This is an optimization exercise on Yosys and OpenROAD, whose aim is small area and a short achievable clock period, not a production implementation. Where RTL was checked, it was by simulation tests only, not by an equivalence proof against the original. The series may have gaps, and a smaller design here may also do less where the tests do not look. No functional check of the RTL was part of runs 7 and 8. No activity file was given, so power comes from the tool's default toggle rates.

==> design/flow/config.mk <==
export PLATFORM = sky130hd
export DESIGN_NAME = APB_INT_Count
export DESIGN_NICKNAME = APB_INT_Count
export VERILOG_FILES = /design/flow/design.v
export SDC_FILE = /design/flow/constraint.sdc
export NUM_CORES = 4
export LEC_CHECK = 0
export CAP_MARGIN = 20
export CORE_MARGIN = 2
export CORE_UTILIZATION = 40
export SLEW_MARGIN = 20
==> design/flow/constraint.sdc <==
create_clock -name core_clock -period 10.0 [get_ports {PCLK}]
set_input_delay 2.0000 -clock core_clock [delete_from_list [all_inputs] [get_ports {PCLK}]]
set_output_delay 2.0000 -clock core_clock [all_outputs]
set_load 0.01 [all_outputs]
==> design/flow/design.v <==
module APB_INT_Count#(
    parameter DATA_WIDTH = 32,
    parameter ADDR_WIDTH = 16
) 
(
    input  wire                     PCLK,         
    input  wire                     PRESETn,      
    input  wire                     PSEL,         
    input  wire                     PENABLE,      
    input  wire                     PWRITE,       
    input  wire [ADDR_WIDTH-1:0]    PADDR,        
    input  wire [DATA_WIDTH-1:0]    PWDATA,       
    output reg  [DATA_WIDTH-1:0]    PRDATA,       
    output reg                      PREADY,       
    output reg                      PSLVERR,      
    output  wire                    linux_irq,    
    output  wire                    lim_irq,      
    output  wire                    itim_irq,     
    input  wire                     linux_ack,    
    input  wire                     lim_ack,      
    input  wire                     itim_ack      
);
    reg [DATA_WIDTH-1:0] control_regs[0:3];           
    reg [DATA_WIDTH-1:0] linux_count[0:9];            
    reg [DATA_WIDTH-1:0] lim_count[0:9];              
    reg [DATA_WIDTH-1:0] itim_count[0:9];             
    reg invalid_access;   
    always @(posedge PCLK) begin
        if (!PRESETn) begin
            integer x;
            for (x = 0; x < 10; x = x + 1) begin
                linux_count[x] <= {DATA_WIDTH{1'b0}};
            end
        end else if (PSEL && PENABLE && PWRITE && (PADDR == 16'h0010)) begin
            linux_count[0] <= PWDATA;   
        end else if (linux_irq) begin
            linux_count[0] <= linux_count[0] + 1;
        end else if (linux_ack) begin
            integer j;
            for (j = 9; j > 0; j = j - 1) begin
                linux_count[j] <= linux_count[j-1];
            end
            linux_count[0] <= 0;
        end
    end
    always @(posedge PCLK) begin
        if (!PRESETn) begin
            integer y;
            for (y = 0; y < 10; y = y + 1) begin
                lim_count[y] <= {DATA_WIDTH{1'b0}};
            end
        end else if (PSEL && PENABLE && PWRITE && (PADDR == 16'h0040)) begin
            lim_count[0] <= PWDATA;   
        end else if (lim_irq) begin
            lim_count [0] <= lim_count[0] + 1;
        end else if (lim_ack) begin
            integer k;
            for (k = 9; k > 0; k = k - 1) begin 
                lim_count[k] <= lim_count[k-1];
            end
            lim_count[0] <= 0;
        end
    end
    always @(posedge PCLK) begin
        if (!PRESETn) begin
            integer z;
            for (z = 0; z < 10; z = z + 1) begin
                itim_count[z] <= {DATA_WIDTH{1'b0}};
            end
        end else if (PSEL && PENABLE && PWRITE && (PADDR == 16'h0080)) begin
            itim_count[0] <= PWDATA;   
        end else if (itim_irq) begin
            itim_count [0] <= itim_count[0] + 1;
        end else if (itim_ack) begin
            integer l;
            for (l = 9; l > 0; l = l - 1) begin
                itim_count[l] <= itim_count[l-1];
            end
            itim_count[0] <= 0;
        end
    end 
    localparam [31:0] VERSION = 32'h0000_0001;  
    assign linux_irq = control_regs[1][0];
    assign lim_irq = control_regs[2][0];
    assign itim_irq = control_regs[3][0];
    always @(posedge PCLK or negedge PRESETn) begin
        if (!PRESETn) begin
            integer i;
            for (i = 1; i < 4; i = i + 1) control_regs[i] <= {DATA_WIDTH{1'b0}};
            PREADY <= 1'b0;
            PRDATA <= {DATA_WIDTH{1'b0}};
            PSLVERR <= 1'b0;
            invalid_access <= 1'b0;
        end else begin
            PREADY <= 1'b1;
            PSLVERR <= 1'b0;
            if (linux_ack) begin
                control_regs[1][0] <= 0;
            end
            if (lim_ack) begin
                control_regs[2][0] <= 0;
            end            
            if (itim_ack) begin
                control_regs[3][0] <= 0;
            end
            invalid_access <= 1'b0;
            if (PSEL && PENABLE) begin
                if (PWRITE) begin  
                    case (PADDR)
                        16'h0000, 16'h0004, 16'h0008, 16'h000C:
                            control_regs[(PADDR >> 2)] <= PWDATA;
                        16'h0010, 16'h0040, 16'h0080: ;  
                        default: begin
                            invalid_access <= 1'b1;   
                        end
                    endcase
                end else begin
                    case (PADDR)
                        16'h0000: PRDATA <= VERSION;
                        16'h0004, 16'h0008, 16'h000C: PRDATA <= control_regs[(PADDR >> 2)];
                        16'h0010: PRDATA <= linux_count[0];
                        16'h0014: PRDATA <= linux_count[1];
                        16'h0018: PRDATA <= linux_count[2];
                        16'h001C: PRDATA <= linux_count[3];
                        16'h0020: PRDATA <= linux_count[4];
                        16'h0024: PRDATA <= linux_count[5];
                        16'h0028: PRDATA <= linux_count[6];
                        16'h002C: PRDATA <= linux_count[7];
                        16'h0030: PRDATA <= linux_count[8];
                        16'h0034: PRDATA <= linux_count[9];
                        16'h0040: PRDATA <= lim_count[0];
                        16'h0044: PRDATA <= lim_count[1];
                        16'h0048: PRDATA <= lim_count[2];
                        16'h004C: PRDATA <= lim_count[3];
                        16'h0050: PRDATA <= lim_count[4];
                        16'h0054: PRDATA <= lim_count[5];
                        16'h0058: PRDATA <= lim_count[6];
                        16'h005C: PRDATA <= lim_count[7];
                        16'h0060: PRDATA <= lim_count[8];
                        16'h0064: PRDATA <= lim_count[9];
                        16'h0080: PRDATA <= itim_count[0];
                        16'h0084: PRDATA <= itim_count[1];
                        16'h0088: PRDATA <= itim_count[2];
                        16'h008C: PRDATA <= itim_count[3];
                        16'h0090: PRDATA <= itim_count[4];
                        16'h0094: PRDATA <= itim_count[5];
                        16'h0098: PRDATA <= itim_count[6];
                        16'h009C: PRDATA <= itim_count[7];
                        16'h00A0: PRDATA <= itim_count[8];
                        16'h00A4: PRDATA <= itim_count[9];
                        default: begin
                            PRDATA <= {DATA_WIDTH{1'b0}};   
                            invalid_access <= 1'b1;         
                        end
                    endcase
                end 
                if (invalid_access) begin
                    PSLVERR <= 1'b1;
                    PREADY <= 1'b0;   
                end else begin
                    PSLVERR <= 1'b0;
                    PREADY <= 1'b1;   
                end
            end else begin
                    PREADY <= 1'b0;   
            end
        end
    end
endmodule
==> design/flow/run.sh <==
#!/bin/bash
# synth_recipe.tcl (not shown) runs the flow's synth.tcl, then flattens the netlist and writes it again
# the make line also repeats each setting of config.mk as NAME=value (left out here)
make -C /OpenROAD-flow-scripts/flow DESIGN_CONFIG=/design/flow/config.mk WORK_HOME=/design/flow/orfs CLKGATE_MAP_FILE= SYNTH_SCRIPT=/design/flow/synth_recipe.tcl finish
==> run_1/met3.png <==
Scale: 2 px per micron.
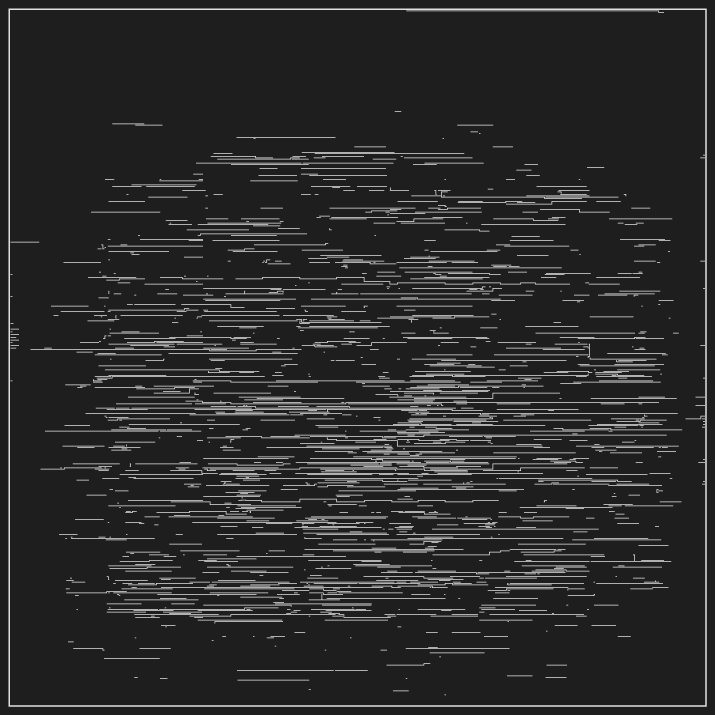
- longest straight run: 156 microns
- main direction: horizontal
- wire length on this layer: 20.2 mm
- nets with wire on the layer: 453
Via Count: 44700
met3 usage: 0.0613
Detailed Route WL: 190 mm

==> run_1/met4.png <==
Scale: 1 px per micron.
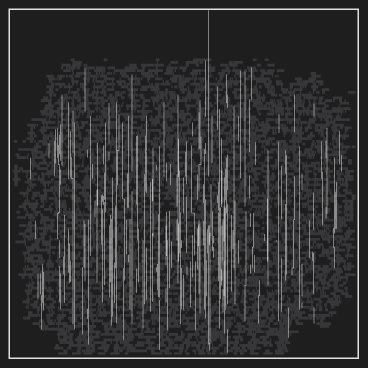
- nets with wire on the layer: 130
- longest straight run: 221 microns
- main direction: vertical

==> notes.md, run 1 <==
synthesis-to-layout area growth 12.4%; num ports 93; crit end category register; initial antenna violation count 5; Via-to-Cell Ratio between 6 and 7; Crit Path Class in -> reg; sequential element share of the synthesized area 0.476; H-tree levels 3; First-pass DRT Iterations 9; Tot Pwr 9040 uW; placed instance area between 40000 and 50000 sq um; share of layout cells above drive strength 1 0.0818; worst endpoint required time between 10 and 15 ns; worst r2r dst itim_count[1][6]; Post-synth top cells nand2_1, a21oi_1, dfxtp_1; metal3 WL approximately 20 mm; Slew Viols, Final 0; #FFs+latches synth 1091; Leakage 0.0177 uW; Die X 348 microns; Core Rows between 100 and 150; # setup viols final 0; Routed wire per std cell 25.8 microns; crit path max fanout 54; Peak VDD IR ~0.00013 V; top area cells in the synthesized netlist dfxtp_1, nand2_1, a21oi_1, dfrtp_1, a22oi_1; DRC Markers 0; Mapped Area about 47000 sq um; vias in the first global route 40500; Iter 0 DRT Violations 5772; worst reg2reg setup slack between 6 and 7 ns; clock latency on the worst-skew pair approximately 0.71 ns; Layout fillers between 10000 and 15000; global-route wire length before repair approximately 280 mm; Syn Inst Count around 6000; setup bufs post-CTS 0; Least-Margin Pin Slew 1.29 ns; nets slightly below 6000; HP Class reg -> reg; status finished clean; hold wc startpoint invalid_access; slew margin rel. 0.133; Pwr per Cell Area between 150 and 200 nW/um^2; worst reg2reg path depth 6; post-route cell area around 53000 sq um; cts hold-fix bufs 0
==> run_1/met2.png <==
Scale: 1.5 px per micron.
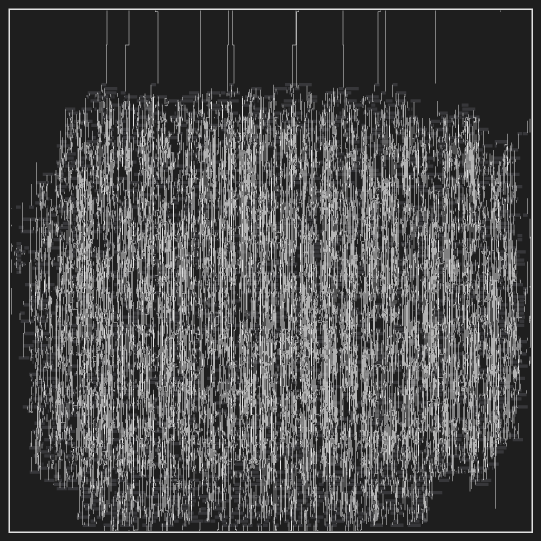
- nets with wire on the layer: 4269
- main direction: vertical
met2 Usage GRT: 0.458

[run 1: sequential cells by signal (all words and copies together), names as in the netlist]
signal / count
PSLVERR: 1
linux_count: 320
itim_count: 320
control_regs: 96
lim_count: 320
PREADY: 1
invalid_access: 1
PRDATA: 32
[run 1: critical path, stage by stage]
cell,delay [ns]
clkdlybuf4s50_1,0.82
or4b_1,1.01
nor4_4,0.65
nand2_1,0.11
buf_4,0.32
nand3_4,0.55
buf_4,0.64
buf_4,0.63
nand2_1,0.13
a21oi_1,0.19
[run 1: metrics by stage]
stage          cells  setup WS, ns  hold slack (ns)   util
4_1_cts         7368          3.65            0.420  0.451
3_3_place_gp    7162          3.11            0.413  0.419
2_1_floorplan   5902          5.66            0.393      -
6_report        7372          3.41            0.417  0.451
3_5_place_dp    7162          2.96            0.412  0.419
5_1_grt         7370          3.29            0.433  0.451
[run 1: report_power, final]
part	leakage, uW	switching (uW)	total [uW]	internal, uW
logic	0.00633	307	363	55.8
registers	0.00956	4.27	4360	4360
clock network	0.00183	1820	4310	2500
total	0.0177	2130	9040	6910
[run 1: layout by cell type, fill, tap and decap left out, drive strengths merged, types with 15 or more instances in the layout]
master	instances
a211oi	29
nand4	60
a222oi	44
nor4	72
mux2i	36
o211ai	15
buf	136
inv	15
a22oi	244
a221oi	74
a31oi	27
nand2	1949
dfxtp	960
a21oi	974
nand3	96
a22o	82
nor2	111
o21ai	133
nor3	44
dfrtp	131
clkdlybuf4s50	89
clkbuf	182
and3	22
mux2	95
[run 1: cell families after synthesis]
logic type	count (synthesis)	synth area share
fa+ha+maj	3	0.000795
xor+xnor	28	0.00519
buf+inv	512	0.0501
mux	131	0.0303
flops	1091	0.476
compound gates	1700	0.219
simple gates	2437	0.218
[run 1: worst max path at each step]
stage	endpoint	slack, ns	start	depth (start not counted)
after detailed placement	linux_count[9][28]	2.96	PADDR[5]	10
final	linux_count[2][26]	3.41	PADDR[5]	10
after global routing	linux_count[2][26]	3.29	PADDR[5]	10
after CTS	linux_count[2][26]	3.65	PADDR[5]	10
after global placement	linux_count[1][28]	3.11	PADDR[5]	10
after floorplan	itim_count[8][10]	5.66	PADDR[0]	11
[run 1: area by class of cell]
| type | instances | area, sq um | share of cell area |
|---|---|---|---|
| antenna | 2 | 5.00 | 0.0000943 |
| clock buffer | 181 | 3450 | 0.0650 |
| clock inverter | 25 | 289 | 0.00545 |
| inverter | 12 | 52.6 | 0.000990 |
| multi-input combinational | 4299 | 22800 | 0.429 |
| sequential | 1091 | 22500 | 0.424 |
| tap | 1536 | 1920 | 0.0362 |
| timing repair buffer | 226 | 2060 | 0.0389 |
[run 1: layer usage]
layer  GRT usage  up-vias
li1            -    20300
met1       0.404    21500
met2       0.458     2380
met3      0.0613      518
met4       0.170        4
met5           0        -
==> run_1/met1.png <==
Scale: 1.5 px per micron.
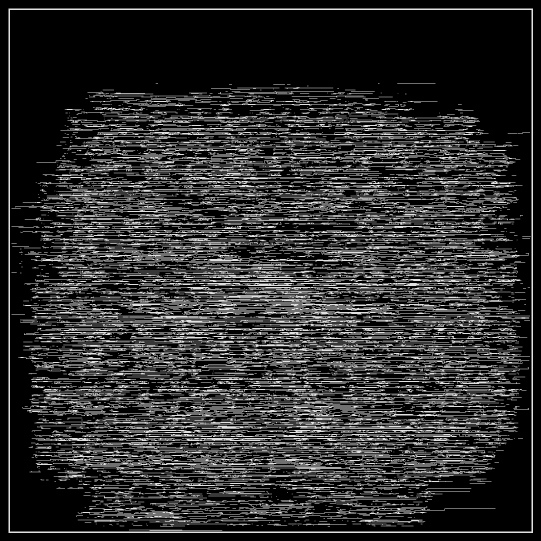

--- run 2 (diff from run 1) ---
==> design/flow/design.v (replaced) <==
module APB_INT_Count #(
    parameter DATA_WIDTH = 32,
    parameter ADDR_WIDTH = 16
)
(
    input  wire                     PCLK,
    input  wire                     PRESETn,
    input  wire                     PSEL,
    input  wire                     PENABLE,
    input  wire                     PWRITE,
    input  wire [ADDR_WIDTH-1:0]    PADDR,
    input  wire [DATA_WIDTH-1:0]    PWDATA,
    output reg  [DATA_WIDTH-1:0]    PRDATA,
    output reg                      PREADY,
    output reg                      PSLVERR,
    output wire                     linux_irq,
    output wire                     lim_irq,
    output wire                     itim_irq,
    input  wire                     linux_ack,
    input  wire                     lim_ack,
    input  wire                     itim_ack
);
    reg  [31:0] ctrl [1:3];
    reg  [31:0] cnt0 [1:3];           
    reg  [31:0] slot [1:3][0:8];      
    reg  [8:0]  ptr  [1:3];           
    reg         invalid_access;
    assign linux_irq = ctrl[1][0];
    assign lim_irq   = ctrl[2][0];
    assign itim_irq  = ctrl[3][0];
    wire [3:1] ack = {itim_ack, lim_ack, linux_ack};
    wire [3:1] irq = {itim_irq, lim_irq, linux_irq};
    wire       acc  = PSEL & PENABLE;
    wire       wacc = acc & PWRITE;
    wire       racc = acc & ~PWRITE;
    wire       hi0  = (PADDR[15:8] == 8'h00) && (PADDR[1:0] == 2'b00);
    wire [5:0] a    = PADDR[7:2];
    wire [3:0] lo   = PADDR[5:2];
    wire [15:0] dlo;
    genvar gi;
    generate
        for (gi = 0; gi < 16; gi = gi + 1) begin : g_dlo
            assign dlo[gi] = (lo == gi);
        end
    endgenerate
    wire grp0 = hi0 & (PADDR[7:6] == 2'b00);
    wire grp1 = hi0 & (PADDR[7:6] == 2'b01);
    wire grp2 = hi0 & (PADDR[7:6] == 2'b10);
    wire [3:1] wr_ctrl = {wacc & grp0 & dlo[3], wacc & grp0 & dlo[2], wacc & grp0 & dlo[1]};
    wire [3:1] load    = {wacc & grp2 & dlo[0], wacc & grp1 & dlo[0], wacc & grp0 & dlo[4]};
    wire       wvalid  = grp0 & (dlo[0] | dlo[1] | dlo[2] | dlo[3] | dlo[4])
                       | (grp1 | grp2) & dlo[0];
    wire       rvalid  = grp0 & (lo <= 4'd13) | (grp1 | grp2) & (lo <= 4'd9);
    wire [3:1] grp = {grp2, grp1, grp0};
    wire [3:0] off [1:3];
    assign off[1] = 4'd4;
    assign off[2] = 4'd0;
    assign off[3] = 4'd0;
    reg  [31:0] rdata;
    integer c, s, j;
    always @* begin
        rdata = {31'd0, racc & grp0 & dlo[0]};                    
        for (c = 1; c <= 3; c = c + 1) begin
            rdata = rdata | ({32{racc & grp0 & dlo[c]}} & ctrl[c]);
            rdata = rdata | ({32{racc & grp[c] & dlo[off[c]]}} & cnt0[c]);
            for (s = 0; s < 9; s = s + 1) begin : g_sel
                reg sel;
                sel = 1'b0;
                for (j = 1; j <= 9; j = j + 1)
                    sel = sel | (dlo[off[c] + j] & ptr[c][(s + j) % 9]);
                rdata = rdata | ({32{racc & grp[c] & sel}} & slot[c][s]);
            end
        end
        rdata = rdata | ({32{~racc}} & PRDATA);                    
    end
    wire [31:0] bus [1:3];
    genvar gc, gs;
    generate
        for (gc = 1; gc <= 3; gc = gc + 1) begin : g_ch
            wire shift = ack[gc] & ~irq[gc] & ~load[gc];
            assign bus[gc] = cnt0[gc] & {32{PRESETn}};
            always @(posedge PCLK) begin
                if (!PRESETn)
                    cnt0[gc] <= 32'd0;
                else if (load[gc])
                    cnt0[gc] <= PWDATA;
                else if (irq[gc])
                    cnt0[gc] <= cnt0[gc] + 32'd1;
                else if (ack[gc])
                    cnt0[gc] <= 32'd0;
            end
            always @(posedge PCLK) begin
                if (!PRESETn)
                    ptr[gc] <= 9'b000000001;
                else if (shift)
                    ptr[gc] <= {ptr[gc][7:0], ptr[gc][8]};
            end
            for (gs = 0; gs < 9; gs = gs + 1) begin : g_slot
                always @(posedge PCLK) begin
                    if (!PRESETn || (shift && ptr[gc][gs]))
                        slot[gc][gs] <= bus[gc];
                end
            end
        end
    endgenerate
    always @(posedge PCLK or negedge PRESETn) begin
        if (!PRESETn) begin
            ctrl[1] <= 32'd0;
            ctrl[2] <= 32'd0;
            ctrl[3] <= 32'd0;
            PRDATA <= 32'd0;
            PREADY <= 1'b0;
            PSLVERR <= 1'b0;
            invalid_access <= 1'b0;
        end else begin
            for (c = 1; c <= 3; c = c + 1) begin
                if (wr_ctrl[c])
                    ctrl[c] <= PWDATA;
                else if (ack[c])
                    ctrl[c][0] <= 1'b0;
            end
            PRDATA <= rdata;
            invalid_access <= acc & ~(PWRITE ? wvalid : rvalid);
            PREADY <= acc & ~invalid_access;
            PSLVERR <= acc & invalid_access;
        end
    end
endmodule
==> run_2/met1.png <==
Scale: 1.5 px per micron.
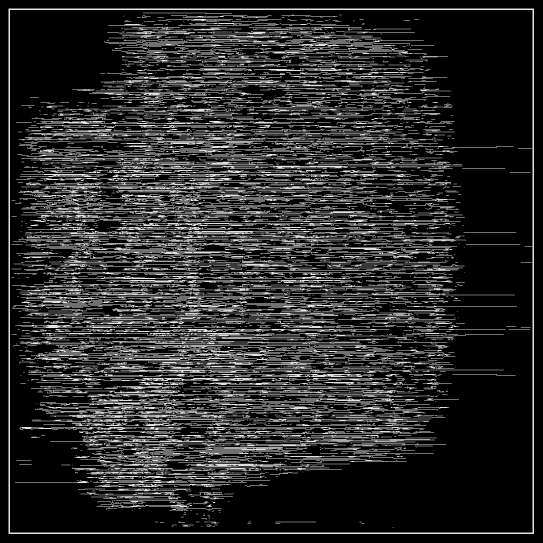
- wire length on this layer: 70.0 mm
- main direction: horizontal
- share of all routed wire: 40%
Detailed Route WL: 173 mm
grt met1 use: 0.398
Via Count: 34200

==> run_2/final_congestion.png <==
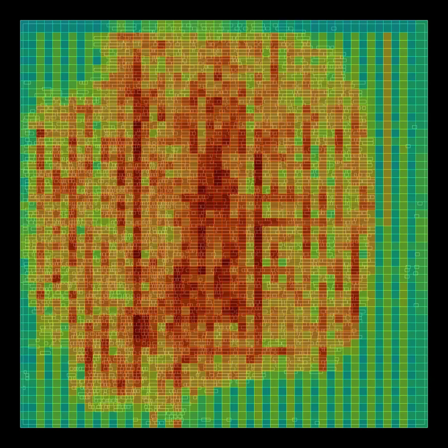
Final Util: 0.454
met3 usage: 0.0617

==> run_2/met2.png <==
Scale: 1.5 px per micron.
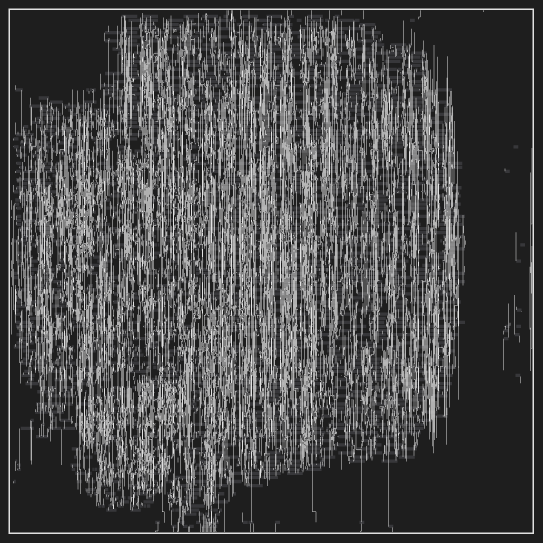
- wire length on this layer: 76.2 mm
- share of all routed wire: 44%
- longest straight run: 130 microns
- main direction: vertical
met2 Usage GRT: 0.420

==> run_2/met4.png <==
Scale: 1 px per micron.
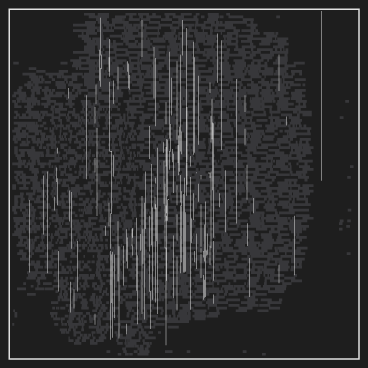
- share of all routed wire: 4.0%
- wire length on this layer: 6970 microns

==> run 2 against run 1 <==
Effect of this change:
- still clean on timing, DRC and antenna
- worst setup slack better by 1.0 ns
- sequential power up 19%
- synthesized area up 0.44%
- cell count fell by 30%
- maximum frequency is 19% higher
- synthesized cell count is 40% lower
- global-route usage is 2.3 points lower
- clock skew rose by 0.032 ns
- critical endpoint is now slot[18][21]
- largest power group unchanged
==> notes.md, run 2 <==
placed instance area 49900 sq um (was 49200 sq um); post-synth cell types 94 (was 82); DP Wirelength 105 mm (was 116 mm); fin crit share 0.554 (was 0.659); most frequent cells in the layout edfxtp_1, a22oi_1, nand2_1 (was nand2_1, a21oi_1, dfxtp_1); share of layout cells above drive strength 1 0.127 (was 0.0818); CTS tree done (unchanged); Pwr per Cell Area 180 nW/um^2 (was 170 nW/um^2); Layout fillers 10400 (was 11700); sequential element share of the synthesized area 0.668 (was 0.476); nets 3617 (was 5803); DP Cell Count 4977 (was 7162); Syn Inst Count 3541 (was 5902); post-route cell area 53500 sq um (was 53100 sq um); Via-to-Cell Ratio 6.59 (was 6.07); First-pass DRT Iterations 8 (was 9); #FFs+latches synth 1118 (was 1091); top area cells in the synthesized netlist edfxtp_1, dfrtp_1, dfxtp_1, a22oi_1, mux2_2 (was dfxtp_1, nand2_1, a21oi_1, dfrtp_1, a22oi_1); clock latency on the worst-skew pair 0.72 ns (was 0.71 ns); dominant cell by count in the synthesized netlist edfxtp_1 (was nand2_1); Crit Path Class in -> reg (unchanged); HP Class reg -> reg (unchanged); slew margin rel. 0.173 (was 0.133); Peak VDD IR 0.000142 V (was 0.000128 V); H-tree levels 3 (unchanged); Synth top area share 0.547 (was 0.407); Mapped Area 47400 sq um (was 47200 sq um); # setup viols final 0 (unchanged); crit path max fanout 50 (was 54); max reg flops between 800 and 900; Setup crit start kind primary input (unchanged); pre-CTS worst setup slack 3.82 ns (was 2.96 ns); cts hold-fix bufs 0 (unchanged); Iter 0 DRT Violations 5600 (was 5772); GP Congestion 0.935 (was 0.985); Layout Cells excl Fill 5190 (was 7372); Syn Area/Cell 13.4 sq um (was 8.00 sq um); Synth async-reset ratio 0.117 (was 0.120); status finished clean (unchanged); total grt overflow 0 (unchanged); Biggest register slot; CTS Root Cell clkbuf_16 (unchanged); num ports 93 (unchanged); setup bufs post-CTS 0 (unchanged); global-route wire length before repair 243 mm (was 276 mm); Die X 348 microns (about the same); Least-Margin Pin Slew 1.24 ns (was 1.29 ns); PortBufs 92 (unchanged); initial antenna violation count 11 (was 5); Leakage 0.0191 uW (was 0.0177 uW); Top Registers slot (864), cnt0 (96), ctrl (96) (was itim_count (320), lim_count (320), linux_count (320)); most common cell after layout, fill and taps aside edfxtp_1 (was nand2_1); crit end category register (unchanged); vias in the first global route 31800 (was 40500); DRC Markers 0 (unchanged); Post-synth EDFFs 864 (was 0); Core ar. 118000 sq um (about the same); RSZ-0062 raised after global routing no (unchanged); CP Cell Sequence clkdlybuf4s50_1, or4_1, nor3_1, and3_1, nand2_2, and3_1, nand2_1, nand2_2, buf_4 (was clkdlybuf4s50_1, or4b_1, nor4_4, nand2_1, buf_4, nand3_4, buf_4, buf_4, nand2_1, a21oi_1); slowest cell on the critical path nor3_1 (was or4b_1); Setup WS post-layout 4.46 ns (was 3.41 ns); synthesis-to-layout area growth 12.7% (was 12.4%); Routed wire per std cell 33.4 microns (was 25.8 microns); Slew Viols, Final 0 (unchanged); critical path's largest stage delay 0.80 ns (was 1.01 ns); Core Rows 126 (unchanged); Post-synth top cells edfxtp_1, a22oi_1, nand2_1 (was nand2_1, a21oi_1, dfxtp_1); worst reg2reg path depth 9 (was 6); worst endpoint required time 10.33 ns (was 10.60 ns)
[run 2: cell families (layout without fill, tap and decap cells)]
family	Yosys count	in the layout	synth area share
AOI/OAI and AO/OA	1001	1001	0.157
and+or+nand+nor	949	949	0.109
buffers and inverters	307	418	0.0289
DFF	1118	1118	0.668
muxes	137	137	0.0317
xor gates and xnor gates	25	25	0.00462
adders and majority gates	4	4	0.00100
other	0	2	0
[run 2: power breakdown]
group          switching, uW  total, uW  internal [uW]
clock network           1830       4090           2260
logic                    293        363           70.3
registers               48.6       5190           5140
[run 2: final cells by class]
| type | instances | area (sq um) | share of cell area |
|---|---|---|---|
| well taps | 1536 | 1920 | 0.0360 |
| diodes | 2 | 5.00 | 0.0000936 |
| inverters | 23 | 86.3 | 0.00162 |
| clock inverters | 60 | 556 | 0.0104 |
| repair buffers | 190 | 1650 | 0.0309 |
| flip-flops and latches | 1118 | 31700 | 0.593 |
| clock buffers | 145 | 2940 | 0.0551 |
| multi-input cells | 2116 | 14600 | 0.273 |
[run 2: worst max-delay path, delay by kind of cell]
family                 cells  cell delay [ns]
buffers and inverters      2             0.78
AND/OR/NAND/NOR            7             3.06
[run 2: per-layer routing]
| layer | up-vias | global-route usage | wire length [microns] |
|---|---|---|---|
| li1 | 14100 | - | - |
| met2 | 2351 | 0.420 | 76200 |
| met4 | 2 | 0.105 | 6970 |
| met1 | 17400 | 0.398 | 70000 |
| met5 | - | 0 | 11 |
| met3 | 350 | 0.0617 | 20000 |
[run 2: path summary, 6_finish.rpt]
check / startpoint / endpoint / slack (ns)
min in group asynchronous: PRESETn / ctrl[2][27] / 1.27
max in group asynchronous: PRESETn / PRDATA[2] / 7.35
max reg2reg: ptr[2][2] / PRDATA[24] / 6.51
min reg2reg: invalid_access / PREADY / 0.42
min: invalid_access / PREADY / 0.42
max: PADDR[9] / slot[18][21] / 4.46
[run 2: stage by stage]
step                total power, uW  hold slack (ns)
global placement               5630            0.406
floorplan                      5430            0.395
global route                   9850            0.440
finish                         9630            0.422
detailed placement             5640            0.416
CTS                            9640            0.424
==> run_2/met3.png <==
Scale: 2 px per micron.
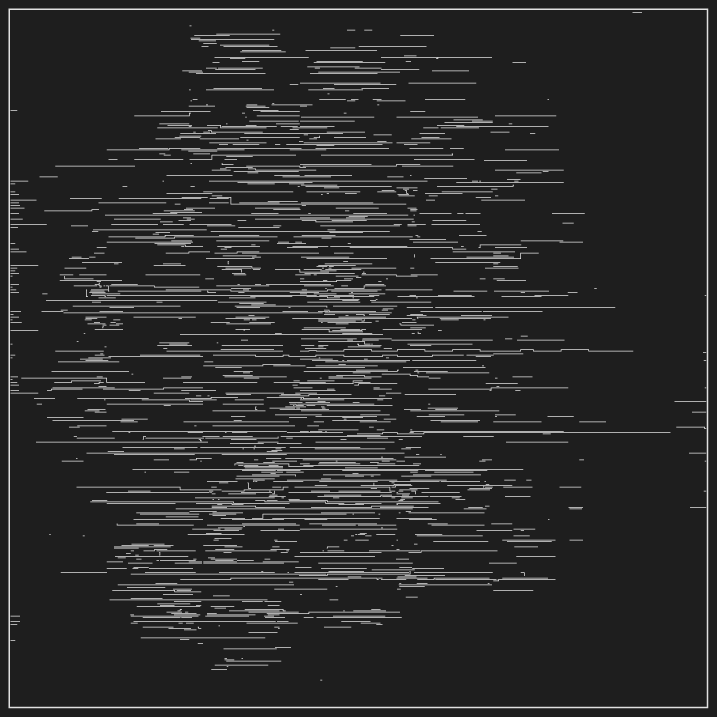

--- run 3 (diff from run 2) ---
--- a/design/flow/config.mk
+++ b/design/flow/config.mk
@@ -7,2 +7,3 @@
 export LEC_CHECK = 0
+export ABC_CLOCK_PERIOD_IN_PS = 1000
 export CAP_MARGIN = 20
@@ -10,2 +11,3 @@
 export CORE_UTILIZATION = 40
+export SETUP_SLACK_MARGIN = 5
 export SLEW_MARGIN = 20
==> run_3/met3.png <==
Scale: 2 px per micron.
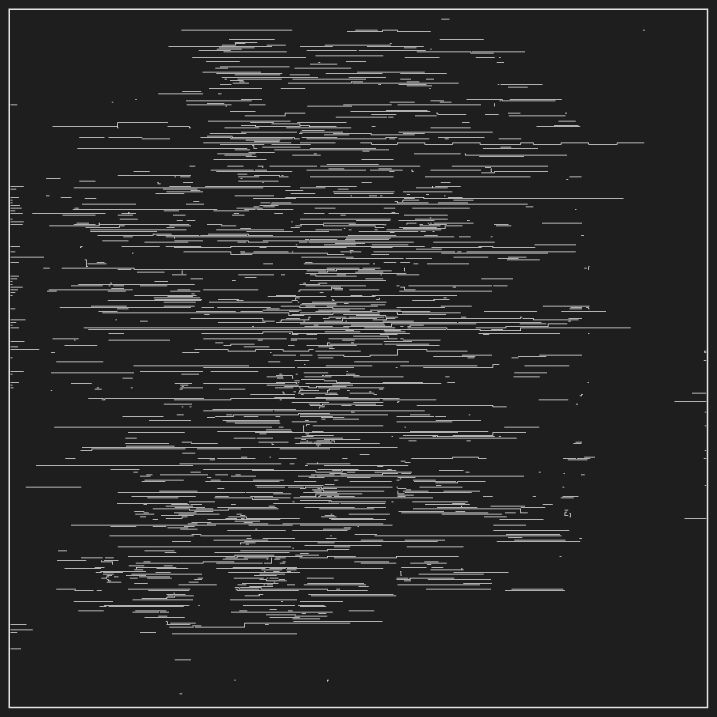
- main direction: horizontal
- share of all routed wire: 12%
- wire length on this layer: 20.4 mm
- nets with wire on the layer: 515
Detailed Route WL: 171 mm
Via Count: 33900
met3 usage: 0.0664

==> run_3/met4.png <==
Scale: 1 px per micron.
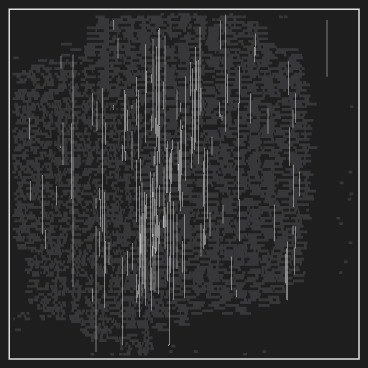
- nets with wire on the layer: 89
- wire length on this layer: 6930 microns

==> run_3/met1.png <==
Scale: 1.5 px per micron.
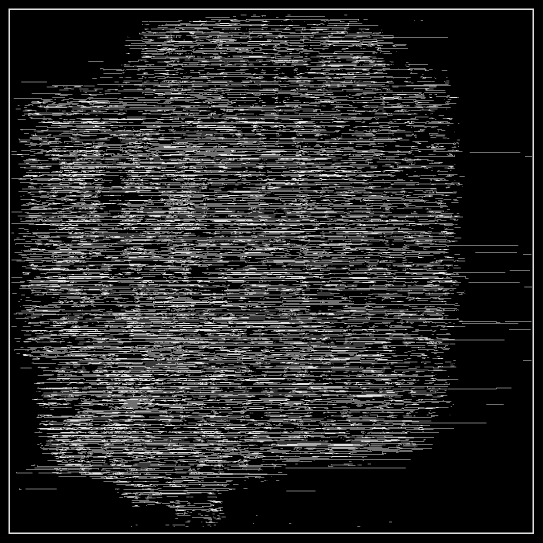
- share of all routed wire: 40%
- wire length on this layer: 68.9 mm
- nets with wire on the layer: 3453
- longest straight run: 109 microns
grt met1 use: 0.389

==> run_3/final_congestion.png <==
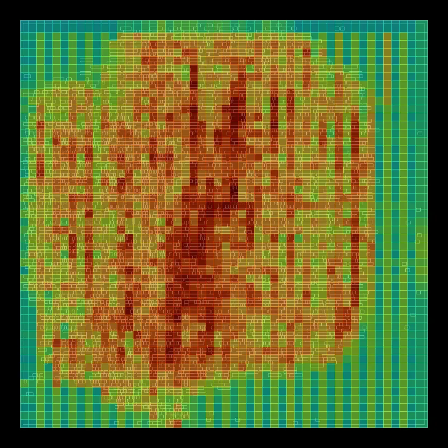
Routed wire per std cell: 33.0 microns
Final Util: 0.458

==> run 3 against run 2 <==
Effect of this change:
- still clean on timing, DRC and antenna
- power increased by 3.2%
- core utilization rose by 0.45 points
- maximum frequency up 11%
- critical endpoint is now PRDATA[27]
- highest routed layer unchanged
==> notes.md, run 3 <==
status finished clean (unchanged); critical path's largest stage delay 0.77 ns (was 0.80 ns); slew margin rel. 0.120 (was 0.173); share of total power in the clock network 0.441 (was 0.424); Gate power share 0.037 (was 0.038); num ports 93 (unchanged); Biggest register slot (unchanged); largest family of logic cells by synthesized area compound AO/OA/AOI/OAI gates (unchanged); most common cell after layout, fill and taps aside edfxtp_1 (unchanged); fin crit share 0.499 (was 0.554); Die X 348 microns (unchanged); CP delay by family, top simple AND/OR/NAND/NOR gates (unchanged); switching power 2220 uW (was 2170 uW); Core Rows 126 (unchanged); First-pass DRT Iterations 6 (was 8); most frequent CP cell a221oi_1; Setup WS post-layout 5.01 ns (was 4.46 ns); synthesis-to-layout area growth 13.8% (was 12.7%); mux share of post-synthesis cell area 0.0317 (unchanged); sequential element share of the synthesized area 0.668 (unchanged); final hold vios 0 (unchanged); Post-Synth Adder-Cell Area 0.00100 (unchanged); post-synth cell types 94 (unchanged); DRC Markers 0 (unchanged); Peak VDD IR 0.000157 V (was 0.000142 V); Synth async-reset ratio 0.117 (unchanged); Crit Path Class in -> reg (unchanged); Post-synth top cells edfxtp_1, a22oi_1, nand2_1 (unchanged); slowest cell on the critical path nor3b_1 (was nor3_1); initial antenna violation count 10 (was 11); Least-Margin Pin Slew 1.32 ns (was 1.24 ns); Setup crit start kind primary input (unchanged); Post-synth EDFFs 864 (unchanged); Syn Inst Count 3541 (unchanged); DP Wirelength 103 mm (was 105 mm); PortBufs 92 (unchanged); post-synthesis compound-gate area fraction 0.157 (unchanged); dominant cell by count in the synthesized netlist edfxtp_1 (unchanged); total grt overflow 0 (unchanged); HP Class reg -> reg (unchanged); Core ar. 118000 sq um (unchanged); Leakage 0.0193 uW (was 0.0191 uW); max reg flops 864 (unchanged); global-route wire length before repair 240 mm (was 243 mm); internal power 7720 uW (was 7470 uW); Syn Area/Cell 13.4 sq um (unchanged); GP Congestion 0.906 (was 0.935); setup TNS 0 ns (unchanged); Synth Area in Simple Gates 0.109 (unchanged); Via-to-Cell Ratio 6.53 (was 6.59); vias in the first global route 31400 (was 31800); top area cells in the synthesized netlist edfxtp_1, dfrtp_1, dfxtp_1, a22oi_1, mux2_2 (unchanged); # setup viols final 0 (unchanged); Layout Cells excl Fill 5191 (was 5190); crit end category register (unchanged); H-tree levels 3 (unchanged); worst endpoint required time 10.65 ns (was 10.33 ns); RSZ-0062 raised after global routing no (unchanged); CTS tree done (unchanged); xor/xnor share of the synthesized area 0.00462 (unchanged); nets 3614 (was 3617); most frequent cells in the layout edfxtp_1, a22oi_1, nand2_1 (unchanged); post-route cell area 54000 sq um (was 53500 sq um); Mapped Area 47400 sq um (unchanged); crit path max fanout 71 (was 50); Slew Viols, Final 0 (unchanged); Pwr per Cell Area 184 nW/um^2 (was 180 nW/um^2); share of power burned in registers 0.522 (was 0.538); Synth top area share 0.547 (unchanged); #FFs+latches synth 1118 (unchanged); DP Cell Count 4976 (was 4977); Iter 0 DRT Violations 5414 (was 5600); sw frac 0.223 (was 0.225); CTS Root Cell clkbuf_16 (unchanged); cts hold-fix bufs 0 (unchanged); placed instance area 49900 sq um (about the same)
==> run 3: cell counts after synthesis <==
Identical to the previous run, type by type.
==> run 3: worst register-to-register path: stages, from the launching register on <==
cell and delay (ns):
dfxtp_1 0.44, mux2_4 0.33, a32o_1 0.25, or4b_4 0.59, and2_4 0.40, a211o_1 0.44
a221oi_2 0.18, nand3_1 0.11, or4_1 0.52
==> run 3: timing repair <==
item,CTS,global route
hold endpoints to repair,0,0
setup endpoints to repair,895,429
pin swaps,0,1
resized for setup,26,17
setup buffers,1,1
==> run 3: power groups by stage <==
stage	Combinational, uW	Clock (uW)	Sequential [uW]
floorplan	166	0	5260
global placement	354	0	5280
detailed placement	354	0	5280
CTS	358	4400	5180
global route	376	4590	5190
finish	369	4390	5180
==> run 3: through the flow <==
stage                     hold WS (ns)  power [uW]   util
after floorplan                  0.395        5430      -
after detailed placement         0.418        5640  0.424
after global routing             0.452       10200  0.458
after global placement           0.416        5630  0.424
final                            0.423        9940  0.458
after CTS                        0.426        9940  0.457
==> run 3: cell type report <==
cell class	instances	area [sq um]
Inverter	23	86.3
Clock buffer	148	3030
Fill cell	10300	63800
Antenna cell	3	7.51
Tap cell	1536	1920
Multi-Input combinational cell	2116	14700
Clock inverter	61	832
Sequential cell	1118	31700
Timing Repair Buffer	186	1730
==> run 3: worst paths after layout <==
check                          startpoint     endpoint  slack (ns)  cells past startpoint
min                        invalid_access       PREADY        0.42                      1
min reg2reg                invalid_access       PREADY        0.42                      1
min in group asynchronous         PRESETn  ctrl[1][15]        1.30                      1
max reg2reg                     ptr[1][0]   PRDATA[14]        6.63                      8
max                              PADDR[5]   PRDATA[27]        5.01                     11
max in group asynchronous         PRESETn      PSLVERR        7.48                      2
==> run 3: cell families after synthesis <==
logic type                 Yosys count
AOI/OAI and AO/OA                 1001
xor gates and xnor gates            25
and+or+nand+nor                    949
DFF                               1118
buffers and inverters              307
muxes                              137
adders and majority gates            4
==> run 3: metal layers <==
metal	share of wire	vias to the layer above	track usage
li1	-	14100	-
met2	0.44	2287	0.416
met3	0.12	356	0.0664
met5	0.00023	-	0
met4	0.040	6	0.102
met1	0.40	17100	0.389
--- run 4 (diff from run 3) ---
--- a/design/flow/config.mk
+++ b/design/flow/config.mk
@@ -7,3 +7,3 @@
 export LEC_CHECK = 0
-export ABC_CLOCK_PERIOD_IN_PS = 1000
+export ABC_CLOCK_PERIOD_IN_PS = 2500
 export CAP_MARGIN = 20
==> run_4/met2.png <==
Scale: 1.5 px per micron.
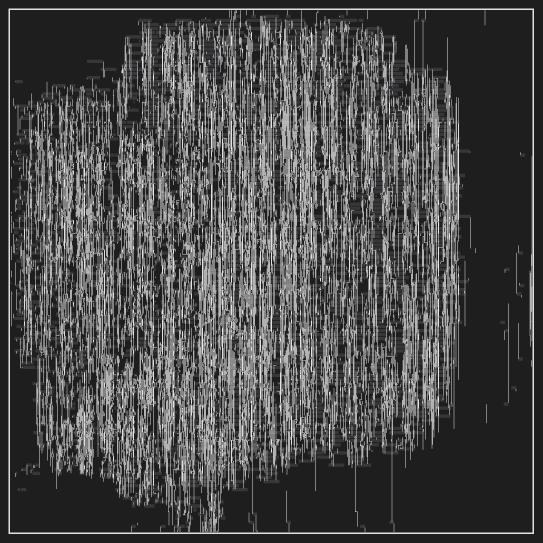
- wire length on this layer: 75.2 mm
- longest straight run: 121 microns
- main direction: vertical
met2 Usage GRT: 0.416

==> run 4 against run 3 <==
Effect of this change:
- combinational power about the same
- first-iteration DRC count unchanged
- synthesized cell count unchanged
- cell count unchanged
- via count unchanged
- register-to-register slack about the same
- die area unchanged
- clock power about the same
- sequential cell count unchanged
- core utilization unchanged
- maximum frequency unchanged
- critical path depth unchanged
- largest cell class unchanged
- largest power group unchanged
- highest routed layer unchanged
==> notes.md, run 4 <==
initial antenna violation count 10 (unchanged); crit path max fanout 71 (unchanged); Core Rows 126 (unchanged); Setup crit start kind primary input (unchanged); most frequent cells in the layout edfxtp_1, a22oi_1, nand2_1 (unchanged); Slew Viols, Final 0 (unchanged); Setup WS post-layout 5.01 ns (unchanged); num ports 93 (unchanged); Post-synth EDFFs 864 (unchanged); Post-synth top cells edfxtp_1, a22oi_1, nand2_1 (unchanged); Detailed Route WL 171 mm (unchanged); final hold vios 0 (unchanged); CTS tree done (unchanged); #FFs+latches synth 1118 (unchanged); GP Congestion 0.906 (unchanged); Syn Area/Cell 13.4 sq um (unchanged); Die X 348 microns (unchanged); HP Class reg -> reg (unchanged); share of layout cells above drive strength 1 0.132 (unchanged); Crit Path Class in -> reg (unchanged); most common cell after layout, fill and taps aside edfxtp_1 (unchanged); setup TNS 0 ns (unchanged); Top Registers slot (864), cnt0 (96), ctrl (96) (unchanged); nets 3614 (unchanged); internal power 7720 uW (unchanged); Gate power share 0.037 (about the same); vias in the first global route 31400 (unchanged); CTS Root Cell clkbuf_16 (unchanged); slew margin rel. 0.120 (unchanged); sequential element share of the synthesized area 0.668 (unchanged); # setup viols final 0 (unchanged); top area cells in the synthesized netlist edfxtp_1, dfrtp_1, dfxtp_1, a22oi_1, mux2_2 (unchanged); fin crit share 0.499 (unchanged); PortBufs 92 (unchanged); Synth top area share 0.547 (unchanged); First-pass DRT Iterations 6 (unchanged); Synth async-reset ratio 0.117 (unchanged); Biggest register slot (unchanged); global-route wire length before repair 240 mm (unchanged); share of total power in the clock network 0.441 (about the same); Least-Margin Pin Slew 1.32 ns (unchanged); Pwr per Cell Area 184 nW/um^2 (unchanged); share of power burned in registers 0.522 (about the same); crit end category register (unchanged); Syn Inst Count 3541 (unchanged); H-tree levels 3 (unchanged); Via Count 33900 (unchanged); Peak VDD IR 0.000157 V (unchanged); Final Util 0.458 (unchanged); total grt overflow 0 (unchanged); status finished clean (unchanged); Via-to-Cell Ratio 6.53 (unchanged); max reg flops 864 (unchanged); RSZ-0062 raised after global routing no (unchanged); Iter 0 DRT Violations 5414 (unchanged); switching power 2220 uW (unchanged)
==> run 4: cell counts after synthesis <==
No cell type changed its count.
==> run 4: repair_timing <==
item,4_1_cts,5_1_grt
resized for setup,26,17
hold buffers,0,0
pin swaps,0,1
setup endpoints to repair,895,429
setup buffers,1,1
==> run 4: worst paths after layout <==
check / startpoint / end / slack (ns) / cells past startpoint
setup / recovery: PADDR[5] / PRDATA[27] / 5.01 / 11
hold / removal: invalid_access / PREADY / 0.42 / 1
setup reg to reg: ptr[1][0] / PRDATA[14] / 6.63 / 8
hold reg to reg: invalid_access / PREADY / 0.42 / 1
max in group asynchronous: PRESETn / PSLVERR / 7.48 / 2
min in group asynchronous: PRESETn / ctrl[1][15] / 1.30 / 1
==> run 4: cell type report <==
class / count / area (sq um)
fill: 10300 / 63800
inverter: 23 / 86.3
timing repair buffer: 186 / 1730
clock inverter: 61 / 832
clock buffer: 148 / 3030
antenna: 3 / 7.51
tap: 1536 / 1920
sequential: 1118 / 31700
multi-input combinational: 2116 / 14700
==> run 4: logic make-up (layout without fill, tap and decap cells) <==
kind of cell / Yosys count / after routing / share of synthesized area
flops: 1118 / 1118 / 0.668
compound gates: 1001 / 1001 / 0.157
simple gates: 949 / 949 / 0.109
buf+inv: 307 / 418 / 0.0289
mux: 137 / 137 / 0.0317
xor+xnor: 25 / 25 / 0.00462
fa+ha+maj: 4 / 4 / 0.00100
other cells: 0 / 3 / 0
==> run 4: stage by stage <==
step                hold WS (ns)  instances  instance area (sq um)
floorplan                  0.395       3541                  47400
global placement           0.416       4975                  49900
detailed placement         0.418       4976                  49900
CTS                        0.426       5186                  53900
global route               0.452       5188                  54000
finish                     0.423       5191                  54000
==> run 4: metal layers <==
layer / wire length [microns] / vias up / part of all wire / track usage
met3: 20400 / 356 / 0.12 / 0.0664
met4: 6930 / 6 / 0.040 / 0.102
li1: - / 14100 / - / -
met5: 40 / - / 0.00023 / 0
met1: 68900 / 17100 / 0.40 / 0.389
met2: 75200 / 2287 / 0.44 / 0.416
==> run 4: power by group through the flow <==
stage | logic [uW] | registers (uW) | clock network (uW)
finish | 369 | 5180 | 4390
global route | 376 | 5190 | 4590
CTS | 358 | 5180 | 4400
detailed placement | 354 | 5280 | 0
global placement | 354 | 5280 | 0
floorplan | 166 | 5260 | 0
==> run 4: critical path: stages <==
cell and delay, ns:
buf_2 0.08, buf_6 0.44, nor3b_1 0.77, a221oi_1 0.21, o211ai_1 0.61, and2_2 0.25, buf_4 0.58, a22o_1 0.26
a221oi_1 0.05, and3_1 0.20, nand3_1 0.07
--- run 5 (diff from run 4) ---
--- a/design/flow/config.mk
+++ b/design/flow/config.mk
@@ -7,3 +7,2 @@
 export LEC_CHECK = 0
-export ABC_CLOCK_PERIOD_IN_PS = 2500
 export CAP_MARGIN = 20
@@ -11,3 +10,6 @@
 export CORE_UTILIZATION = 40
+export CTS_BUF_LIST = sky130_fd_sc_hd__clkbuf_8
+export CTS_CLUSTER_SIZE = 24
 export SETUP_SLACK_MARGIN = 5
 export SLEW_MARGIN = 20
+export TNS_END_PERCENT = 10
==> run_5/met1.png <==
Scale: 1.5 px per micron.
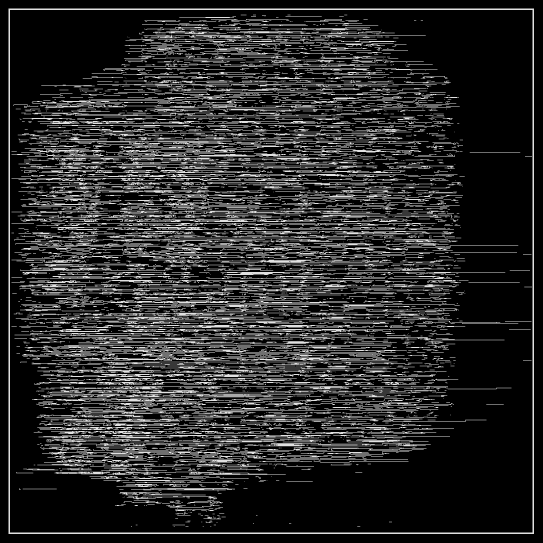
- share of all routed wire: 40%
- wire length on this layer: 69.5 mm
- main direction: horizontal
- longest straight run: 159 microns
Detailed Route WL: 172 mm
Via Count: 34500

==> run_5/final_congestion.png <==
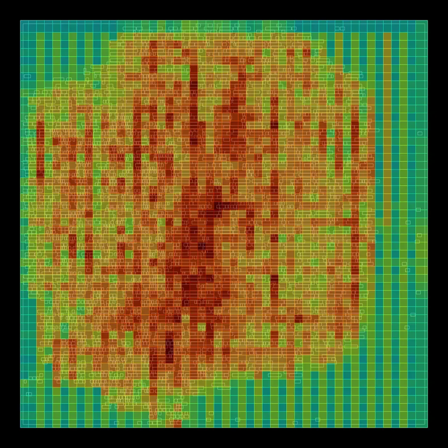
Tot GR Track Use: 0.279
Routed wire per std cell: 32.4 microns
met2 Usage GRT: 0.417
Final Util: 0.455
grt met1 use: 0.393

==> run_5/met4.png <==
Scale: 1 px per micron.
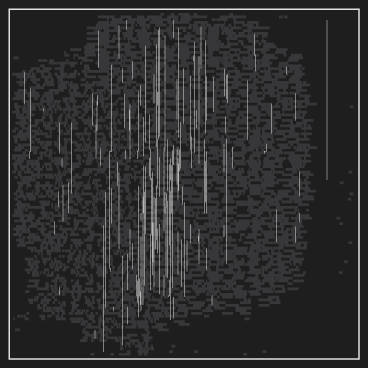
- share of all routed wire: 3.7%
- longest straight run: 160 microns
- nets with wire on the layer: 91
- wire length on this layer: 6450 microns

==> run_5/met3.png <==
Scale: 2 px per micron.
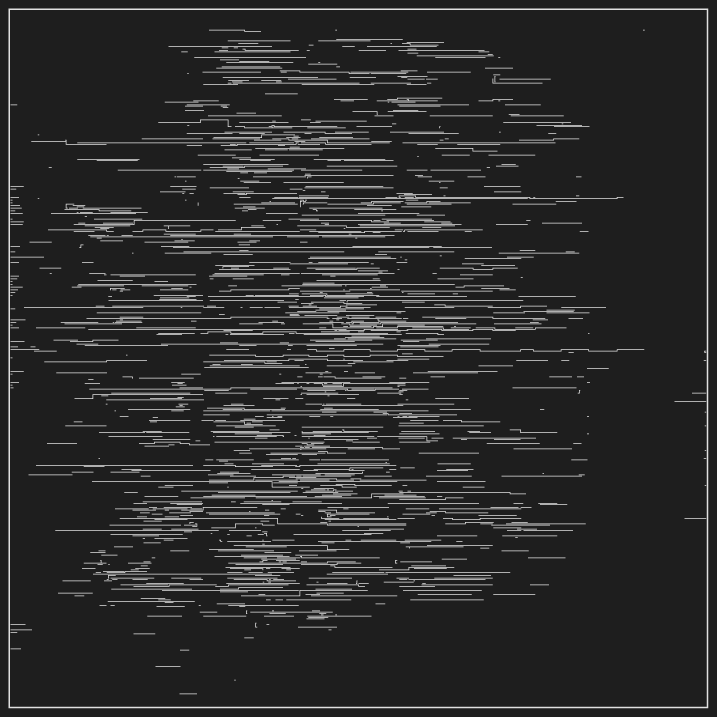
- longest straight run: 129 microns
- wire length on this layer: 20.5 mm
- share of all routed wire: 12%
met3 usage: 0.0666

==> run 5 against run 4 <==
Effect of this change:
- still clean on timing, DRC and antenna
- first-iteration DRC count rose by 1.4%
- core utilization fell by 0.37 points
- sequential cell count did not move
- synthesized cell count did not move
- sequential power barely moved
- critical path depth did not move
- clock power fell by 12%
- power fell by 5.1%
- largest power group unchanged
==> notes.md, run 5 <==
status finished clean (unchanged); CTS tree done (unchanged); HP Class reg -> reg (unchanged); worst hold slack 0.427 ns (was 0.423 ns); Core Rows 126 (unchanged); vias in the first global route 32100 (was 31400); num ports 93 (unchanged); Peak VDD IR 0.000144 V (was 0.000157 V); share of layout cells above drive strength 1 0.143 (was 0.132); Tot Pwr 9440 uW (was 9940 uW); Setup crit start kind primary input (unchanged); slowest cell on the critical path a221oi_1 (was nor3b_1); Mapped Area 47400 sq um (unchanged); post-synth cell types 94 (unchanged); setup TNS 0 ns (unchanged); sw frac 0.236 (was 0.223); most frequent cells in the layout edfxtp_1, a22oi_1, nand2_1 (unchanged); critical path's largest stage delay 1.03 ns (was 0.77 ns); Leakage 0.0195 uW (was 0.0193 uW); DRC Markers 0 (unchanged); synthesis-to-layout area growth 12.9% (was 13.8%); Slew Viols, Final 0 (unchanged); PortBufs 92 (unchanged); RSZ-0062 raised after global routing yes (was no); nets 3683 (was 3614); Syn Inst Count 3541 (unchanged); internal power 7210 uW (was 7720 uW); Layout Cells excl Fill 5317 (was 5191); Pwr per Cell Area 176 nW/um^2 (was 184 nW/um^2); fin crit share 0.513 (was 0.499); #FFs+latches synth 1118 (unchanged); CTS Root Cell clkbuf_8 (was clkbuf_16); # setup viols final 0 (unchanged); DP Cell Count 4976 (unchanged); global-route wire length before repair 242 mm (was 240 mm); total grt overflow 0 (unchanged); Synth async-reset ratio 0.117 (unchanged); GP Congestion 0.906 (unchanged); final hold vios 0 (unchanged); clock latency on the worst-skew pair 0.87 ns (was 0.72 ns); worst reg2reg path depth 9 (was 8); share of power burned in registers 0.550 (was 0.522); Post-synth top cells edfxtp_1, a22oi_1, nand2_1 (unchanged); top area cells in the synthesized netlist edfxtp_1, dfrtp_1, dfxtp_1, a22oi_1, mux2_2 (unchanged); Gate power share 0.039 (was 0.037); Synth top area share 0.547 (unchanged); Top Registers slot (864), cnt0 (96), ctrl (96) (unchanged); Post-synth EDFFs 864 (unchanged); Core ar. 118000 sq um (unchanged); Least-Margin Pin Slew 1.34 ns (was 1.32 ns); crit path max fanout 71 (unchanged); Via-to-Cell Ratio 6.49 (was 6.53); Iter 0 DRT Violations 5490 (was 5414); Syn Area/Cell 13.4 sq um (unchanged); slew margin rel. 0.103 (was 0.120); DP Wirelength 103 mm (unchanged); switching power 2230 uW (was 2220 uW)
## run 5: cell counts after synthesis
No cell type changed its count.
## run 5: metal layers
metal,part of all wire,routed length (microns),track usage
met5,0.00017,29,0
met4,0.037,6450,0.105
met3,0.12,20500,0.0666
met2,0.44,75800,0.417
met1,0.40,69500,0.393
## run 5: power groups by stage
stage	combinational (uW)	clock, uW	sequential, uW
global route	371	4110	5200
finish	364	3880	5190
detailed placement	354	0	5280
global placement	354	0	5280
floorplan	166	0	5260
CTS	356	3910	5190
## run 5: worst max-delay path, delay by kind of cell
| kind | cells | cell delay, ns |
|---|---|---|
| compound gates | 4 | 2.18 |
| buf+inv | 3 | 1.00 |
| simple gates | 4 | 0.58 |
## run 5: timing repair
action | in CTS | in global routing
endpoints found under the setup margin | 303 | 612
resized for setup | 7 | 3
hold buffers | 0 | 0
setup buffers | 1 | 0
## run 5: cell type report
| type | count | area [sq um] |
|---|---|---|
| Antenna cell | 4 | 10.0 |
| Clock buffer | 198 | 2730 |
| Clock inverter | 135 | 820 |
| Fill cell | 10400 | 64200 |
| Inverter | 23 | 86.3 |
| Multi-Input combinational cell | 2116 | 14600 |
| Sequential cell | 1118 | 31700 |
| Tap cell | 1536 | 1920 |
| Timing Repair Buffer | 187 | 1660 |
## run 5: cell families (layout without fill, tap and decap cells)
group                      Yosys count  in the layout  synth area share
AOI/OAI and AO/OA                 1001           1001             0.157
xor gates and xnor gates            25             25           0.00462
adders and majority gates            4              4           0.00100
buffers and inverters              307            543            0.0289
DFF                               1118           1118             0.668
muxes                              137            137            0.0317
other                                0              4                 0
and+or+nand+nor                    949            949             0.109
## run 5: worst paths after layout
check,start,end
worst max-delay path,PADDR[5],PRDATA[30]
worst min register to register,invalid_access,PREADY
worst min-delay path,invalid_access,PREADY
worst max register to register,ptr[1][0],PRDATA[1]
max in group asynchronous,PRESETn,PRDATA[5]
min in group asynchronous,PRESETn,ctrl[2][27]
## run 5: metrics by stage
| stage | worst slack, ns | area, sq um |
|---|---|---|
| detailed placement | 3.56 | 49900 |
| CTS | 5.04 | 53500 |
| finish | 4.87 | 53500 |
| global route | 4.85 | 53500 |
| global placement | 3.45 | 49900 |
| floorplan | 5.00 | 47400 |
==> run_5/met2.png <==
Scale: 1.5 px per micron.
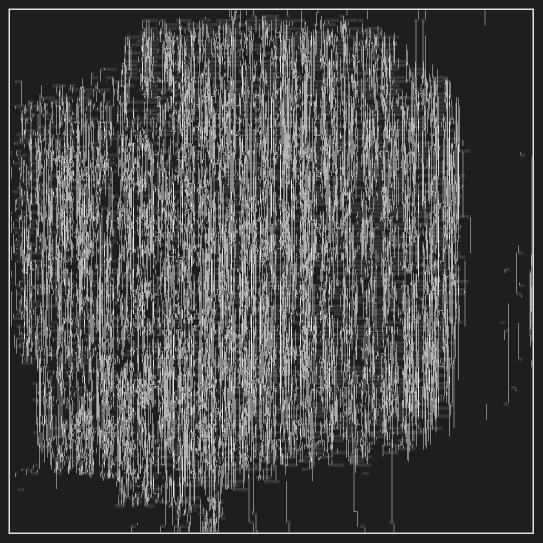

--- run 6 (diff from run 5) ---
==> design/flow/flow/run.sh (new file) <==
#!/bin/bash
set -euo pipefail
bash standard.sh SETUP_SLACK_MARGIN=6.5 TNS_END_PERCENT=20 finish > flow_make.log 2>&1
==> design/flow/standard.sh (new file) <==
#!/bin/bash
# synth_recipe.tcl (not shown) runs the flow's synth.tcl, then flattens the netlist and writes it again
# the make line also repeats each setting of config.mk as NAME=value (left out here)
make -C /OpenROAD-flow-scripts/flow DESIGN_CONFIG=/design/flow/config.mk WORK_HOME=/design/flow/orfs CLKGATE_MAP_FILE= SYNTH_SCRIPT=/design/flow/synth_recipe.tcl "${@:-finish}"
--- a/design/flow/config.mk
+++ b/design/flow/config.mk
@@ -7,2 +7,3 @@
 export LEC_CHECK = 0
+export ABC_CLOCK_PERIOD_IN_PS = 1000
 export CAP_MARGIN = 20
@@ -10,6 +11,3 @@
 export CORE_UTILIZATION = 40
-export CTS_BUF_LIST = sky130_fd_sc_hd__clkbuf_8
-export CTS_CLUSTER_SIZE = 24
 export SETUP_SLACK_MARGIN = 5
 export SLEW_MARGIN = 20
-export TNS_END_PERCENT = 10
removed: design/flow/run.sh
==> run_6/met2.png <==
Scale: 1.5 px per micron.
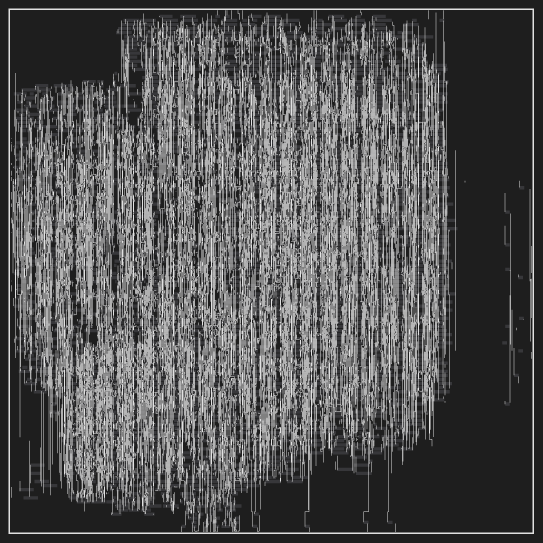
- main direction: vertical
- share of all routed wire: 40%
- wire length on this layer: 94.2 mm
- nets with wire on the layer: 3474
- longest straight run: 200 microns
Via Count: 40600
met2 Usage GRT: 0.493
Detailed Route WL: 238 mm

==> run_6/met3.png <==
Scale: 2 px per micron.
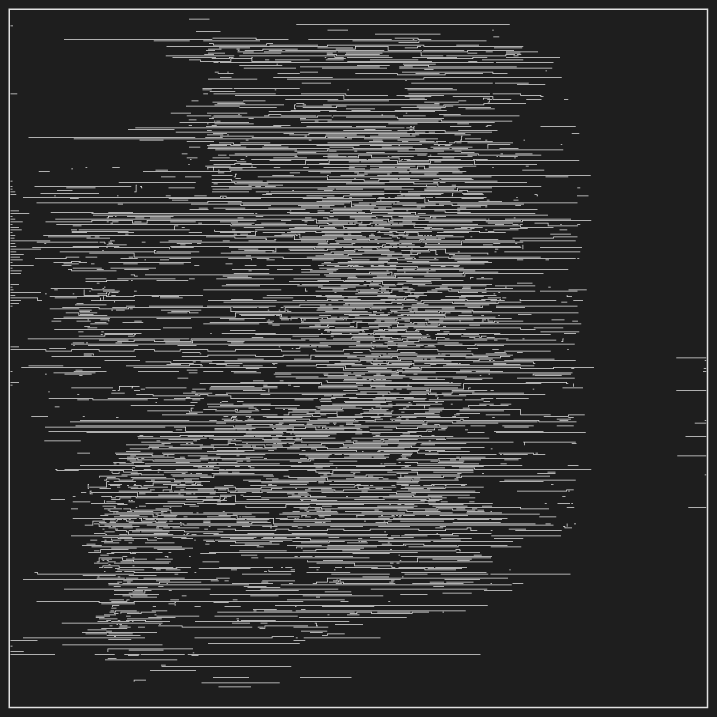
- share of all routed wire: 18%
- main direction: horizontal
met3 usage: 0.141

==> run_6/met4.png <==
Scale: 1 px per micron.
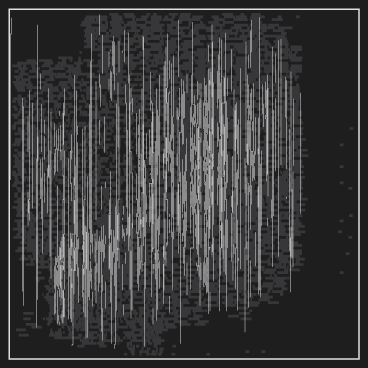
- nets with wire on the layer: 348
- wire length on this layer: 24.8 mm
- share of all routed wire: 10%

==> run_6/final_congestion.png <==
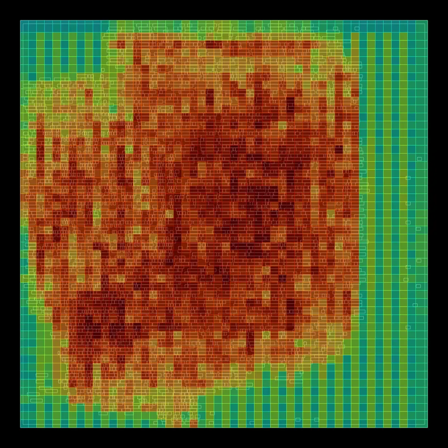
Final Util: 0.532
Routed wire per std cell: 42.6 microns

==> run 6 against run 5 <==
Effect of this change:
- now fails the layout checks on slew limit
- power increased by 8.6%
- synthesized cell count did not move
- die area did not move
- non-clock buffer count is 314 higher
==> notes.md, run 6 <==
Buf/Inv on CP 3 (unchanged); First-pass DRT Iterations 9 (was 7); share of layout cells above drive strength 1 0.265 (was 0.143); worst endpoint required time 10.61 ns (was 10.72 ns); #FFs+latches synth 1118 (unchanged); status failed layout checks (was finished clean); most frequent CP cell buf_16; Syn Inst Count 3541 (unchanged); DP Wirelength 105 mm (was 103 mm); switching power 2480 uW (was 2230 uW); area occupied by multi-input gates 18000 sq um (was 14600 sq um); dominant cell by count in the synthesized netlist edfxtp_1 (unchanged); Syn Area/Cell 13.4 sq um (unchanged); clock latency on the worst-skew pair 0.79 ns (was 0.87 ns); CP Cell Sequence buf_16, buf_16, buf_4, nor2_1, a222oi_1, o21ai_1, a21o_1, a221oi_2, nand3_1, or3_1 (was buf_2, buf_4, nor4bb_4, buf_4, a22o_1, a221oi_1, o21ai_0, a221oi_1, and3_1, nand3_1, nand3b_1); Leakage 0.0231 uW (was 0.0195 uW); post-synth cell types 94 (unchanged); RSZ-0062 raised after global routing yes (unchanged); mux share of post-synthesis cell area 0.0317 (unchanged); critical path's largest stage delay 1.23 ns (was 1.03 ns); Gate power share 0.062 (was 0.039); DRC Markers 0 (unchanged); global-route wire length before repair 296 mm (was 242 mm); final hold vios 0 (unchanged); vias in the first global route 35200 (was 32100); max reg flops 864 (unchanged); Peak VDD IR 0.000150 V (was 0.000144 V); slew margin rel. -0.0298 (was 0.103); largest family of logic cells by synthesized area compound AO/OA/AOI/OAI gates (unchanged); CTS Root Cell clkbuf_16 (was clkbuf_8); share of power burned in registers 0.507 (was 0.550); GP Congestion 0.924 (was 0.906); setup TNS 0 ns (unchanged); most frequent cells in the layout edfxtp_1, a22oi_1, nand2_1 (unchanged); nets 4009 (was 3683); Post-Synth Adder-Cell Area 0.00100 (unchanged); Tot GR Track Use 0.353 (was 0.279); slowest cell on the critical path a222oi_1 (was a221oi_1); placed instance area 49800 sq um (was 49900 sq um); Synth Area in Simple Gates 0.109 (unchanged); total grt overflow 0 (unchanged); metal3 WL 42.1 mm (was 20.5 mm); Crit Path Class in -> reg (unchanged); met1 WL 76.7 mm (was 69.5 mm); Slew Viols, Final 21 (was 0); Post-synth top cells edfxtp_1, a22oi_1, nand2_1 (unchanged); initial antenna violation count 23 (was 6); CTS tree done (unchanged); Synth async-reset ratio 0.117 (unchanged); highest routed layer met5 (unchanged); fin crit share 0.433 (was 0.513); share of total power in the clock network 0.430 (was 0.412); post-synthesis compound-gate area fraction 0.157 (unchanged); post-route cell area 62700 sq um (was 53500 sq um); Setup crit start kind primary input (unchanged); xor/xnor share of the synthesized area 0.00462 (unchanged); Mapped Area 47400 sq um (unchanged); Core ar. 118000 sq um (unchanged); Biggest register slot (unchanged); internal power 7770 uW (was 7210 uW); Failed Checks slew limit; Die X 348 microns (unchanged); Layout Cells excl Fill 5597 (was 5317); DP Cell Count 4946 (was 4976); PortBufs 92 (unchanged); cts hold-fix bufs 0 (unchanged); synthesis-to-layout area growth 32.2% (was 12.9%); Core Rows 126 (unchanged); top area cells in the synthesized netlist edfxtp_1, dfrtp_1, dfxtp_1, a22oi_1, mux2_2 (unchanged); Post-synth EDFFs 864 (unchanged); DR WL met2 94.2 mm (was 75.8 mm); most common cell after layout, fill and taps aside edfxtp_1 (unchanged); Layout fillers 9171 (was 10400); crit end category register (unchanged); num ports 93 (unchanged); Top Registers slot (864), cnt0 (96), ctrl (96) (unchanged); sequential element share of the synthesized area 0.668 (unchanged); Pwr per Cell Area 163 nW/um^2 (was 176 nW/um^2); Least-Margin Pin Slew 1.54 ns (was 1.34 ns); crit path max fanout 7 (was 71); H-tree levels 3 (was 4); sw frac 0.242 (was 0.236)
-- run 6: through the flow --
stage | setup slack (ns) | hold slack, ns | power (uW) | util
2_1_floorplan | 5.60 | 0.395 | 5440 | -
3_3_place_gp | 3.99 | 0.416 | 5630 | 0.423
3_5_place_dp | 3.96 | 0.418 | 5630 | 0.423
4_1_cts | 5.94 | 0.426 | 10000 | 0.507
5_1_grt | 5.65 | 0.465 | 10400 | 0.532
6_report | 5.67 | 0.432 | 10200 | 0.532
-- run 6: final cells by class --
type | count | area share
inverters | 23 | 0.00138
diodes | 12 | 0.000479
repair buffers | 501 | 0.114
multi-input cells | 2195 | 0.288
clock buffers | 145 | 0.0479
well taps | 1536 | 0.0307
flip-flops and latches | 1118 | 0.505
clock inverters | 67 | 0.0126
-- run 6: final timing paths --
| check | startpoint | end | depth (start not counted) |
|---|---|---|---|
| worst max register to register | cnt0[2][4] | cnt0[2][31] | 8 |
| worst max-delay path | PADDR[3] | PRDATA[25] | 10 |
| max in group asynchronous | PRESETn | PRDATA[5] | 2 |
| worst min register to register | invalid_access | PREADY | 1 |
| worst min-delay path | invalid_access | PREADY | 1 |
| min in group asynchronous | PRESETn | ctrl[2][31] | 1 |
-- run 6: timing repair --
item	in CTS	in global routing
endpoints found under the hold margin	0	0
endpoints found under the setup margin	1440	1665
buffers inserted	174	105
resized for setup	460	198
pin swaps	107	109
cloned	102	44
-- run 6: kinds of logic after synthesis --
| group | count (synthesis) |
|---|---|
| AND/OR/NAND/NOR | 949 |
| adder cells (fa/ha/maj) | 4 |
| buffers and inverters | 307 |
| XOR/XNOR | 25 |
| multiplexers | 137 |
| AO/OA/AOI/OAI | 1001 |
| flip-flops | 1118 |
-- run 6: per-layer routing --
metal,GRT usage,up-vias
li1,-,15100
met1,0.439,19900
met2,0.493,4358
met3,0.141,1194
met4,0.261,24
met5,0.0120,-
-- run 6: power groups by stage --
| stage | clock network, uW | registers [uW] | logic, uW |
|---|---|---|---|
| floorplan | 0 | 5260 | 177 |
| global placement | 0 | 5280 | 348 |
| detailed placement | 0 | 5280 | 349 |
| CTS | 4340 | 5190 | 508 |
| global route | 4540 | 5210 | 621 |
| finish | 4410 | 5200 | 638 |
==> run_6/met1.png <==
Scale: 1.5 px per micron.
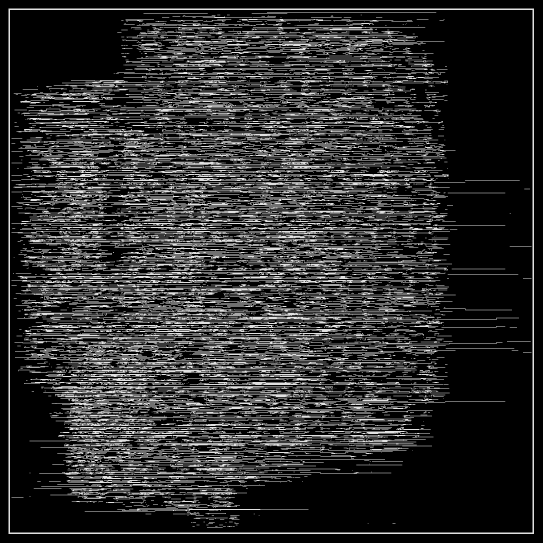

--- run 7 (diff from run 6) ---
--- a/design/flow/design.v
+++ b/design/flow/design.v
@@ -22,6 +22,7 @@
 );
-    reg  [31:0] ctrl [1:3];
-    reg  [31:0] cnt0 [1:3];           
-    reg  [31:0] slot [1:3][0:8];      
-    reg  [8:0]  ptr  [1:3];           
+    reg  [31:0] ctrl  [1:3];
+    reg  [31:0] cnt0  [1:3];           
+    reg  [31:0] slot  [1:3][0:9];      
+    reg  [9:0]  ptr   [1:3];           
+    reg  [9:1]  fill  [1:3];           
     reg         invalid_access;
@@ -36,3 +37,2 @@
     wire       hi0  = (PADDR[15:8] == 8'h00) && (PADDR[1:0] == 2'b00);
-    wire [5:0] a    = PADDR[7:2];
     wire [3:0] lo   = PADDR[5:2];
@@ -48,2 +48,7 @@
     wire grp2 = hi0 & (PADDR[7:6] == 2'b10);
+    wire [3:1] grp = {grp2, grp1, grp0};
+    function [3:0] base;
+        input integer ch;
+        base = (ch == 1) ? 4'd4 : 4'd0;
+    endfunction
     wire [3:1] wr_ctrl = {wacc & grp0 & dlo[3], wacc & grp0 & dlo[2], wacc & grp0 & dlo[1]};
@@ -53,8 +58,5 @@
     wire       rvalid  = grp0 & (lo <= 4'd13) | (grp1 | grp2) & (lo <= 4'd9);
-    wire [3:1] grp = {grp2, grp1, grp0};
-    wire [3:0] off [1:3];
-    assign off[1] = 4'd4;
-    assign off[2] = 4'd0;
-    assign off[3] = 4'd0;
     reg  [31:0] rdata;
+    reg  [9:1]  rk;
+    reg         sel;
     integer c, s, j;
@@ -64,9 +66,10 @@
             rdata = rdata | ({32{racc & grp0 & dlo[c]}} & ctrl[c]);
-            rdata = rdata | ({32{racc & grp[c] & dlo[off[c]]}} & cnt0[c]);
-            for (s = 0; s < 9; s = s + 1) begin : g_sel
-                reg sel;
+            rdata = rdata | ({32{racc & grp[c] & dlo[base(c)]}} & cnt0[c]);
+            for (j = 1; j <= 9; j = j + 1)
+                rk[j] = racc & grp[c] & dlo[base(c) + j] & fill[c][j];   
+            for (s = 0; s < 10; s = s + 1) begin
                 sel = 1'b0;
                 for (j = 1; j <= 9; j = j + 1)
-                    sel = sel | (dlo[off[c] + j] & ptr[c][(s + j) % 9]);
-                rdata = rdata | ({32{racc & grp[c] & sel}} & slot[c][s]);
+                    sel = sel | (rk[j] & ptr[c][(s + j) % 10]);
+                rdata = rdata | ({32{sel}} & slot[c][s]);
             end
@@ -75,3 +78,2 @@
     end
-    wire [31:0] bus [1:3];
     genvar gc, gs;
@@ -80,3 +82,2 @@
             wire shift = ack[gc] & ~irq[gc] & ~load[gc];
-            assign bus[gc] = cnt0[gc] & {32{PRESETn}};
             always @(posedge PCLK) begin
@@ -92,12 +93,14 @@
             always @(posedge PCLK) begin
-                if (!PRESETn)
-                    ptr[gc] <= 9'b000000001;
-                else if (shift)
-                    ptr[gc] <= {ptr[gc][7:0], ptr[gc][8]};
+                if (!PRESETn) begin
+                    ptr[gc]   <= 10'd1;
+                    fill[gc]  <= 9'd0;
+                end else if (shift) begin
+                    ptr[gc]   <= {ptr[gc][8:0], ptr[gc][9]};
+                    fill[gc]  <= {fill[gc][8:1], 1'b1};
+                end
             end
-            for (gs = 0; gs < 9; gs = gs + 1) begin : g_slot
-                always @(posedge PCLK) begin
-                    if (!PRESETn || (shift && ptr[gc][gs]))
-                        slot[gc][gs] <= bus[gc];
-                end
+            for (gs = 0; gs < 10; gs = gs + 1) begin : g_slot
+                always @(posedge PCLK)
+                    if (ptr[gc][gs])
+                        slot[gc][gs] <= cnt0[gc];
             end
==> design/flow/flow/run.sh (replaced) <==
#!/bin/bash
set -euo pipefail
bash standard.sh SETUP_SLACK_MARGIN=7 finish > flow_make.log 2>&1
==> run_7/met1.png <==
Scale: 1.5 px per micron.
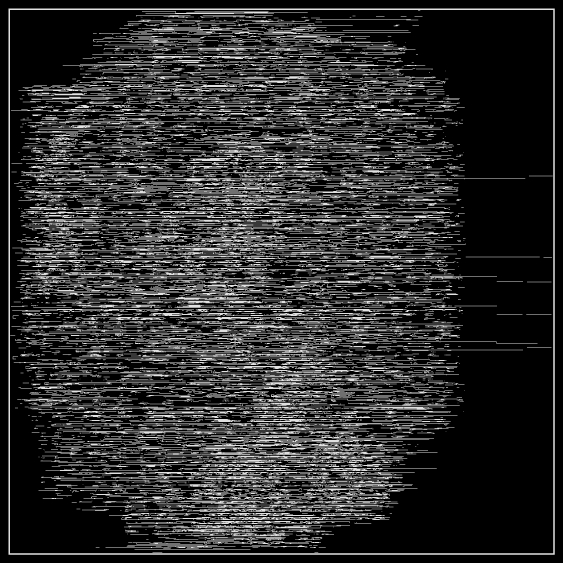
- wire length on this layer: 81.2 mm
- main direction: horizontal
- share of all routed wire: 34%
- longest straight run: 138 microns
grt met1 use: 0.440
Via Count: 42900
Detailed Route WL: 241 mm

==> run_7/met3.png <==
Scale: 2 px per micron.
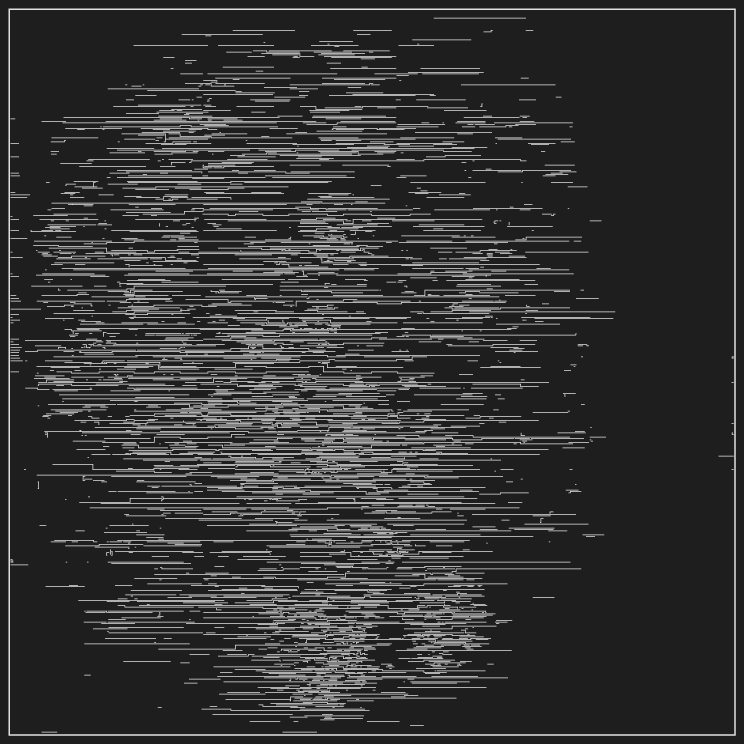
- share of all routed wire: 15%
- longest straight run: 156 microns
- nets with wire on the layer: 863
- wire length on this layer: 37.2 mm
met3 usage: 0.126

==> run 7 against run 6 <==
Effect of this change:
- the run now finishes clean
- critical path depth grew 4
- clock skew down 0.037 ns
- synthesized area increased by 8.2%
- register-to-register slack lost 0.34 ns
- combinational power shrank 47%
- core utilization fell by 0.66 points
- clock power up about 10%
- final area grew 6.8%
- worst hold slack gained 0.039 ns
- critical path type unchanged
- critical endpoint is now PRDATA[17]
- largest power group unchanged
- highest routed layer unchanged
==> notes.md, run 7 <==
Synth Area in Simple Gates 0.105 (was 0.109); PortBufs 92 (unchanged); synthesis-to-layout area growth 30.5% (was 32.2%); global-route wire length before repair 320 mm (was 296 mm); cts hold-fix bufs 0 (unchanged); post-synth cell types 90 (was 94); setup TNS 0 ns (unchanged); Leakage 0.0239 uW (was 0.0231 uW); GP Congestion 0.958 (was 0.924); CTS Root Cell clkbuf_16 (unchanged); Core ar. 127000 sq um (was 118000 sq um); vias in the first global route 38900 (was 35200); #FFs+latches synth 1244 (was 1118); Die X 362 microns (was 348 microns); placed instance area 54900 sq um (was 49800 sq um); DP Cell Count 5383 (was 4946); num ports 93 (unchanged); sequential element share of the synthesized area 0.686 (was 0.668); CP Cell Sequence buf_16, buf_16, nor4b_4, buf_6, and2_4, a222oi_1, a41oi_2, a31o_4, buf_6, buf_12, buf_16, a222oi_1, nand4_1, or3_1 (was buf_16, buf_16, buf_4, nor2_1, a222oi_1, o21ai_1, a21o_1, a221oi_2, nand3_1, or3_1); initial antenna violation count 16 (was 23); Mapped Area 51300 sq um (was 47400 sq um); Gate power share 0.031 (was 0.062); Top Registers slot (960), cnt0 (96), ctrl (96) (was slot (864), cnt0 (96), ctrl (96)); # setup viols final 0 (unchanged); Core Rows 131 (was 126); post-route cell area 67000 sq um (was 62700 sq um); share of total power in the clock network 0.449 (was 0.430); share of power burned in registers 0.520 (was 0.507); status finished clean (was failed layout checks); Post-synth top cells edfxtp_1, nand2_1, a22oi_1 (was edfxtp_1, a22oi_1, nand2_1); DRC Markers 0 (unchanged); nets 4308 (was 4009); fin crit share 0.433 (about the same); DP Wirelength 124 mm (was 105 mm); Peak VDD IR 0.000148 V (was 0.000150 V); final hold vios 0 (unchanged); Via-to-Cell Ratio 7.12 (was 7.25); dominant cell by count in the synthesized netlist edfxtp_1 (unchanged); internal power 8470 uW (was 7770 uW); Syn Area/Cell 13.7 sq um (was 13.4 sq um); top area cells in the synthesized netlist edfxtp_1, dfrtp_1, dfxtp_1, a22oi_1, nand2_1 (was edfxtp_1, dfrtp_1, dfxtp_1, a22oi_1, mux2_2); share of layout cells above drive strength 1 0.307 (was 0.265); xor/xnor share of the synthesized area 0.00393 (was 0.00462); CP delay by family, top compound AO/OA/AOI/OAI gates (unchanged); H-tree levels 3 (unchanged); slew margin rel. 0.0754 (was -0.0298); Crit Path Class in -> reg (unchanged); Buf/Inv on CP 6 (was 3); Synth async-reset ratio 0.105 (was 0.117); most common cell after layout, fill and taps aside edfxtp_1 (unchanged); Slew Viols, Final 0 (was 21); post-synthesis compound-gate area fraction 0.154 (was 0.157); Post-synth EDFFs 960 (was 864); CTS tree done (unchanged); mux share of post-synthesis cell area 0.0247 (was 0.0317); switching power 2350 uW (was 2480 uW); most frequent cells in the layout edfxtp_1, buf_4, nand2_1 (was edfxtp_1, a22oi_1, nand2_1); Least-Margin Pin Slew 1.38 ns (was 1.54 ns); Post-Synth Adder-Cell Area 0.000927 (was 0.00100); slowest cell on the critical path a222oi_1 (unchanged); Syn Inst Count 3756 (was 3541); total grt overflow 0 (unchanged); worst hold slack 0.472 ns (was 0.432 ns); Iter 0 DRT Violations 7916 (was 8672); Biggest register slot (unchanged); RSZ-0062 raised after global routing yes (unchanged)
==> run_7/final_congestion.png <==
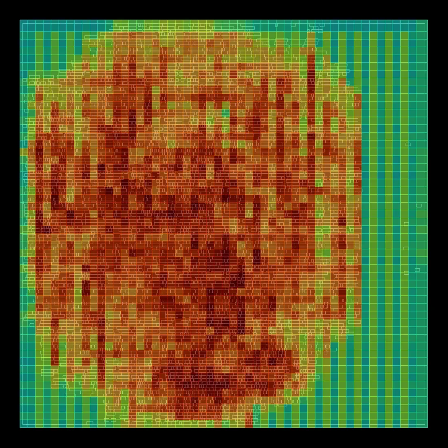
Routed wire per std cell: 39.9 microns
met2 Usage GRT: 0.511
busiest grt layer: met2
Tot GR Track Use: 0.352
Final Util: 0.526

==> run_7/met2.png <==
Scale: 1 px per micron.
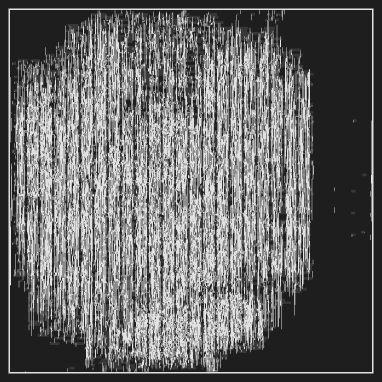
- longest straight run: 132 microns
- share of all routed wire: 42%
- wire length on this layer: 101 mm
- nets with wire on the layer: 3651

-- run 7: changes by cell type after synthesis, moves of 28 or more --
cell and delta:
and2_1 -99, edfxtp_1 +96, nand2_1 +72, a222oi_1 +68, nand4_1 +53, nand3b_1 -45, a221oi_1 -35, and3_1 +35
a31oi_1 +32, dfxtp_1 +30, a22oi_1 +28, nor2_1 +28
-- run 7: kinds of logic after synthesis --
group                      Yosys count
DFF                               1244
adders and majority gates            4
AOI/OAI and AO/OA                 1039
xor gates and xnor gates            23
buffers and inverters              295
muxes                              115
and+or+nand+nor                   1036
-- run 7: metrics by stage --
stage / worst slack (ns) / total power (uW)
6_report: 5.67 / 10800
5_1_grt: 5.65 / 11000
4_1_cts: 5.85 / 10800
3_5_place_dp: 3.13 / 5960
3_3_place_gp: 3.30 / 5960
2_1_floorplan: 5.59 / 5810
-- run 7: per-layer routing --
metal	share of wire	global-route usage
met1	0.34	0.440
met2	0.42	0.511
met3	0.15	0.126
met4	0.087	0.239
met5	0.00044	0.00222
-- run 7: area by class of cell --
cell class / count / area (sq um)
Fill cell: 10300 / 60400
Sequential cell: 1244 / 35200
Multi-Input combinational cell: 2243 / 17600
Timing Repair Buffer: 622 / 7720
Clock buffer: 153 / 3240
Tap cell: 1662 / 2080
Clock inverter: 73 / 943
Inverter: 19 / 83.8
Antenna cell: 13 / 32.5
-- run 7: repair_timing --
| item | in CTS | in global routing |
|---|---|---|
| pin swaps | 146 | 173 |
| endpoints found under the setup margin | 319 | 349 |
| gates resized for setup | 760 | 226 |
| setup buffers | 268 | 64 |
| gates cloned | 64 | 11 |
| hold endpoints to repair | 0 | 0 |
-- run 7: worst paths after layout --
path,cells past startpoint,slack (ns),start,to
max in group asynchronous,2,7.30,PRESETn,PRDATA[19]
max reg2reg,13,6.35,ptr[3][5],PRDATA[19]
max,14,5.67,PADDR[4],PRDATA[17]
min,1,0.47,invalid_access,PREADY
min reg2reg,1,0.47,invalid_access,PREADY
min in group asynchronous,1,1.23,PRESETn,PREADY
-- run 7: power groups by stage --
stage | Combinational (uW) | Clock [uW] | Sequential, uW
global placement | 236 | 0 | 5720
global route | 335 | 5050 | 5620
finish | 338 | 4860 | 5620
floorplan | 83.4 | 0 | 5730
detailed placement | 237 | 0 | 5730
CTS | 303 | 4850 | 5620
==> run_7/met4.png <==
Scale: 1 px per micron.
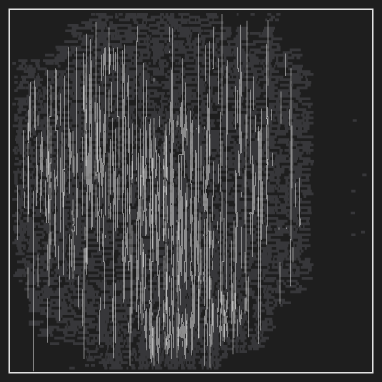

--- run 8 (diff from run 7) ---
==> design/flow/run.sh (new file) <==
#!/bin/bash
# synth_recipe.tcl (not shown) runs the flow's synth.tcl, then flattens the netlist and writes it again
# the make line also repeats each setting of config.mk as NAME=value (left out here)
make -C /OpenROAD-flow-scripts/flow DESIGN_CONFIG=/design/flow/config.mk WORK_HOME=/design/flow/orfs CLKGATE_MAP_FILE= SYNTH_SCRIPT=/design/flow/synth_recipe.tcl finish
--- a/design/flow/config.mk
+++ b/design/flow/config.mk
@@ -7,3 +7,3 @@
 export LEC_CHECK = 0
-export ABC_CLOCK_PERIOD_IN_PS = 1000
+export ABC_CLOCK_PERIOD_IN_PS = 2500
 export CAP_MARGIN = 20
removed: design/flow/flow/run.sh
removed: design/flow/standard.sh
==> run_8/met4.png <==
Scale: 1 px per micron.
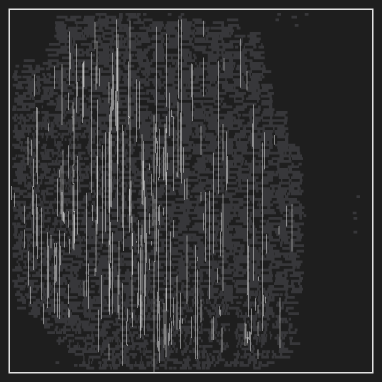
- wire length on this layer: 10800 microns
- longest straight run: 195 microns
- share of all routed wire: 5.3%
Via Count: 38600
Detailed Route WL: 205 mm

==> run_8/met1.png <==
Scale: 1.5 px per micron.
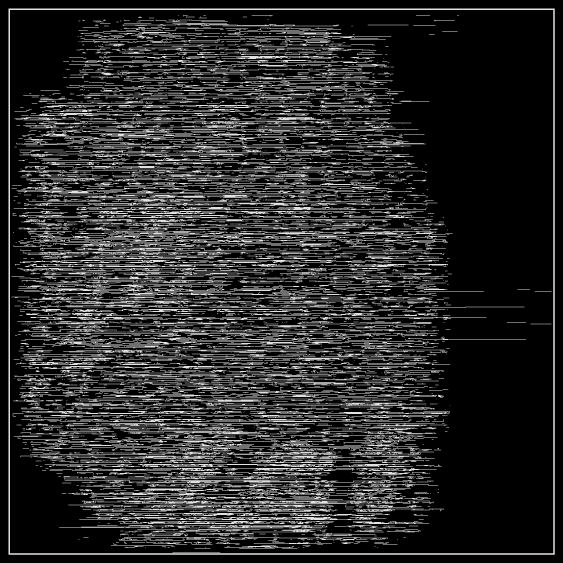
- main direction: horizontal
- longest straight run: 95.7 microns
grt met1 use: 0.410

==> run_8/final_congestion.png <==
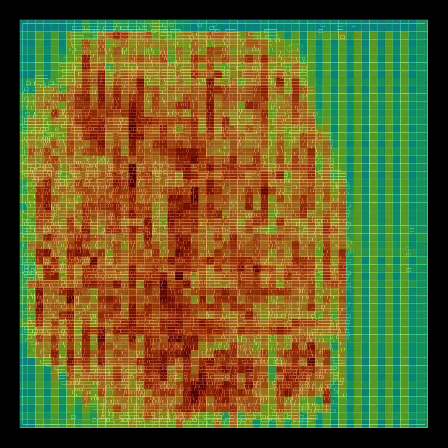
Tot GR Track Use: 0.307
met3 usage: 0.0870
met2 Usage GRT: 0.458
Final Util: 0.464
Routed wire per std cell: 36.3 microns

==> run_8/met3.png <==
Scale: 2 px per micron.
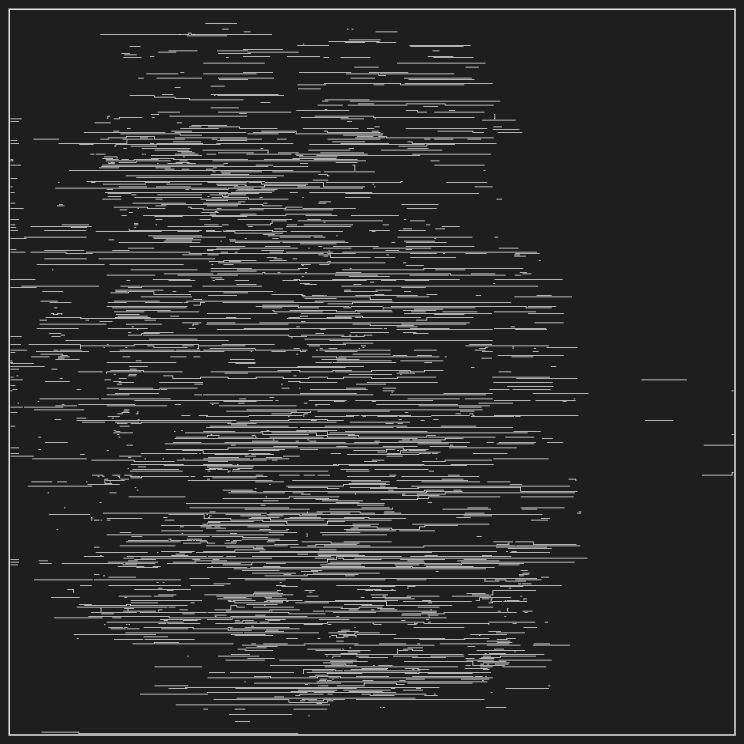
- share of all routed wire: 14%
- main direction: horizontal
- nets with wire on the layer: 606
- longest straight run: 154 microns
- wire length on this layer: 29.3 mm

==> run 8 against run 7 <==
Effect of this change:
- non-clock buffer count shrank 353
- critical path type unchanged
- critical endpoint is now PRDATA[3]
- register-to-register slack lost 0.52 ns
- die area unchanged
- core utilization is 6.2 points lower
- still clean
- largest power group unchanged
- first-iteration DRC count is 15% lower
- synthesized area stayed put
- via count shrank 10%
- combinational power fell by 29%
==> notes.md, run 8 <==
status finished clean (unchanged); num ports 93 (unchanged); nets 3930 (was 4308); initial antenna violation count 15 (was 16); Final ANT Viol Nets 0 (unchanged); Setup crit start kind primary input (unchanged); worst hold slack 0.449 ns (was 0.472 ns); yosys warns 6 (unchanged); global-route wire length before repair 284 mm (was 320 mm); Tot Pwr 10500 uW (was 10800 uW); register area 35200 sq um (about the same); H-tree levels 3 (unchanged); crit end category register (unchanged); metal3 WL 29.3 mm (was 37.2 mm); area occupied by multi-input gates 15300 sq um (was 17600 sq um); worst reg2reg setup slack 5.83 ns (was 6.35 ns); Core Rows 131 (unchanged); sequential element share of the synthesized area 0.686 (unchanged); cts hold-fix bufs 0 (unchanged); post-synth cell types 90 (unchanged); final hold vios 0 (unchanged); share of layout cells above drive strength 1 0.146 (was 0.307); DP Wirelength 120 mm (was 124 mm); First-pass DRT Iterations 27 (was 12); crit path from PENABLE (was PADDR[4]); clock latency on the worst-skew pair 0.77 ns (was 0.75 ns); Least-Margin Pin Slew 1.16 ns (was 1.38 ns); met1 WL 75.6 mm (was 81.2 mm); DRC Markers 0 (unchanged); Synth top area share 0.562 (unchanged); Iter 0 DRT Violations 6727 (was 7916); reg2reg start cnt0[1][2] (was ptr[3][5]); dominant cell by count in the synthesized netlist edfxtp_1 (unchanged); highest routed layer met5 (unchanged); Slew Viols, Final 0 (unchanged); #FFs+latches synth 1244 (unchanged); post-route cell area 59100 sq um (was 67000 sq um); # setup viols final 0 (unchanged); fin crit share 0.500 (was 0.433); setup TNS 0 ns (unchanged); Mapped Area 51300 sq um (unchanged); Synth async-reset ratio 0.105 (unchanged); most frequent cells in the layout edfxtp_1, nand2_1, a22oi_1 (was edfxtp_1, buf_4, nand2_1); Post-synth top cells edfxtp_1, nand2_1, a22oi_1 (unchanged); dominant cell type by area after synthesis edfxtp_1 (unchanged); PortBufs 92 (unchanged); Syn Inst Count 3756 (unchanged); slew margin rel. 0.227 (was 0.0754); CTS tree done (unchanged); Pwr per Cell Area 178 nW/um^2 (was 162 nW/um^2); Leakage 0.0203 uW (was 0.0239 uW); top area cells in the synthesized netlist edfxtp_1, dfrtp_1, dfxtp_1, a22oi_1, nand2_1 (unchanged); placed instance area 54500 sq um (was 54900 sq um); DP Cell Count 5375 (was 5383); Setup Skew 0.0541 ns (was 0.0327 ns); Layout fillers 11100 (was 10300); GP Congestion 0.920 (was 0.958); Layout Cells excl Fill 5641 (was 6029); Biggest register slot (unchanged); Top Registers slot (960), cnt0 (96), ctrl (96) (unchanged); crit path max fanout 35 (was 8); synthesis-to-layout area growth 15.3% (was 30.5%); Core ar. 127000 sq um (unchanged); Post-synth EDFFs 960 (unchanged); CTS Root Cell clkbuf_16 (unchanged); hold wc startpoint invalid_access (unchanged); RSZ-0062 raised after global routing yes (unchanged); Via-to-Cell Ratio 6.83 (was 7.12); Syn Area/Cell 13.7 sq um (unchanged); most common cell after layout, fill and taps aside edfxtp_1 (unchanged); vias in the first global route 36100 (was 38900); total grt overflow 0 (unchanged); max reg flops 960 (unchanged); worst endpoint required time 10.61 ns (was 10.60 ns)
run 8: layout make-up:
type	count	share of cell area
antenna	5	0.000212
clock buffer	172	0.0559
clock inverter	52	0.0119
inverter	19	0.00121
multi-input combinational	2218	0.259
sequential	1244	0.595
tap	1662	0.0352
timing repair buffer	269	0.0414
run 8: kinds of logic (layout without fill, tap and decap cells):
logic type | after synthesis | in the layout | synth area share
simple gates | 1036 | 1037 | 0.105
compound gates | 1039 | 1039 | 0.154
fa+ha+maj | 4 | 4 | 0.000927
buf+inv | 295 | 512 | 0.0255
other cells | 0 | 5 | 0
xor+xnor | 23 | 23 | 0.00393
flops | 1244 | 1244 | 0.686
mux | 115 | 115 | 0.0247
run 8: final timing paths:
| path | endpoint | cells after the start |
|---|---|---|
| worst max-delay path | PRDATA[3] | 12 |
| worst min-delay path | PREADY | 1 |
| worst max register to register | cnt0[1][31] | 7 |
| worst min register to register | PREADY | 1 |
| max in group asynchronous | ctrl[2][12] | 3 |
| min in group asynchronous | PRDATA[18] | 1 |
run 8: stage by stage:
step | worst slack, ns | util
6_report | 5.00 | 0.464
4_1_cts | 4.95 | 0.462
2_1_floorplan | 5.48 | -
5_1_grt | 4.93 | 0.464
3_3_place_gp | 3.33 | 0.427
3_5_place_dp | 3.40 | 0.428
run 8: what timing repair did:
action,CTS,global route
hold endpoints to repair,0,0
pin swaps,11,11
cloned,1,1
endpoints found under the setup margin,51,82
setup buffers,22,13
gates resized for setup,38,32
run 8: power by group:
group / leakage (uW) / internal, uW / switching, uW
sequential: 0.0121 / 5580 / 30.3
combinational: 0.00624 / 52.9 / 187
clock: 0.00194 / 2620 / 2030
run 8: layer usage:
layer  vias to the layer above  global-route usage
li1                      15500                   -
met1                     19400               0.410
met2                      3145               0.458
met3                       553              0.0870
met4                         8               0.151
met5                         -                   0
run 8: critical path, stage by stage:
cell	delay [ns]
clkdlybuf4s50_1	0.48
nand3b_1	0.17
buf_4	0.18
buf_12	0.24
nor2_2	0.14
and3_1	0.21
a31o_1	0.22
a2111o_1	0.37
buf_6	0.22
a222oi_1	0.31
nand4_1	0.40
or4_1	0.64
==> run_8/met2.png <==
Scale: 1 px per micron.
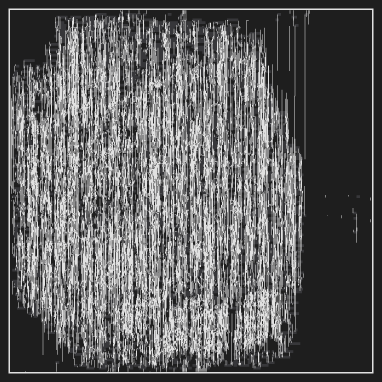

## Run 9: files that changed since run 8, shown whole
removed: design/flow/run.sh
==> design/flow/design.v <==
module APB_INT_Count #(
    parameter DATA_WIDTH = 32,
    parameter ADDR_WIDTH = 16
)
(
    input  wire                     PCLK,
    input  wire                     PRESETn,
    input  wire                     PSEL,
    input  wire                     PENABLE,
    input  wire                     PWRITE,
    input  wire [ADDR_WIDTH-1:0]    PADDR,
    input  wire [DATA_WIDTH-1:0]    PWDATA,
    output reg  [DATA_WIDTH-1:0]    PRDATA,
    output reg                      PREADY,
    output reg                      PSLVERR,
    output wire                     linux_irq,
    output wire                     lim_irq,
    output wire                     itim_irq,
    input  wire                     linux_ack,
    input  wire                     lim_ack,
    input  wire                     itim_ack
);
    reg  [31:0] ctrl [1:3];
    reg  [31:0] cnt0 [1:3];           
    reg  [31:0] slot [1:3][0:8];      
    reg  [8:0]  ptr  [1:3];           
    reg         invalid_access;
    assign linux_irq = ctrl[1][0];
    assign lim_irq   = ctrl[2][0];
    assign itim_irq  = ctrl[3][0];
    wire [3:1] ack = {itim_ack, lim_ack, linux_ack};
    wire [3:1] irq = {itim_irq, lim_irq, linux_irq};
    wire       acc  = PSEL & PENABLE;
    wire       wacc = acc & PWRITE;
    wire       racc = acc & ~PWRITE;
    wire       hi0  = (PADDR[15:8] == 8'h00) && (PADDR[1:0] == 2'b00);
    wire [5:0] a    = PADDR[7:2];
    wire [3:0] lo   = PADDR[5:2];
    wire [15:0] dlo;
    genvar gi;
    generate
        for (gi = 0; gi < 16; gi = gi + 1) begin : g_dlo
            assign dlo[gi] = (lo == gi);
        end
    endgenerate
    wire grp0 = hi0 & (PADDR[7:6] == 2'b00);
    wire grp1 = hi0 & (PADDR[7:6] == 2'b01);
    wire grp2 = hi0 & (PADDR[7:6] == 2'b10);
    wire [3:1] wr_ctrl = {wacc & grp0 & dlo[3], wacc & grp0 & dlo[2], wacc & grp0 & dlo[1]};
    wire [3:1] load    = {wacc & grp2 & dlo[0], wacc & grp1 & dlo[0], wacc & grp0 & dlo[4]};
    wire       wvalid  = grp0 & (dlo[0] | dlo[1] | dlo[2] | dlo[3] | dlo[4])
                       | (grp1 | grp2) & dlo[0];
    wire       rvalid  = grp0 & (lo <= 4'd13) | (grp1 | grp2) & (lo <= 4'd9);
    wire [3:1] grp = {grp2, grp1, grp0};
    wire [3:0] off [1:3];
    assign off[1] = 4'd4;
    assign off[2] = 4'd0;
    assign off[3] = 4'd0;
    localparam NSRC = 35;
    wire [NSRC-1:0] rsel;
    wire [31:0]     rsrc [0:NSRC-1];
    assign rsel[0] = racc & grp0 & dlo[0];                       
    assign rsrc[0] = 32'h0000_0001;
    assign rsel[1] = ~racc;                                      
    assign rsrc[1] = PRDATA;
    genvar rc, rs, rj;
    generate
        for (rc = 1; rc <= 3; rc = rc + 1) begin : g_rsel
            assign rsel[rc + 1] = racc & grp0 & dlo[rc];
            assign rsrc[rc + 1] = ctrl[rc];
            assign rsel[rc + 4] = racc & grp[rc] & dlo[off[rc]];
            assign rsrc[rc + 4] = cnt0[rc];
            for (rs = 0; rs < 9; rs = rs + 1) begin : g_slot
                wire [9:1] m;
                for (rj = 1; rj <= 9; rj = rj + 1) begin : g_j
                    assign m[rj] = dlo[off[rc] + rj] & ptr[rc][(rs + rj) % 9];
                end
                assign rsel[8 + (rc - 1) * 9 + rs] = racc & grp[rc] & (|m);
                assign rsrc[8 + (rc - 1) * 9 + rs] = slot[rc][rs];
            end
        end
    endgenerate
    wire [31:0] rdata;
    genvar rb, rk;
    generate
        for (rb = 0; rb < 32; rb = rb + 1) begin : g_rbit
            wire [NSRC-1:0] d;
            for (rk = 0; rk < NSRC; rk = rk + 1) begin : g_k
                assign d[rk] = rsrc[rk][rb];
            end
            rd_bit #(.N(NSRC)) u_rd (.sel(rsel), .d(d), .q(rdata[rb]));
        end
    endgenerate
    wire [31:0] bus [1:3];
    genvar gc, gs;
    generate
        for (gc = 1; gc <= 3; gc = gc + 1) begin : g_ch
            wire shift = ack[gc] & ~irq[gc] & ~load[gc];
            assign bus[gc] = cnt0[gc] & {32{PRESETn}};
            wire [31:0] cnt0_d;
            cnt_next u_cnt (.q(cnt0[gc]), .pw(PWDATA), .rstn(PRESETn), .load(load[gc]),
                            .inc(irq[gc]), .clr(ack[gc]), .d(cnt0_d));
            always @(posedge PCLK)
                cnt0[gc] <= cnt0_d;
            always @(posedge PCLK) begin
                if (!PRESETn)
                    ptr[gc] <= 9'b000000001;
                else if (shift)
                    ptr[gc] <= {ptr[gc][7:0], ptr[gc][8]};
            end
            for (gs = 0; gs < 9; gs = gs + 1) begin : g_slot
                always @(posedge PCLK) begin
                    if (!PRESETn || (shift && ptr[gc][gs]))
                        slot[gc][gs] <= bus[gc];
                end
            end
        end
    endgenerate
    integer c;
    always @(posedge PCLK or negedge PRESETn) begin
        if (!PRESETn) begin
            ctrl[1] <= 32'd0;
            ctrl[2] <= 32'd0;
            ctrl[3] <= 32'd0;
            PRDATA <= 32'd0;
            PREADY <= 1'b0;
            PSLVERR <= 1'b0;
            invalid_access <= 1'b0;
        end else begin
            for (c = 1; c <= 3; c = c + 1) begin
                if (wr_ctrl[c])
                    ctrl[c] <= PWDATA;
                else if (ack[c])
                    ctrl[c][0] <= 1'b0;
            end
            PRDATA <= rdata;
            invalid_access <= acc & ~(PWRITE ? wvalid : rvalid);
            PREADY <= acc & ~invalid_access;
            PSLVERR <= acc & invalid_access;
        end
    end
endmodule
module rd_bit #(
    parameter N = 2
) (
    input  wire [N-1:0] sel,
    input  wire [N-1:0] d,
    output wire         q
);
    assign q = |(sel & d);
endmodule
module cnt_next (
    input  wire [31:0] q,
    input  wire [31:0] pw,
    input  wire        rstn,
    input  wire        load,
    input  wire        inc,
    input  wire        clr,
    output wire [31:0] d
);
    wire [7:0] g;
    wire [7:0] gin;
    wire [31:0] c;
    genvar i;
    generate
        for (i = 0; i < 8; i = i + 1) begin : g_grp
            assign g[i] = &q[4 * i + 3:4 * i];
            if (i == 0) begin : g_first
                assign gin[i] = 1'b1;
            end else begin : g_rest
                assign gin[i] = &g[i - 1:0];
            end
            assign c[4 * i]     = gin[i];
            assign c[4 * i + 1] = gin[i] & q[4 * i];
            assign c[4 * i + 2] = gin[i] & q[4 * i] & q[4 * i + 1];
            assign c[4 * i + 3] = gin[i] & q[4 * i] & q[4 * i + 1] & q[4 * i + 2];
        end
    endgenerate
    wire ld = rstn & load;
    wire up = rstn & ~load & inc;
    wire hd = rstn & ~load & ~inc & ~clr;
    assign d = ({32{ld}} & pw) | ({32{up}} & (q ^ c)) | ({32{hd}} & q);
endmodule
==> design/flow/flow/run.sh <==
#!/bin/bash
set -euo pipefail
bash standard.sh SETUP_SLACK_MARGIN=7 finish > flow_make.log 2>&1
==> design/flow/standard.sh <==
#!/bin/bash
# synth_recipe.tcl (not shown) runs the flow's synth.tcl, then flattens the netlist and writes it again
# the make line also repeats each setting of config.mk as NAME=value (left out here)
make -C /OpenROAD-flow-scripts/flow DESIGN_CONFIG=/design/flow/config.mk WORK_HOME=/design/flow/orfs CLKGATE_MAP_FILE= SYNTH_SCRIPT=/design/flow/synth_recipe.tcl "${@:-finish}"
==> design/flow/config.mk <==
export PLATFORM = sky130hd
export DESIGN_NAME = APB_INT_Count
export DESIGN_NICKNAME = APB_INT_Count
export VERILOG_FILES = /design/flow/design.v
export SDC_FILE = /design/flow/constraint.sdc
export NUM_CORES = 4
export LEC_CHECK = 0
export CAP_MARGIN = 20
export CORE_MARGIN = 2
export CORE_UTILIZATION = 40
export SETUP_SLACK_MARGIN = 5
export SLEW_MARGIN = 20
export SYNTH_HIERARCHICAL = 1
export SYNTH_MINIMUM_KEEP_SIZE = 0
==> run_9/met2.png <==
Scale: 1.5 px per micron.
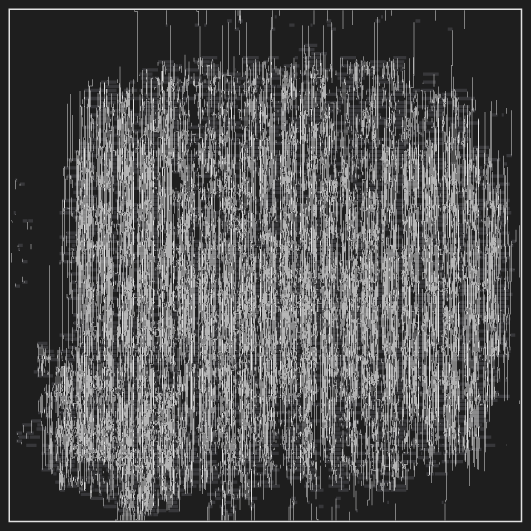
- wire length on this layer: 87.2 mm
- nets with wire on the layer: 3142
met2 Usage GRT: 0.460
Via Count: 35600
Detailed Route WL: 212 mm

==> run_9/met1.png <==
Scale: 1.5 px per micron.
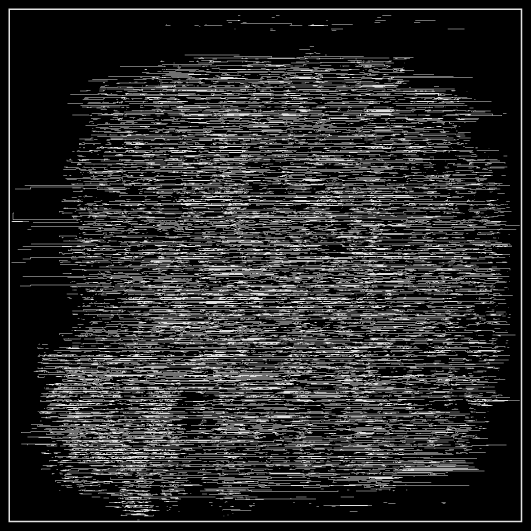
- wire length on this layer: 70.0 mm
- nets with wire on the layer: 3418
- longest straight run: 79.1 microns
grt met1 use: 0.394

==> run 9 against run 8 <==
Effect of this change:
- largest cell class unchanged
- critical path type unchanged
- final area up 2.4%
- worst setup slack improved by 0.83 ns
- maximum frequency up 20%
- critical path depth up 2
- power fell by 2.8%
- highest routed layer unchanged
- global-route usage about the same
- clock power is 5.6% lower
- cell count fell by 11%
- via count is 7.7% lower
- still clean
==> notes.md, run 9 <==
Setup crit start kind primary input (unchanged); Gate power share 0.061 (was 0.023); top area cells in the synthesized netlist edfxtp_1, dfrtp_1, dfxtp_1, a22oi_1, a22o_1 (was edfxtp_1, dfrtp_1, dfxtp_1, a22oi_1, nand2_1); PortBufs 92 (unchanged); final hold vios 0 (unchanged); synthesis-to-layout area growth 33.6% (was 15.3%); worst endpoint required time 10.59 ns (was 10.61 ns); CTS max path bufs 3 (unchanged); share of power burned in registers 0.508 (was 0.534); largest net degree at the start of global routing 69 (was 105); post-synth cell types 69 (was 90); die area 116000 sq um (was 131000 sq um); cts hold-fix bufs 0 (unchanged); Biggest register slot (unchanged); Layout Cells excl Fill 5024 (was 5641); # setup viols final 0 (unchanged); vias in the first global route 32700 (was 36100); DP Wirelength 86.0 mm (was 120 mm); sw frac 0.232 (was 0.214); DRC Markers 0 (unchanged); total grt overflow 0 (unchanged); nets 3540 (was 3930); setup TNS 0 ns (unchanged); status finished clean (unchanged); share of total power in the clock network 0.430 (was 0.443); max reg flops 864 (was 960); Post-synth top cells edfxtp_1, a22oi_1, a22o_1 (was edfxtp_1, nand2_1, a22oi_1); Via-to-Cell Ratio 7.08 (was 6.83); Least-Margin Pin Slew 0.774 ns (was 1.16 ns); share of layout cells above drive strength 1 0.307 (was 0.146); Syn Area/Cell 15.6 sq um (was 13.7 sq um); Syn Inst Count 2896 (was 3756); Starting Density 0.403 (about the same); fmax 240 MHz (was 200 MHz); number of max-cap violations 0 (unchanged); initial antenna violation count 14 (was 15); Crit Path Class in -> reg (unchanged); Top FF cell, synth edfxtp_1 (unchanged); GP Congestion 0.854 (was 0.920); Final ANT Viol Nets 0 (unchanged); Chip Height 341 microns (was 362 microns); Tmin final 4.17 ns (was 5.00 ns); Pwr per Cell Area 169 nW/um^2 (was 178 nW/um^2); Die X 341 microns (was 362 microns); HP Class reg -> reg (unchanged); DP Cell Count 4449 (was 5375); Setup Skew 0.0441 ns (was 0.0541 ns); most common cell after layout, fill and taps aside edfxtp_1 (unchanged); H-tree levels 3 (unchanged); fin crit share 0.417 (was 0.500); Mapped Area 45300 sq um (was 51300 sq um); crit end category register (unchanged); Top Registers slot (864), cnt0 (96), ctrl (96) (was slot (960), cnt0 (96), ctrl (96)); sequential element share of the synthesized area 0.699 (was 0.686); TritonCTS Buffers 112 (was 119); #FFs+latches synth 1118 (was 1244); crit path max fanout 6 (was 35); dominant cell by count in the synthesized netlist edfxtp_1 (unchanged); RSZ-0062 raised after global routing yes (unchanged); Iter 0 DRT Violations 7251 (was 6727); Arr. time, crit path 4.76 ns (was 5.61 ns); num ports 93 (unchanged); slew margin rel. 0.484 (was 0.227); Synth top area share 0.573 (was 0.562); CTS tree done (unchanged); clock latency on the worst-skew pair 0.75 ns (was 0.77 ns); dominant cell type by area after synthesis edfxtp_1 (unchanged); First-pass DRT Iterations 12 (was 27); Worst-path clk slew 0.06 ns (was 0.07 ns); global-route wire length before repair 250 mm (was 284 mm); busiest grt layer met2 (unchanged); clock sink count 1118 (was 1244); yosys warns 15 (was 6); Peak VDD IR 0.000142 V (was 0.000131 V); Slew Viols, Final 0 (unchanged); Synth async-reset ratio 0.117 (was 0.105); worst reg2reg setup slack 6.60 ns (was 5.83 ns); Core ar. 112000 sq um (was 127000 sq um); most frequent cells in the layout edfxtp_1, a22oi_1, a22o_1 (was edfxtp_1, nand2_1, a22oi_1); switching power 2370 uW (was 2250 uW); internal power 7850 uW (was 8260 uW); Leakage 0.0235 uW (was 0.0203 uW); Post-synth EDFFs 864 (was 960); CTS Root Cell clkbuf_16 (unchanged); Core Rows 123 (was 131)
==> run_9/met3.png <==
Scale: 2 px per micron.
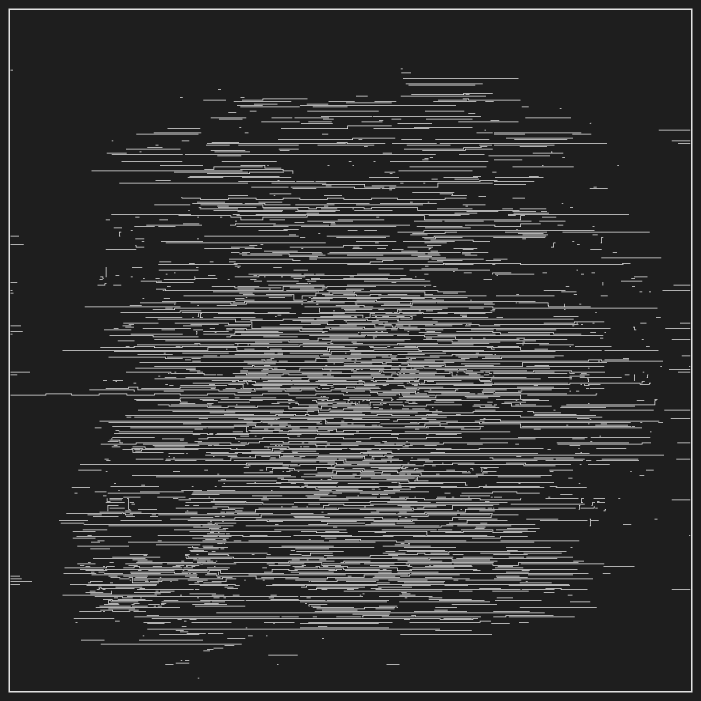
- nets with wire on the layer: 643
- share of all routed wire: 17%
- main direction: horizontal
- longest straight run: 164 microns
- wire length on this layer: 35.4 mm
met3 usage: 0.0955

==> run_9/final_congestion.png <==
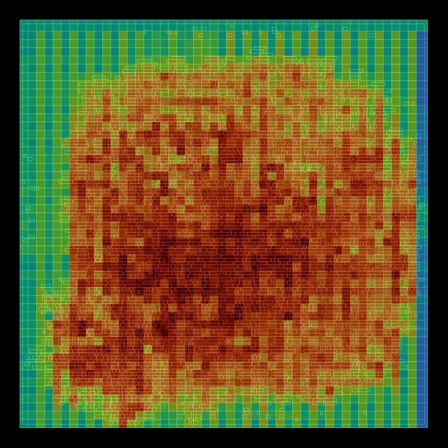
Routed wire per std cell: 42.3 microns
Tot GR Track Use: 0.306
Final Util: 0.539

run 9: stage by stage:
stage	worst slack (ns)	power, uW	hold WS, ns	cell area [sq um]	util
2_1_floorplan	5.78	5400	0.393	46600	-
3_3_place_gp	4.26	5600	0.409	49300	0.439
3_5_place_dp	4.26	5610	0.417	49300	0.439
4_1_cts	6.00	9960	0.424	57200	0.509
5_1_grt	5.80	10400	0.439	60500	0.538
6_report	5.83	10200	0.421	60500	0.539
run 9: metal layers:
metal	up-vias	wire, microns
met5	-	747
met4	25	18900
met3	992	35400
met2	3519	87200
met1	17800	70000
li1	13200	-
run 9: cells by family (layout without fill, tap and decap cells):
logic type / count (synthesis) / count (layout) / share of synthesized area
DFF: 1118 / 1118 / 0.699
AOI/OAI and AO/OA: 849 / 850 / 0.159
and+or+nand+nor: 475 / 480 / 0.0645
buffers and inverters: 253 / 836 / 0.0265
muxes: 127 / 127 / 0.0307
adders and majority gates: 69 / 69 / 0.0191
xor gates and xnor gates: 3 / 3 / 0.000580
other: 2 / 41 / 0.000166
run 9: final cells by class:
cell class	instances	area (sq um)
sequential	1118	31700
timing repair buffer	522	8060
antenna	9	22.5
clock buffer	137	3000
tap	1500	1880
fill	8665	51800
inverter	100	375
clock inverter	77	806
multi-input combinational	1561	14700
run 9: final timing paths:
check / start / to / cells past startpoint
min: invalid_access / PREADY / 1
min in group asynchronous: PRESETn / PRDATA[5] / 1
max: PADDR[4] / PRDATA[8] / 14
max reg2reg: cnt0[3][0] / cnt0[3][30] / 9
max in group asynchronous: PRESETn / PRDATA[22] / 3
min reg2reg: invalid_access / PREADY / 1
run 9: Yosys stat by module (local to each module, per instance), excerpt:
module | flip-flops and latches | times used
cnt_next | 0 | 3
APB_INT_Count | 1118 | 1
run 9: power by group through the flow:
stage	clock network, uW	logic, uW	registers [uW]
3_5_place_dp	0	326	5290
4_1_cts	4360	407	5190
5_1_grt	4560	609	5200
6_report	4390	628	5190
3_3_place_gp	0	321	5280
2_1_floorplan	0	137	5260
run 9: worst max-delay path, cell delays in order:
cell and delay, ns:
buf_8 0.10, buf_12 0.13, nor4bb_4 0.19, buf_6 0.15
buf_12 0.13, buf_12 0.12, a22oi_2 0.17, nand2_1 0.09
o21a_4 0.33, buf_12 0.20, a22o_1 0.26, a221oi_2 0.28
nand4_1 0.19, or3_1 0.40
run 9: timing repair:
item | CTS | global route
buffers inserted | 148 | 88
cloned | 42 | 74
setup endpoints to repair | 1979 | 1376
gates resized for setup | 594 | 235
pin swaps | 79 | 113
==> run_9/met4.png <==
Scale: 1 px per micron.
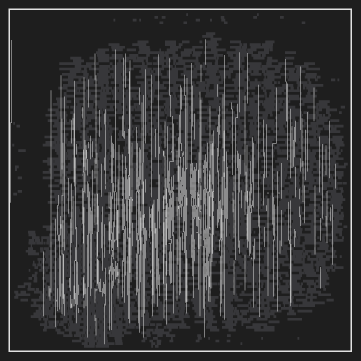

--- run 10 (diff from run 9) ---
==> design/flow/run.sh (new file) <==
#!/bin/bash
# synth_recipe.tcl (not shown) runs the flow's synth.tcl, then flattens the netlist and writes it again
# the make line also repeats each setting of config.mk as NAME=value (left out here)
make -C /OpenROAD-flow-scripts/flow DESIGN_CONFIG=/design/flow/config.mk WORK_HOME=/design/flow/orfs CLKGATE_MAP_FILE= SYNTH_SCRIPT=/design/flow/synth_recipe.tcl finish
removed: design/flow/flow/run.sh
removed: design/flow/standard.sh
==> run_10/met4.png <==
Scale: 1 px per micron.
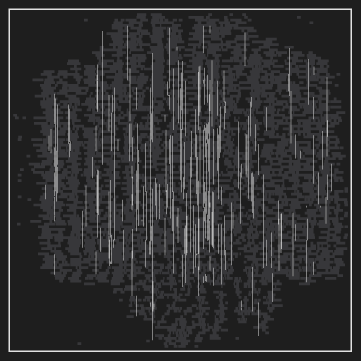
- nets with wire on the layer: 106
- share of all routed wire: 5.1%
- main direction: vertical
- wire length on this layer: 8190 microns
Via Count: 30800
Detailed Route WL: 160 mm

==> run_10/final_congestion.png <==
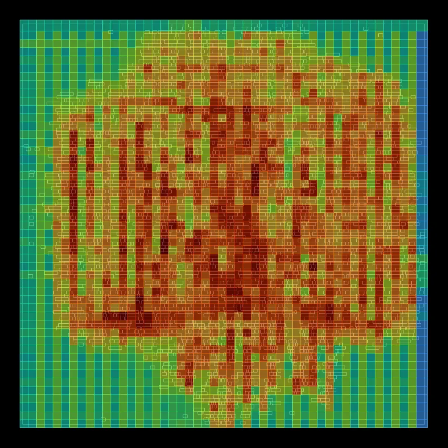
met2 Usage GRT: 0.449
Final Util: 0.471
Tot GR Track Use: 0.271
grt met1 use: 0.330
met3 usage: 0.0703

==> run_10/met2.png <==
Scale: 1.5 px per micron.
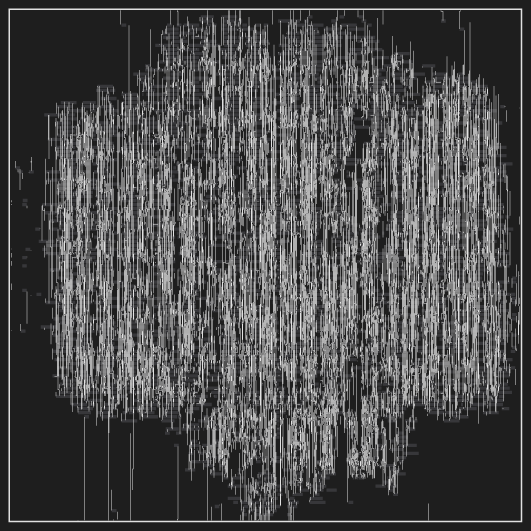
- wire length on this layer: 76.9 mm
- nets with wire on the layer: 2768
- main direction: vertical

==> run_10/met3.png <==
Scale: 2 px per micron.
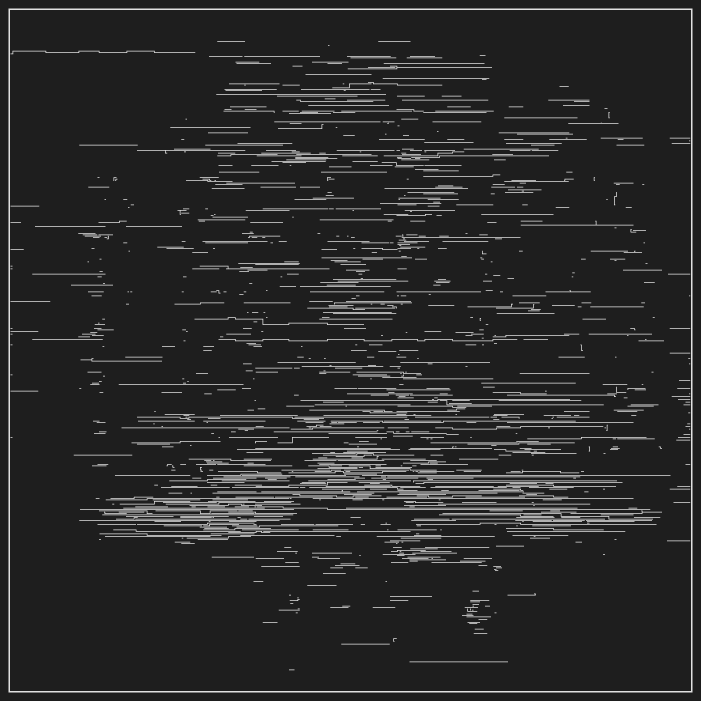
- nets with wire on the layer: 341
- share of all routed wire: 10%

==> run 10 against run 9 <==
Effect of this change:
- still clean
- worst hold slack improved by 0.014 ns
- combinational power fell by 46%
- maximum frequency fell by 16%
- via count fell by 13%
- final area fell by 12%
- clock-buffer cell count rose by 4
- synthesized cell count did not move
- die area did not move
- sequential power barely moved
- cell count fell by 6.8%
- global-route usage fell by 3.6 points
- largest power group unchanged
==> notes.md, run 10 <==
CP delay by family, top buffers and inverters (was compound AO/OA/AOI/OAI gates); sequential element share of the synthesized area 0.699 (unchanged); First-pass DRT Iterations 9 (was 12); slowest cell on the critical path clkdlybuf4s50_1 (was or3_1); initial antenna violation count 7 (was 14); fin crit share 0.494 (was 0.417); most frequent cells in the layout edfxtp_1, a22oi_1, a22o_1 (unchanged); hold wc startpoint invalid_access (unchanged); nets 3208 (was 3540); top area cells in the synthesized netlist edfxtp_1, dfrtp_1, dfxtp_1, a22oi_1, a22o_1 (unchanged); max reg flops 864 (unchanged); Arr. time, crit path 5.48 ns (was 4.76 ns); Worst-path clk slew 0.06 ns (about the same); die area 116000 sq um (unchanged); crit path max fanout 32 (was 6); worst endpoint required time 10.54 ns (was 10.59 ns); synthesis-to-layout area growth 16.9% (was 33.6%); Hold Crit Depth 1 (unchanged); # setup viols final 0 (unchanged); vias in the first global route 30800 (was 32700); H-tree levels 3 (unchanged); Tmin final 4.94 ns (was 4.17 ns); total grt overflow 0 (unchanged); final hold vios 0 (unchanged); Final ANT Viol Nets 0 (unchanged); reg2reg start cnt0[1][0] (was cnt0[3][0]); Top FF cell, synth edfxtp_1 (unchanged); Die X 341 microns (unchanged); Leakage 0.0200 uW (was 0.0235 uW); #FFs+latches synth 1118 (unchanged); DRC Markers 0 (unchanged); DP Wirelength 89.6 mm (was 86.0 mm); Crit Path Class in -> reg (unchanged); most common cell after layout, fill and taps aside edfxtp_1 (unchanged); PortBufs 92 (unchanged); clock latency on the worst-skew pair 0.72 ns (was 0.75 ns); post-synth cell types 69 (unchanged); CTS max path bufs 3 (unchanged); number of max-cap violations 0 (unchanged); CTS tree done (unchanged); worst reg2reg setup slack 6.81 ns (was 6.60 ns); yosys warns 15 (unchanged); Syn Area/Cell 15.6 sq um (unchanged); largest net degree at the start of global routing 119 (was 69); RSZ-0062 raised after global routing no (was yes); Mapped Area 45300 sq um (unchanged); Setup crit start kind primary input (unchanged); Biggest register slot (unchanged); Tot Pwr 9900 uW (was 10200 uW); dominant cell by count in the synthesized netlist edfxtp_1 (unchanged); Least-Margin Pin Slew 1.03 ns (was 0.774 ns); critical path's largest stage delay 0.54 ns (was 0.40 ns); Starting Density 0.403 (unchanged); HP Class reg -> reg (unchanged); CTS Root Cell clkbuf_16 (unchanged); status finished clean (unchanged)
[run 10: worst max path at each step]
stage                       end     start  depth (start not counted)
global route          PRDATA[1]  PADDR[5]                         12
floorplan            slot[0][0]  PADDR[3]                          5
finish                PRDATA[1]    PWRITE                         12
global placement     PRDATA[13]   PENABLE                         10
CTS                 slot[9][16]  PADDR[3]                          7
detailed placement   PRDATA[13]   PENABLE                         10
[run 10: cells by family after synthesis]
group	count (synthesis)	synth area share
other	2	0.000166
AOI/OAI and AO/OA	849	0.159
muxes	127	0.0307
adders and majority gates	69	0.0191
xor gates and xnor gates	3	0.000580
buffers and inverters	253	0.0265
DFF	1118	0.699
and+or+nand+nor	475	0.0645
[run 10: layer usage]
| metal | GRT usage | wire [microns] | vias to the layer above |
|---|---|---|---|
| met4 | 0.127 | 8190 | 6 |
| met3 | 0.0703 | 16600 | 497 |
| met1 | 0.330 | 58100 | 15900 |
| met2 | 0.449 | 76900 | 1969 |
| li1 | - | - | 12500 |
| met5 | 0.00368 | 88 | - |
[run 10: Yosys stat by module (local to each module, per instance), a selection]
module / flops+latches / cells inside / times used / area [sq um]
cnt_next: 0 / 125 / 3 / 998
APB_INT_Count: 1118 / 1849 / 1 / 36700
[run 10: cell type report]
type                       instances  area [sq um]
timing repair buffer             195          1850
clock buffer                     141          3040
multi-input combinational       1555         13300
fill                            9596         59400
clock inverter                    74           817
tap                             1500          1880
antenna                            1          2.50
inverter                         100           375
sequential                      1118         31700
[run 10: stage by stage]
step / setup WS, ns / cells / instance area [sq um] / hold WS, ns / utilization
2_1_floorplan: 4.57 / 2926 / 45500 / 0.393 / -
3_3_place_gp: 3.83 / 4449 / 48700 / 0.413 / 0.434
3_5_place_dp: 3.73 / 4449 / 48700 / 0.439 / 0.434
4_1_cts: 4.87 / 4671 / 52700 / 0.441 / 0.469
5_1_grt: 5.02 / 4684 / 53000 / 0.459 / 0.471
6_report: 5.06 / 4684 / 53000 / 0.435 / 0.471
[run 10: what timing repair did]
item | CTS | global route
buffers inserted | 7 | 11
setup endpoints to repair | 440 | 386
pin swaps | 2 | 4
gates resized for setup | 9 | 18
[run 10: report_power, final]
part           leakage [uW]  switching (uW)  internal, uW
Sequential           0.0118            51.0          5140
Clock               0.00191            1840          2530
Combinational       0.00624             270          66.3

separate check: timing with driven ports:
How much do the figures lean on ideal ports? The routed layouts below were timed once more, with nothing changed but the port constraints.
Step 1 (the two cells are an assumption about what drives the block):
set clk [get_ports {PCLK}]
set_driving_cell -lib_cell sky130_fd_sc_hd__clkbuf_16 $clk
set_driving_cell -lib_cell sky130_fd_sc_hd__buf_2 [delete_from_list [all_inputs] $clk]
Step 2, shift: input delay + t, output delay - t, t = (earliest + latest rising clock arrival at the registers) / 2. This alone moves slack from input paths to output paths.
Three values: no drivers, after step 1, after step 2; two values: the first two.
run	t, ns	slack for setup (ns)	latest minus earliest clock arrival (ns)	slew at the worst register clock pin (ns)	pins driven straight from the clock port
run 1	0.775	3.407 / 3.420 / 2.645	0.025 / 0.026	0.07 / 0.07	1
run 2	0.772	4.456 / 4.509 / 3.736	0.054 / 0.053	0.07 / 0.07	1
run 3	0.780	5.008 / 5.067 / 4.287	0.045 / 0.045	0.07 / 0.07	1
run 4	0.780	5.008 / 5.067 / 4.287	0.045 / 0.045	0.07 / 0.07	1
run 5	0.922	4.872 / 4.923 / 4.001	0.055 / 0.056	0.07 / 0.07	1
run 6	0.830	5.669 / 5.579 / 4.749	0.073 / 0.072	0.08 / 0.08	1
run 7	0.818	5.675 / 5.555 / 4.737	0.036 / 0.036	0.07 / 0.07	1
run 8	0.811	4.998 / 5.043 / 4.232	0.060 / 0.060	0.07 / 0.07	1
run 9	0.802	5.831 / 5.863 / 5.061	0.053 / 0.052	0.07 / 0.07	1
run 10	0.766	5.061 / 5.110 / 4.343	0.059 / 0.059	0.07 / 0.07	1
The setup slack of run 7, which loses most, moves by -0.120 ns with the drivers and by -0.938 ns with both steps.
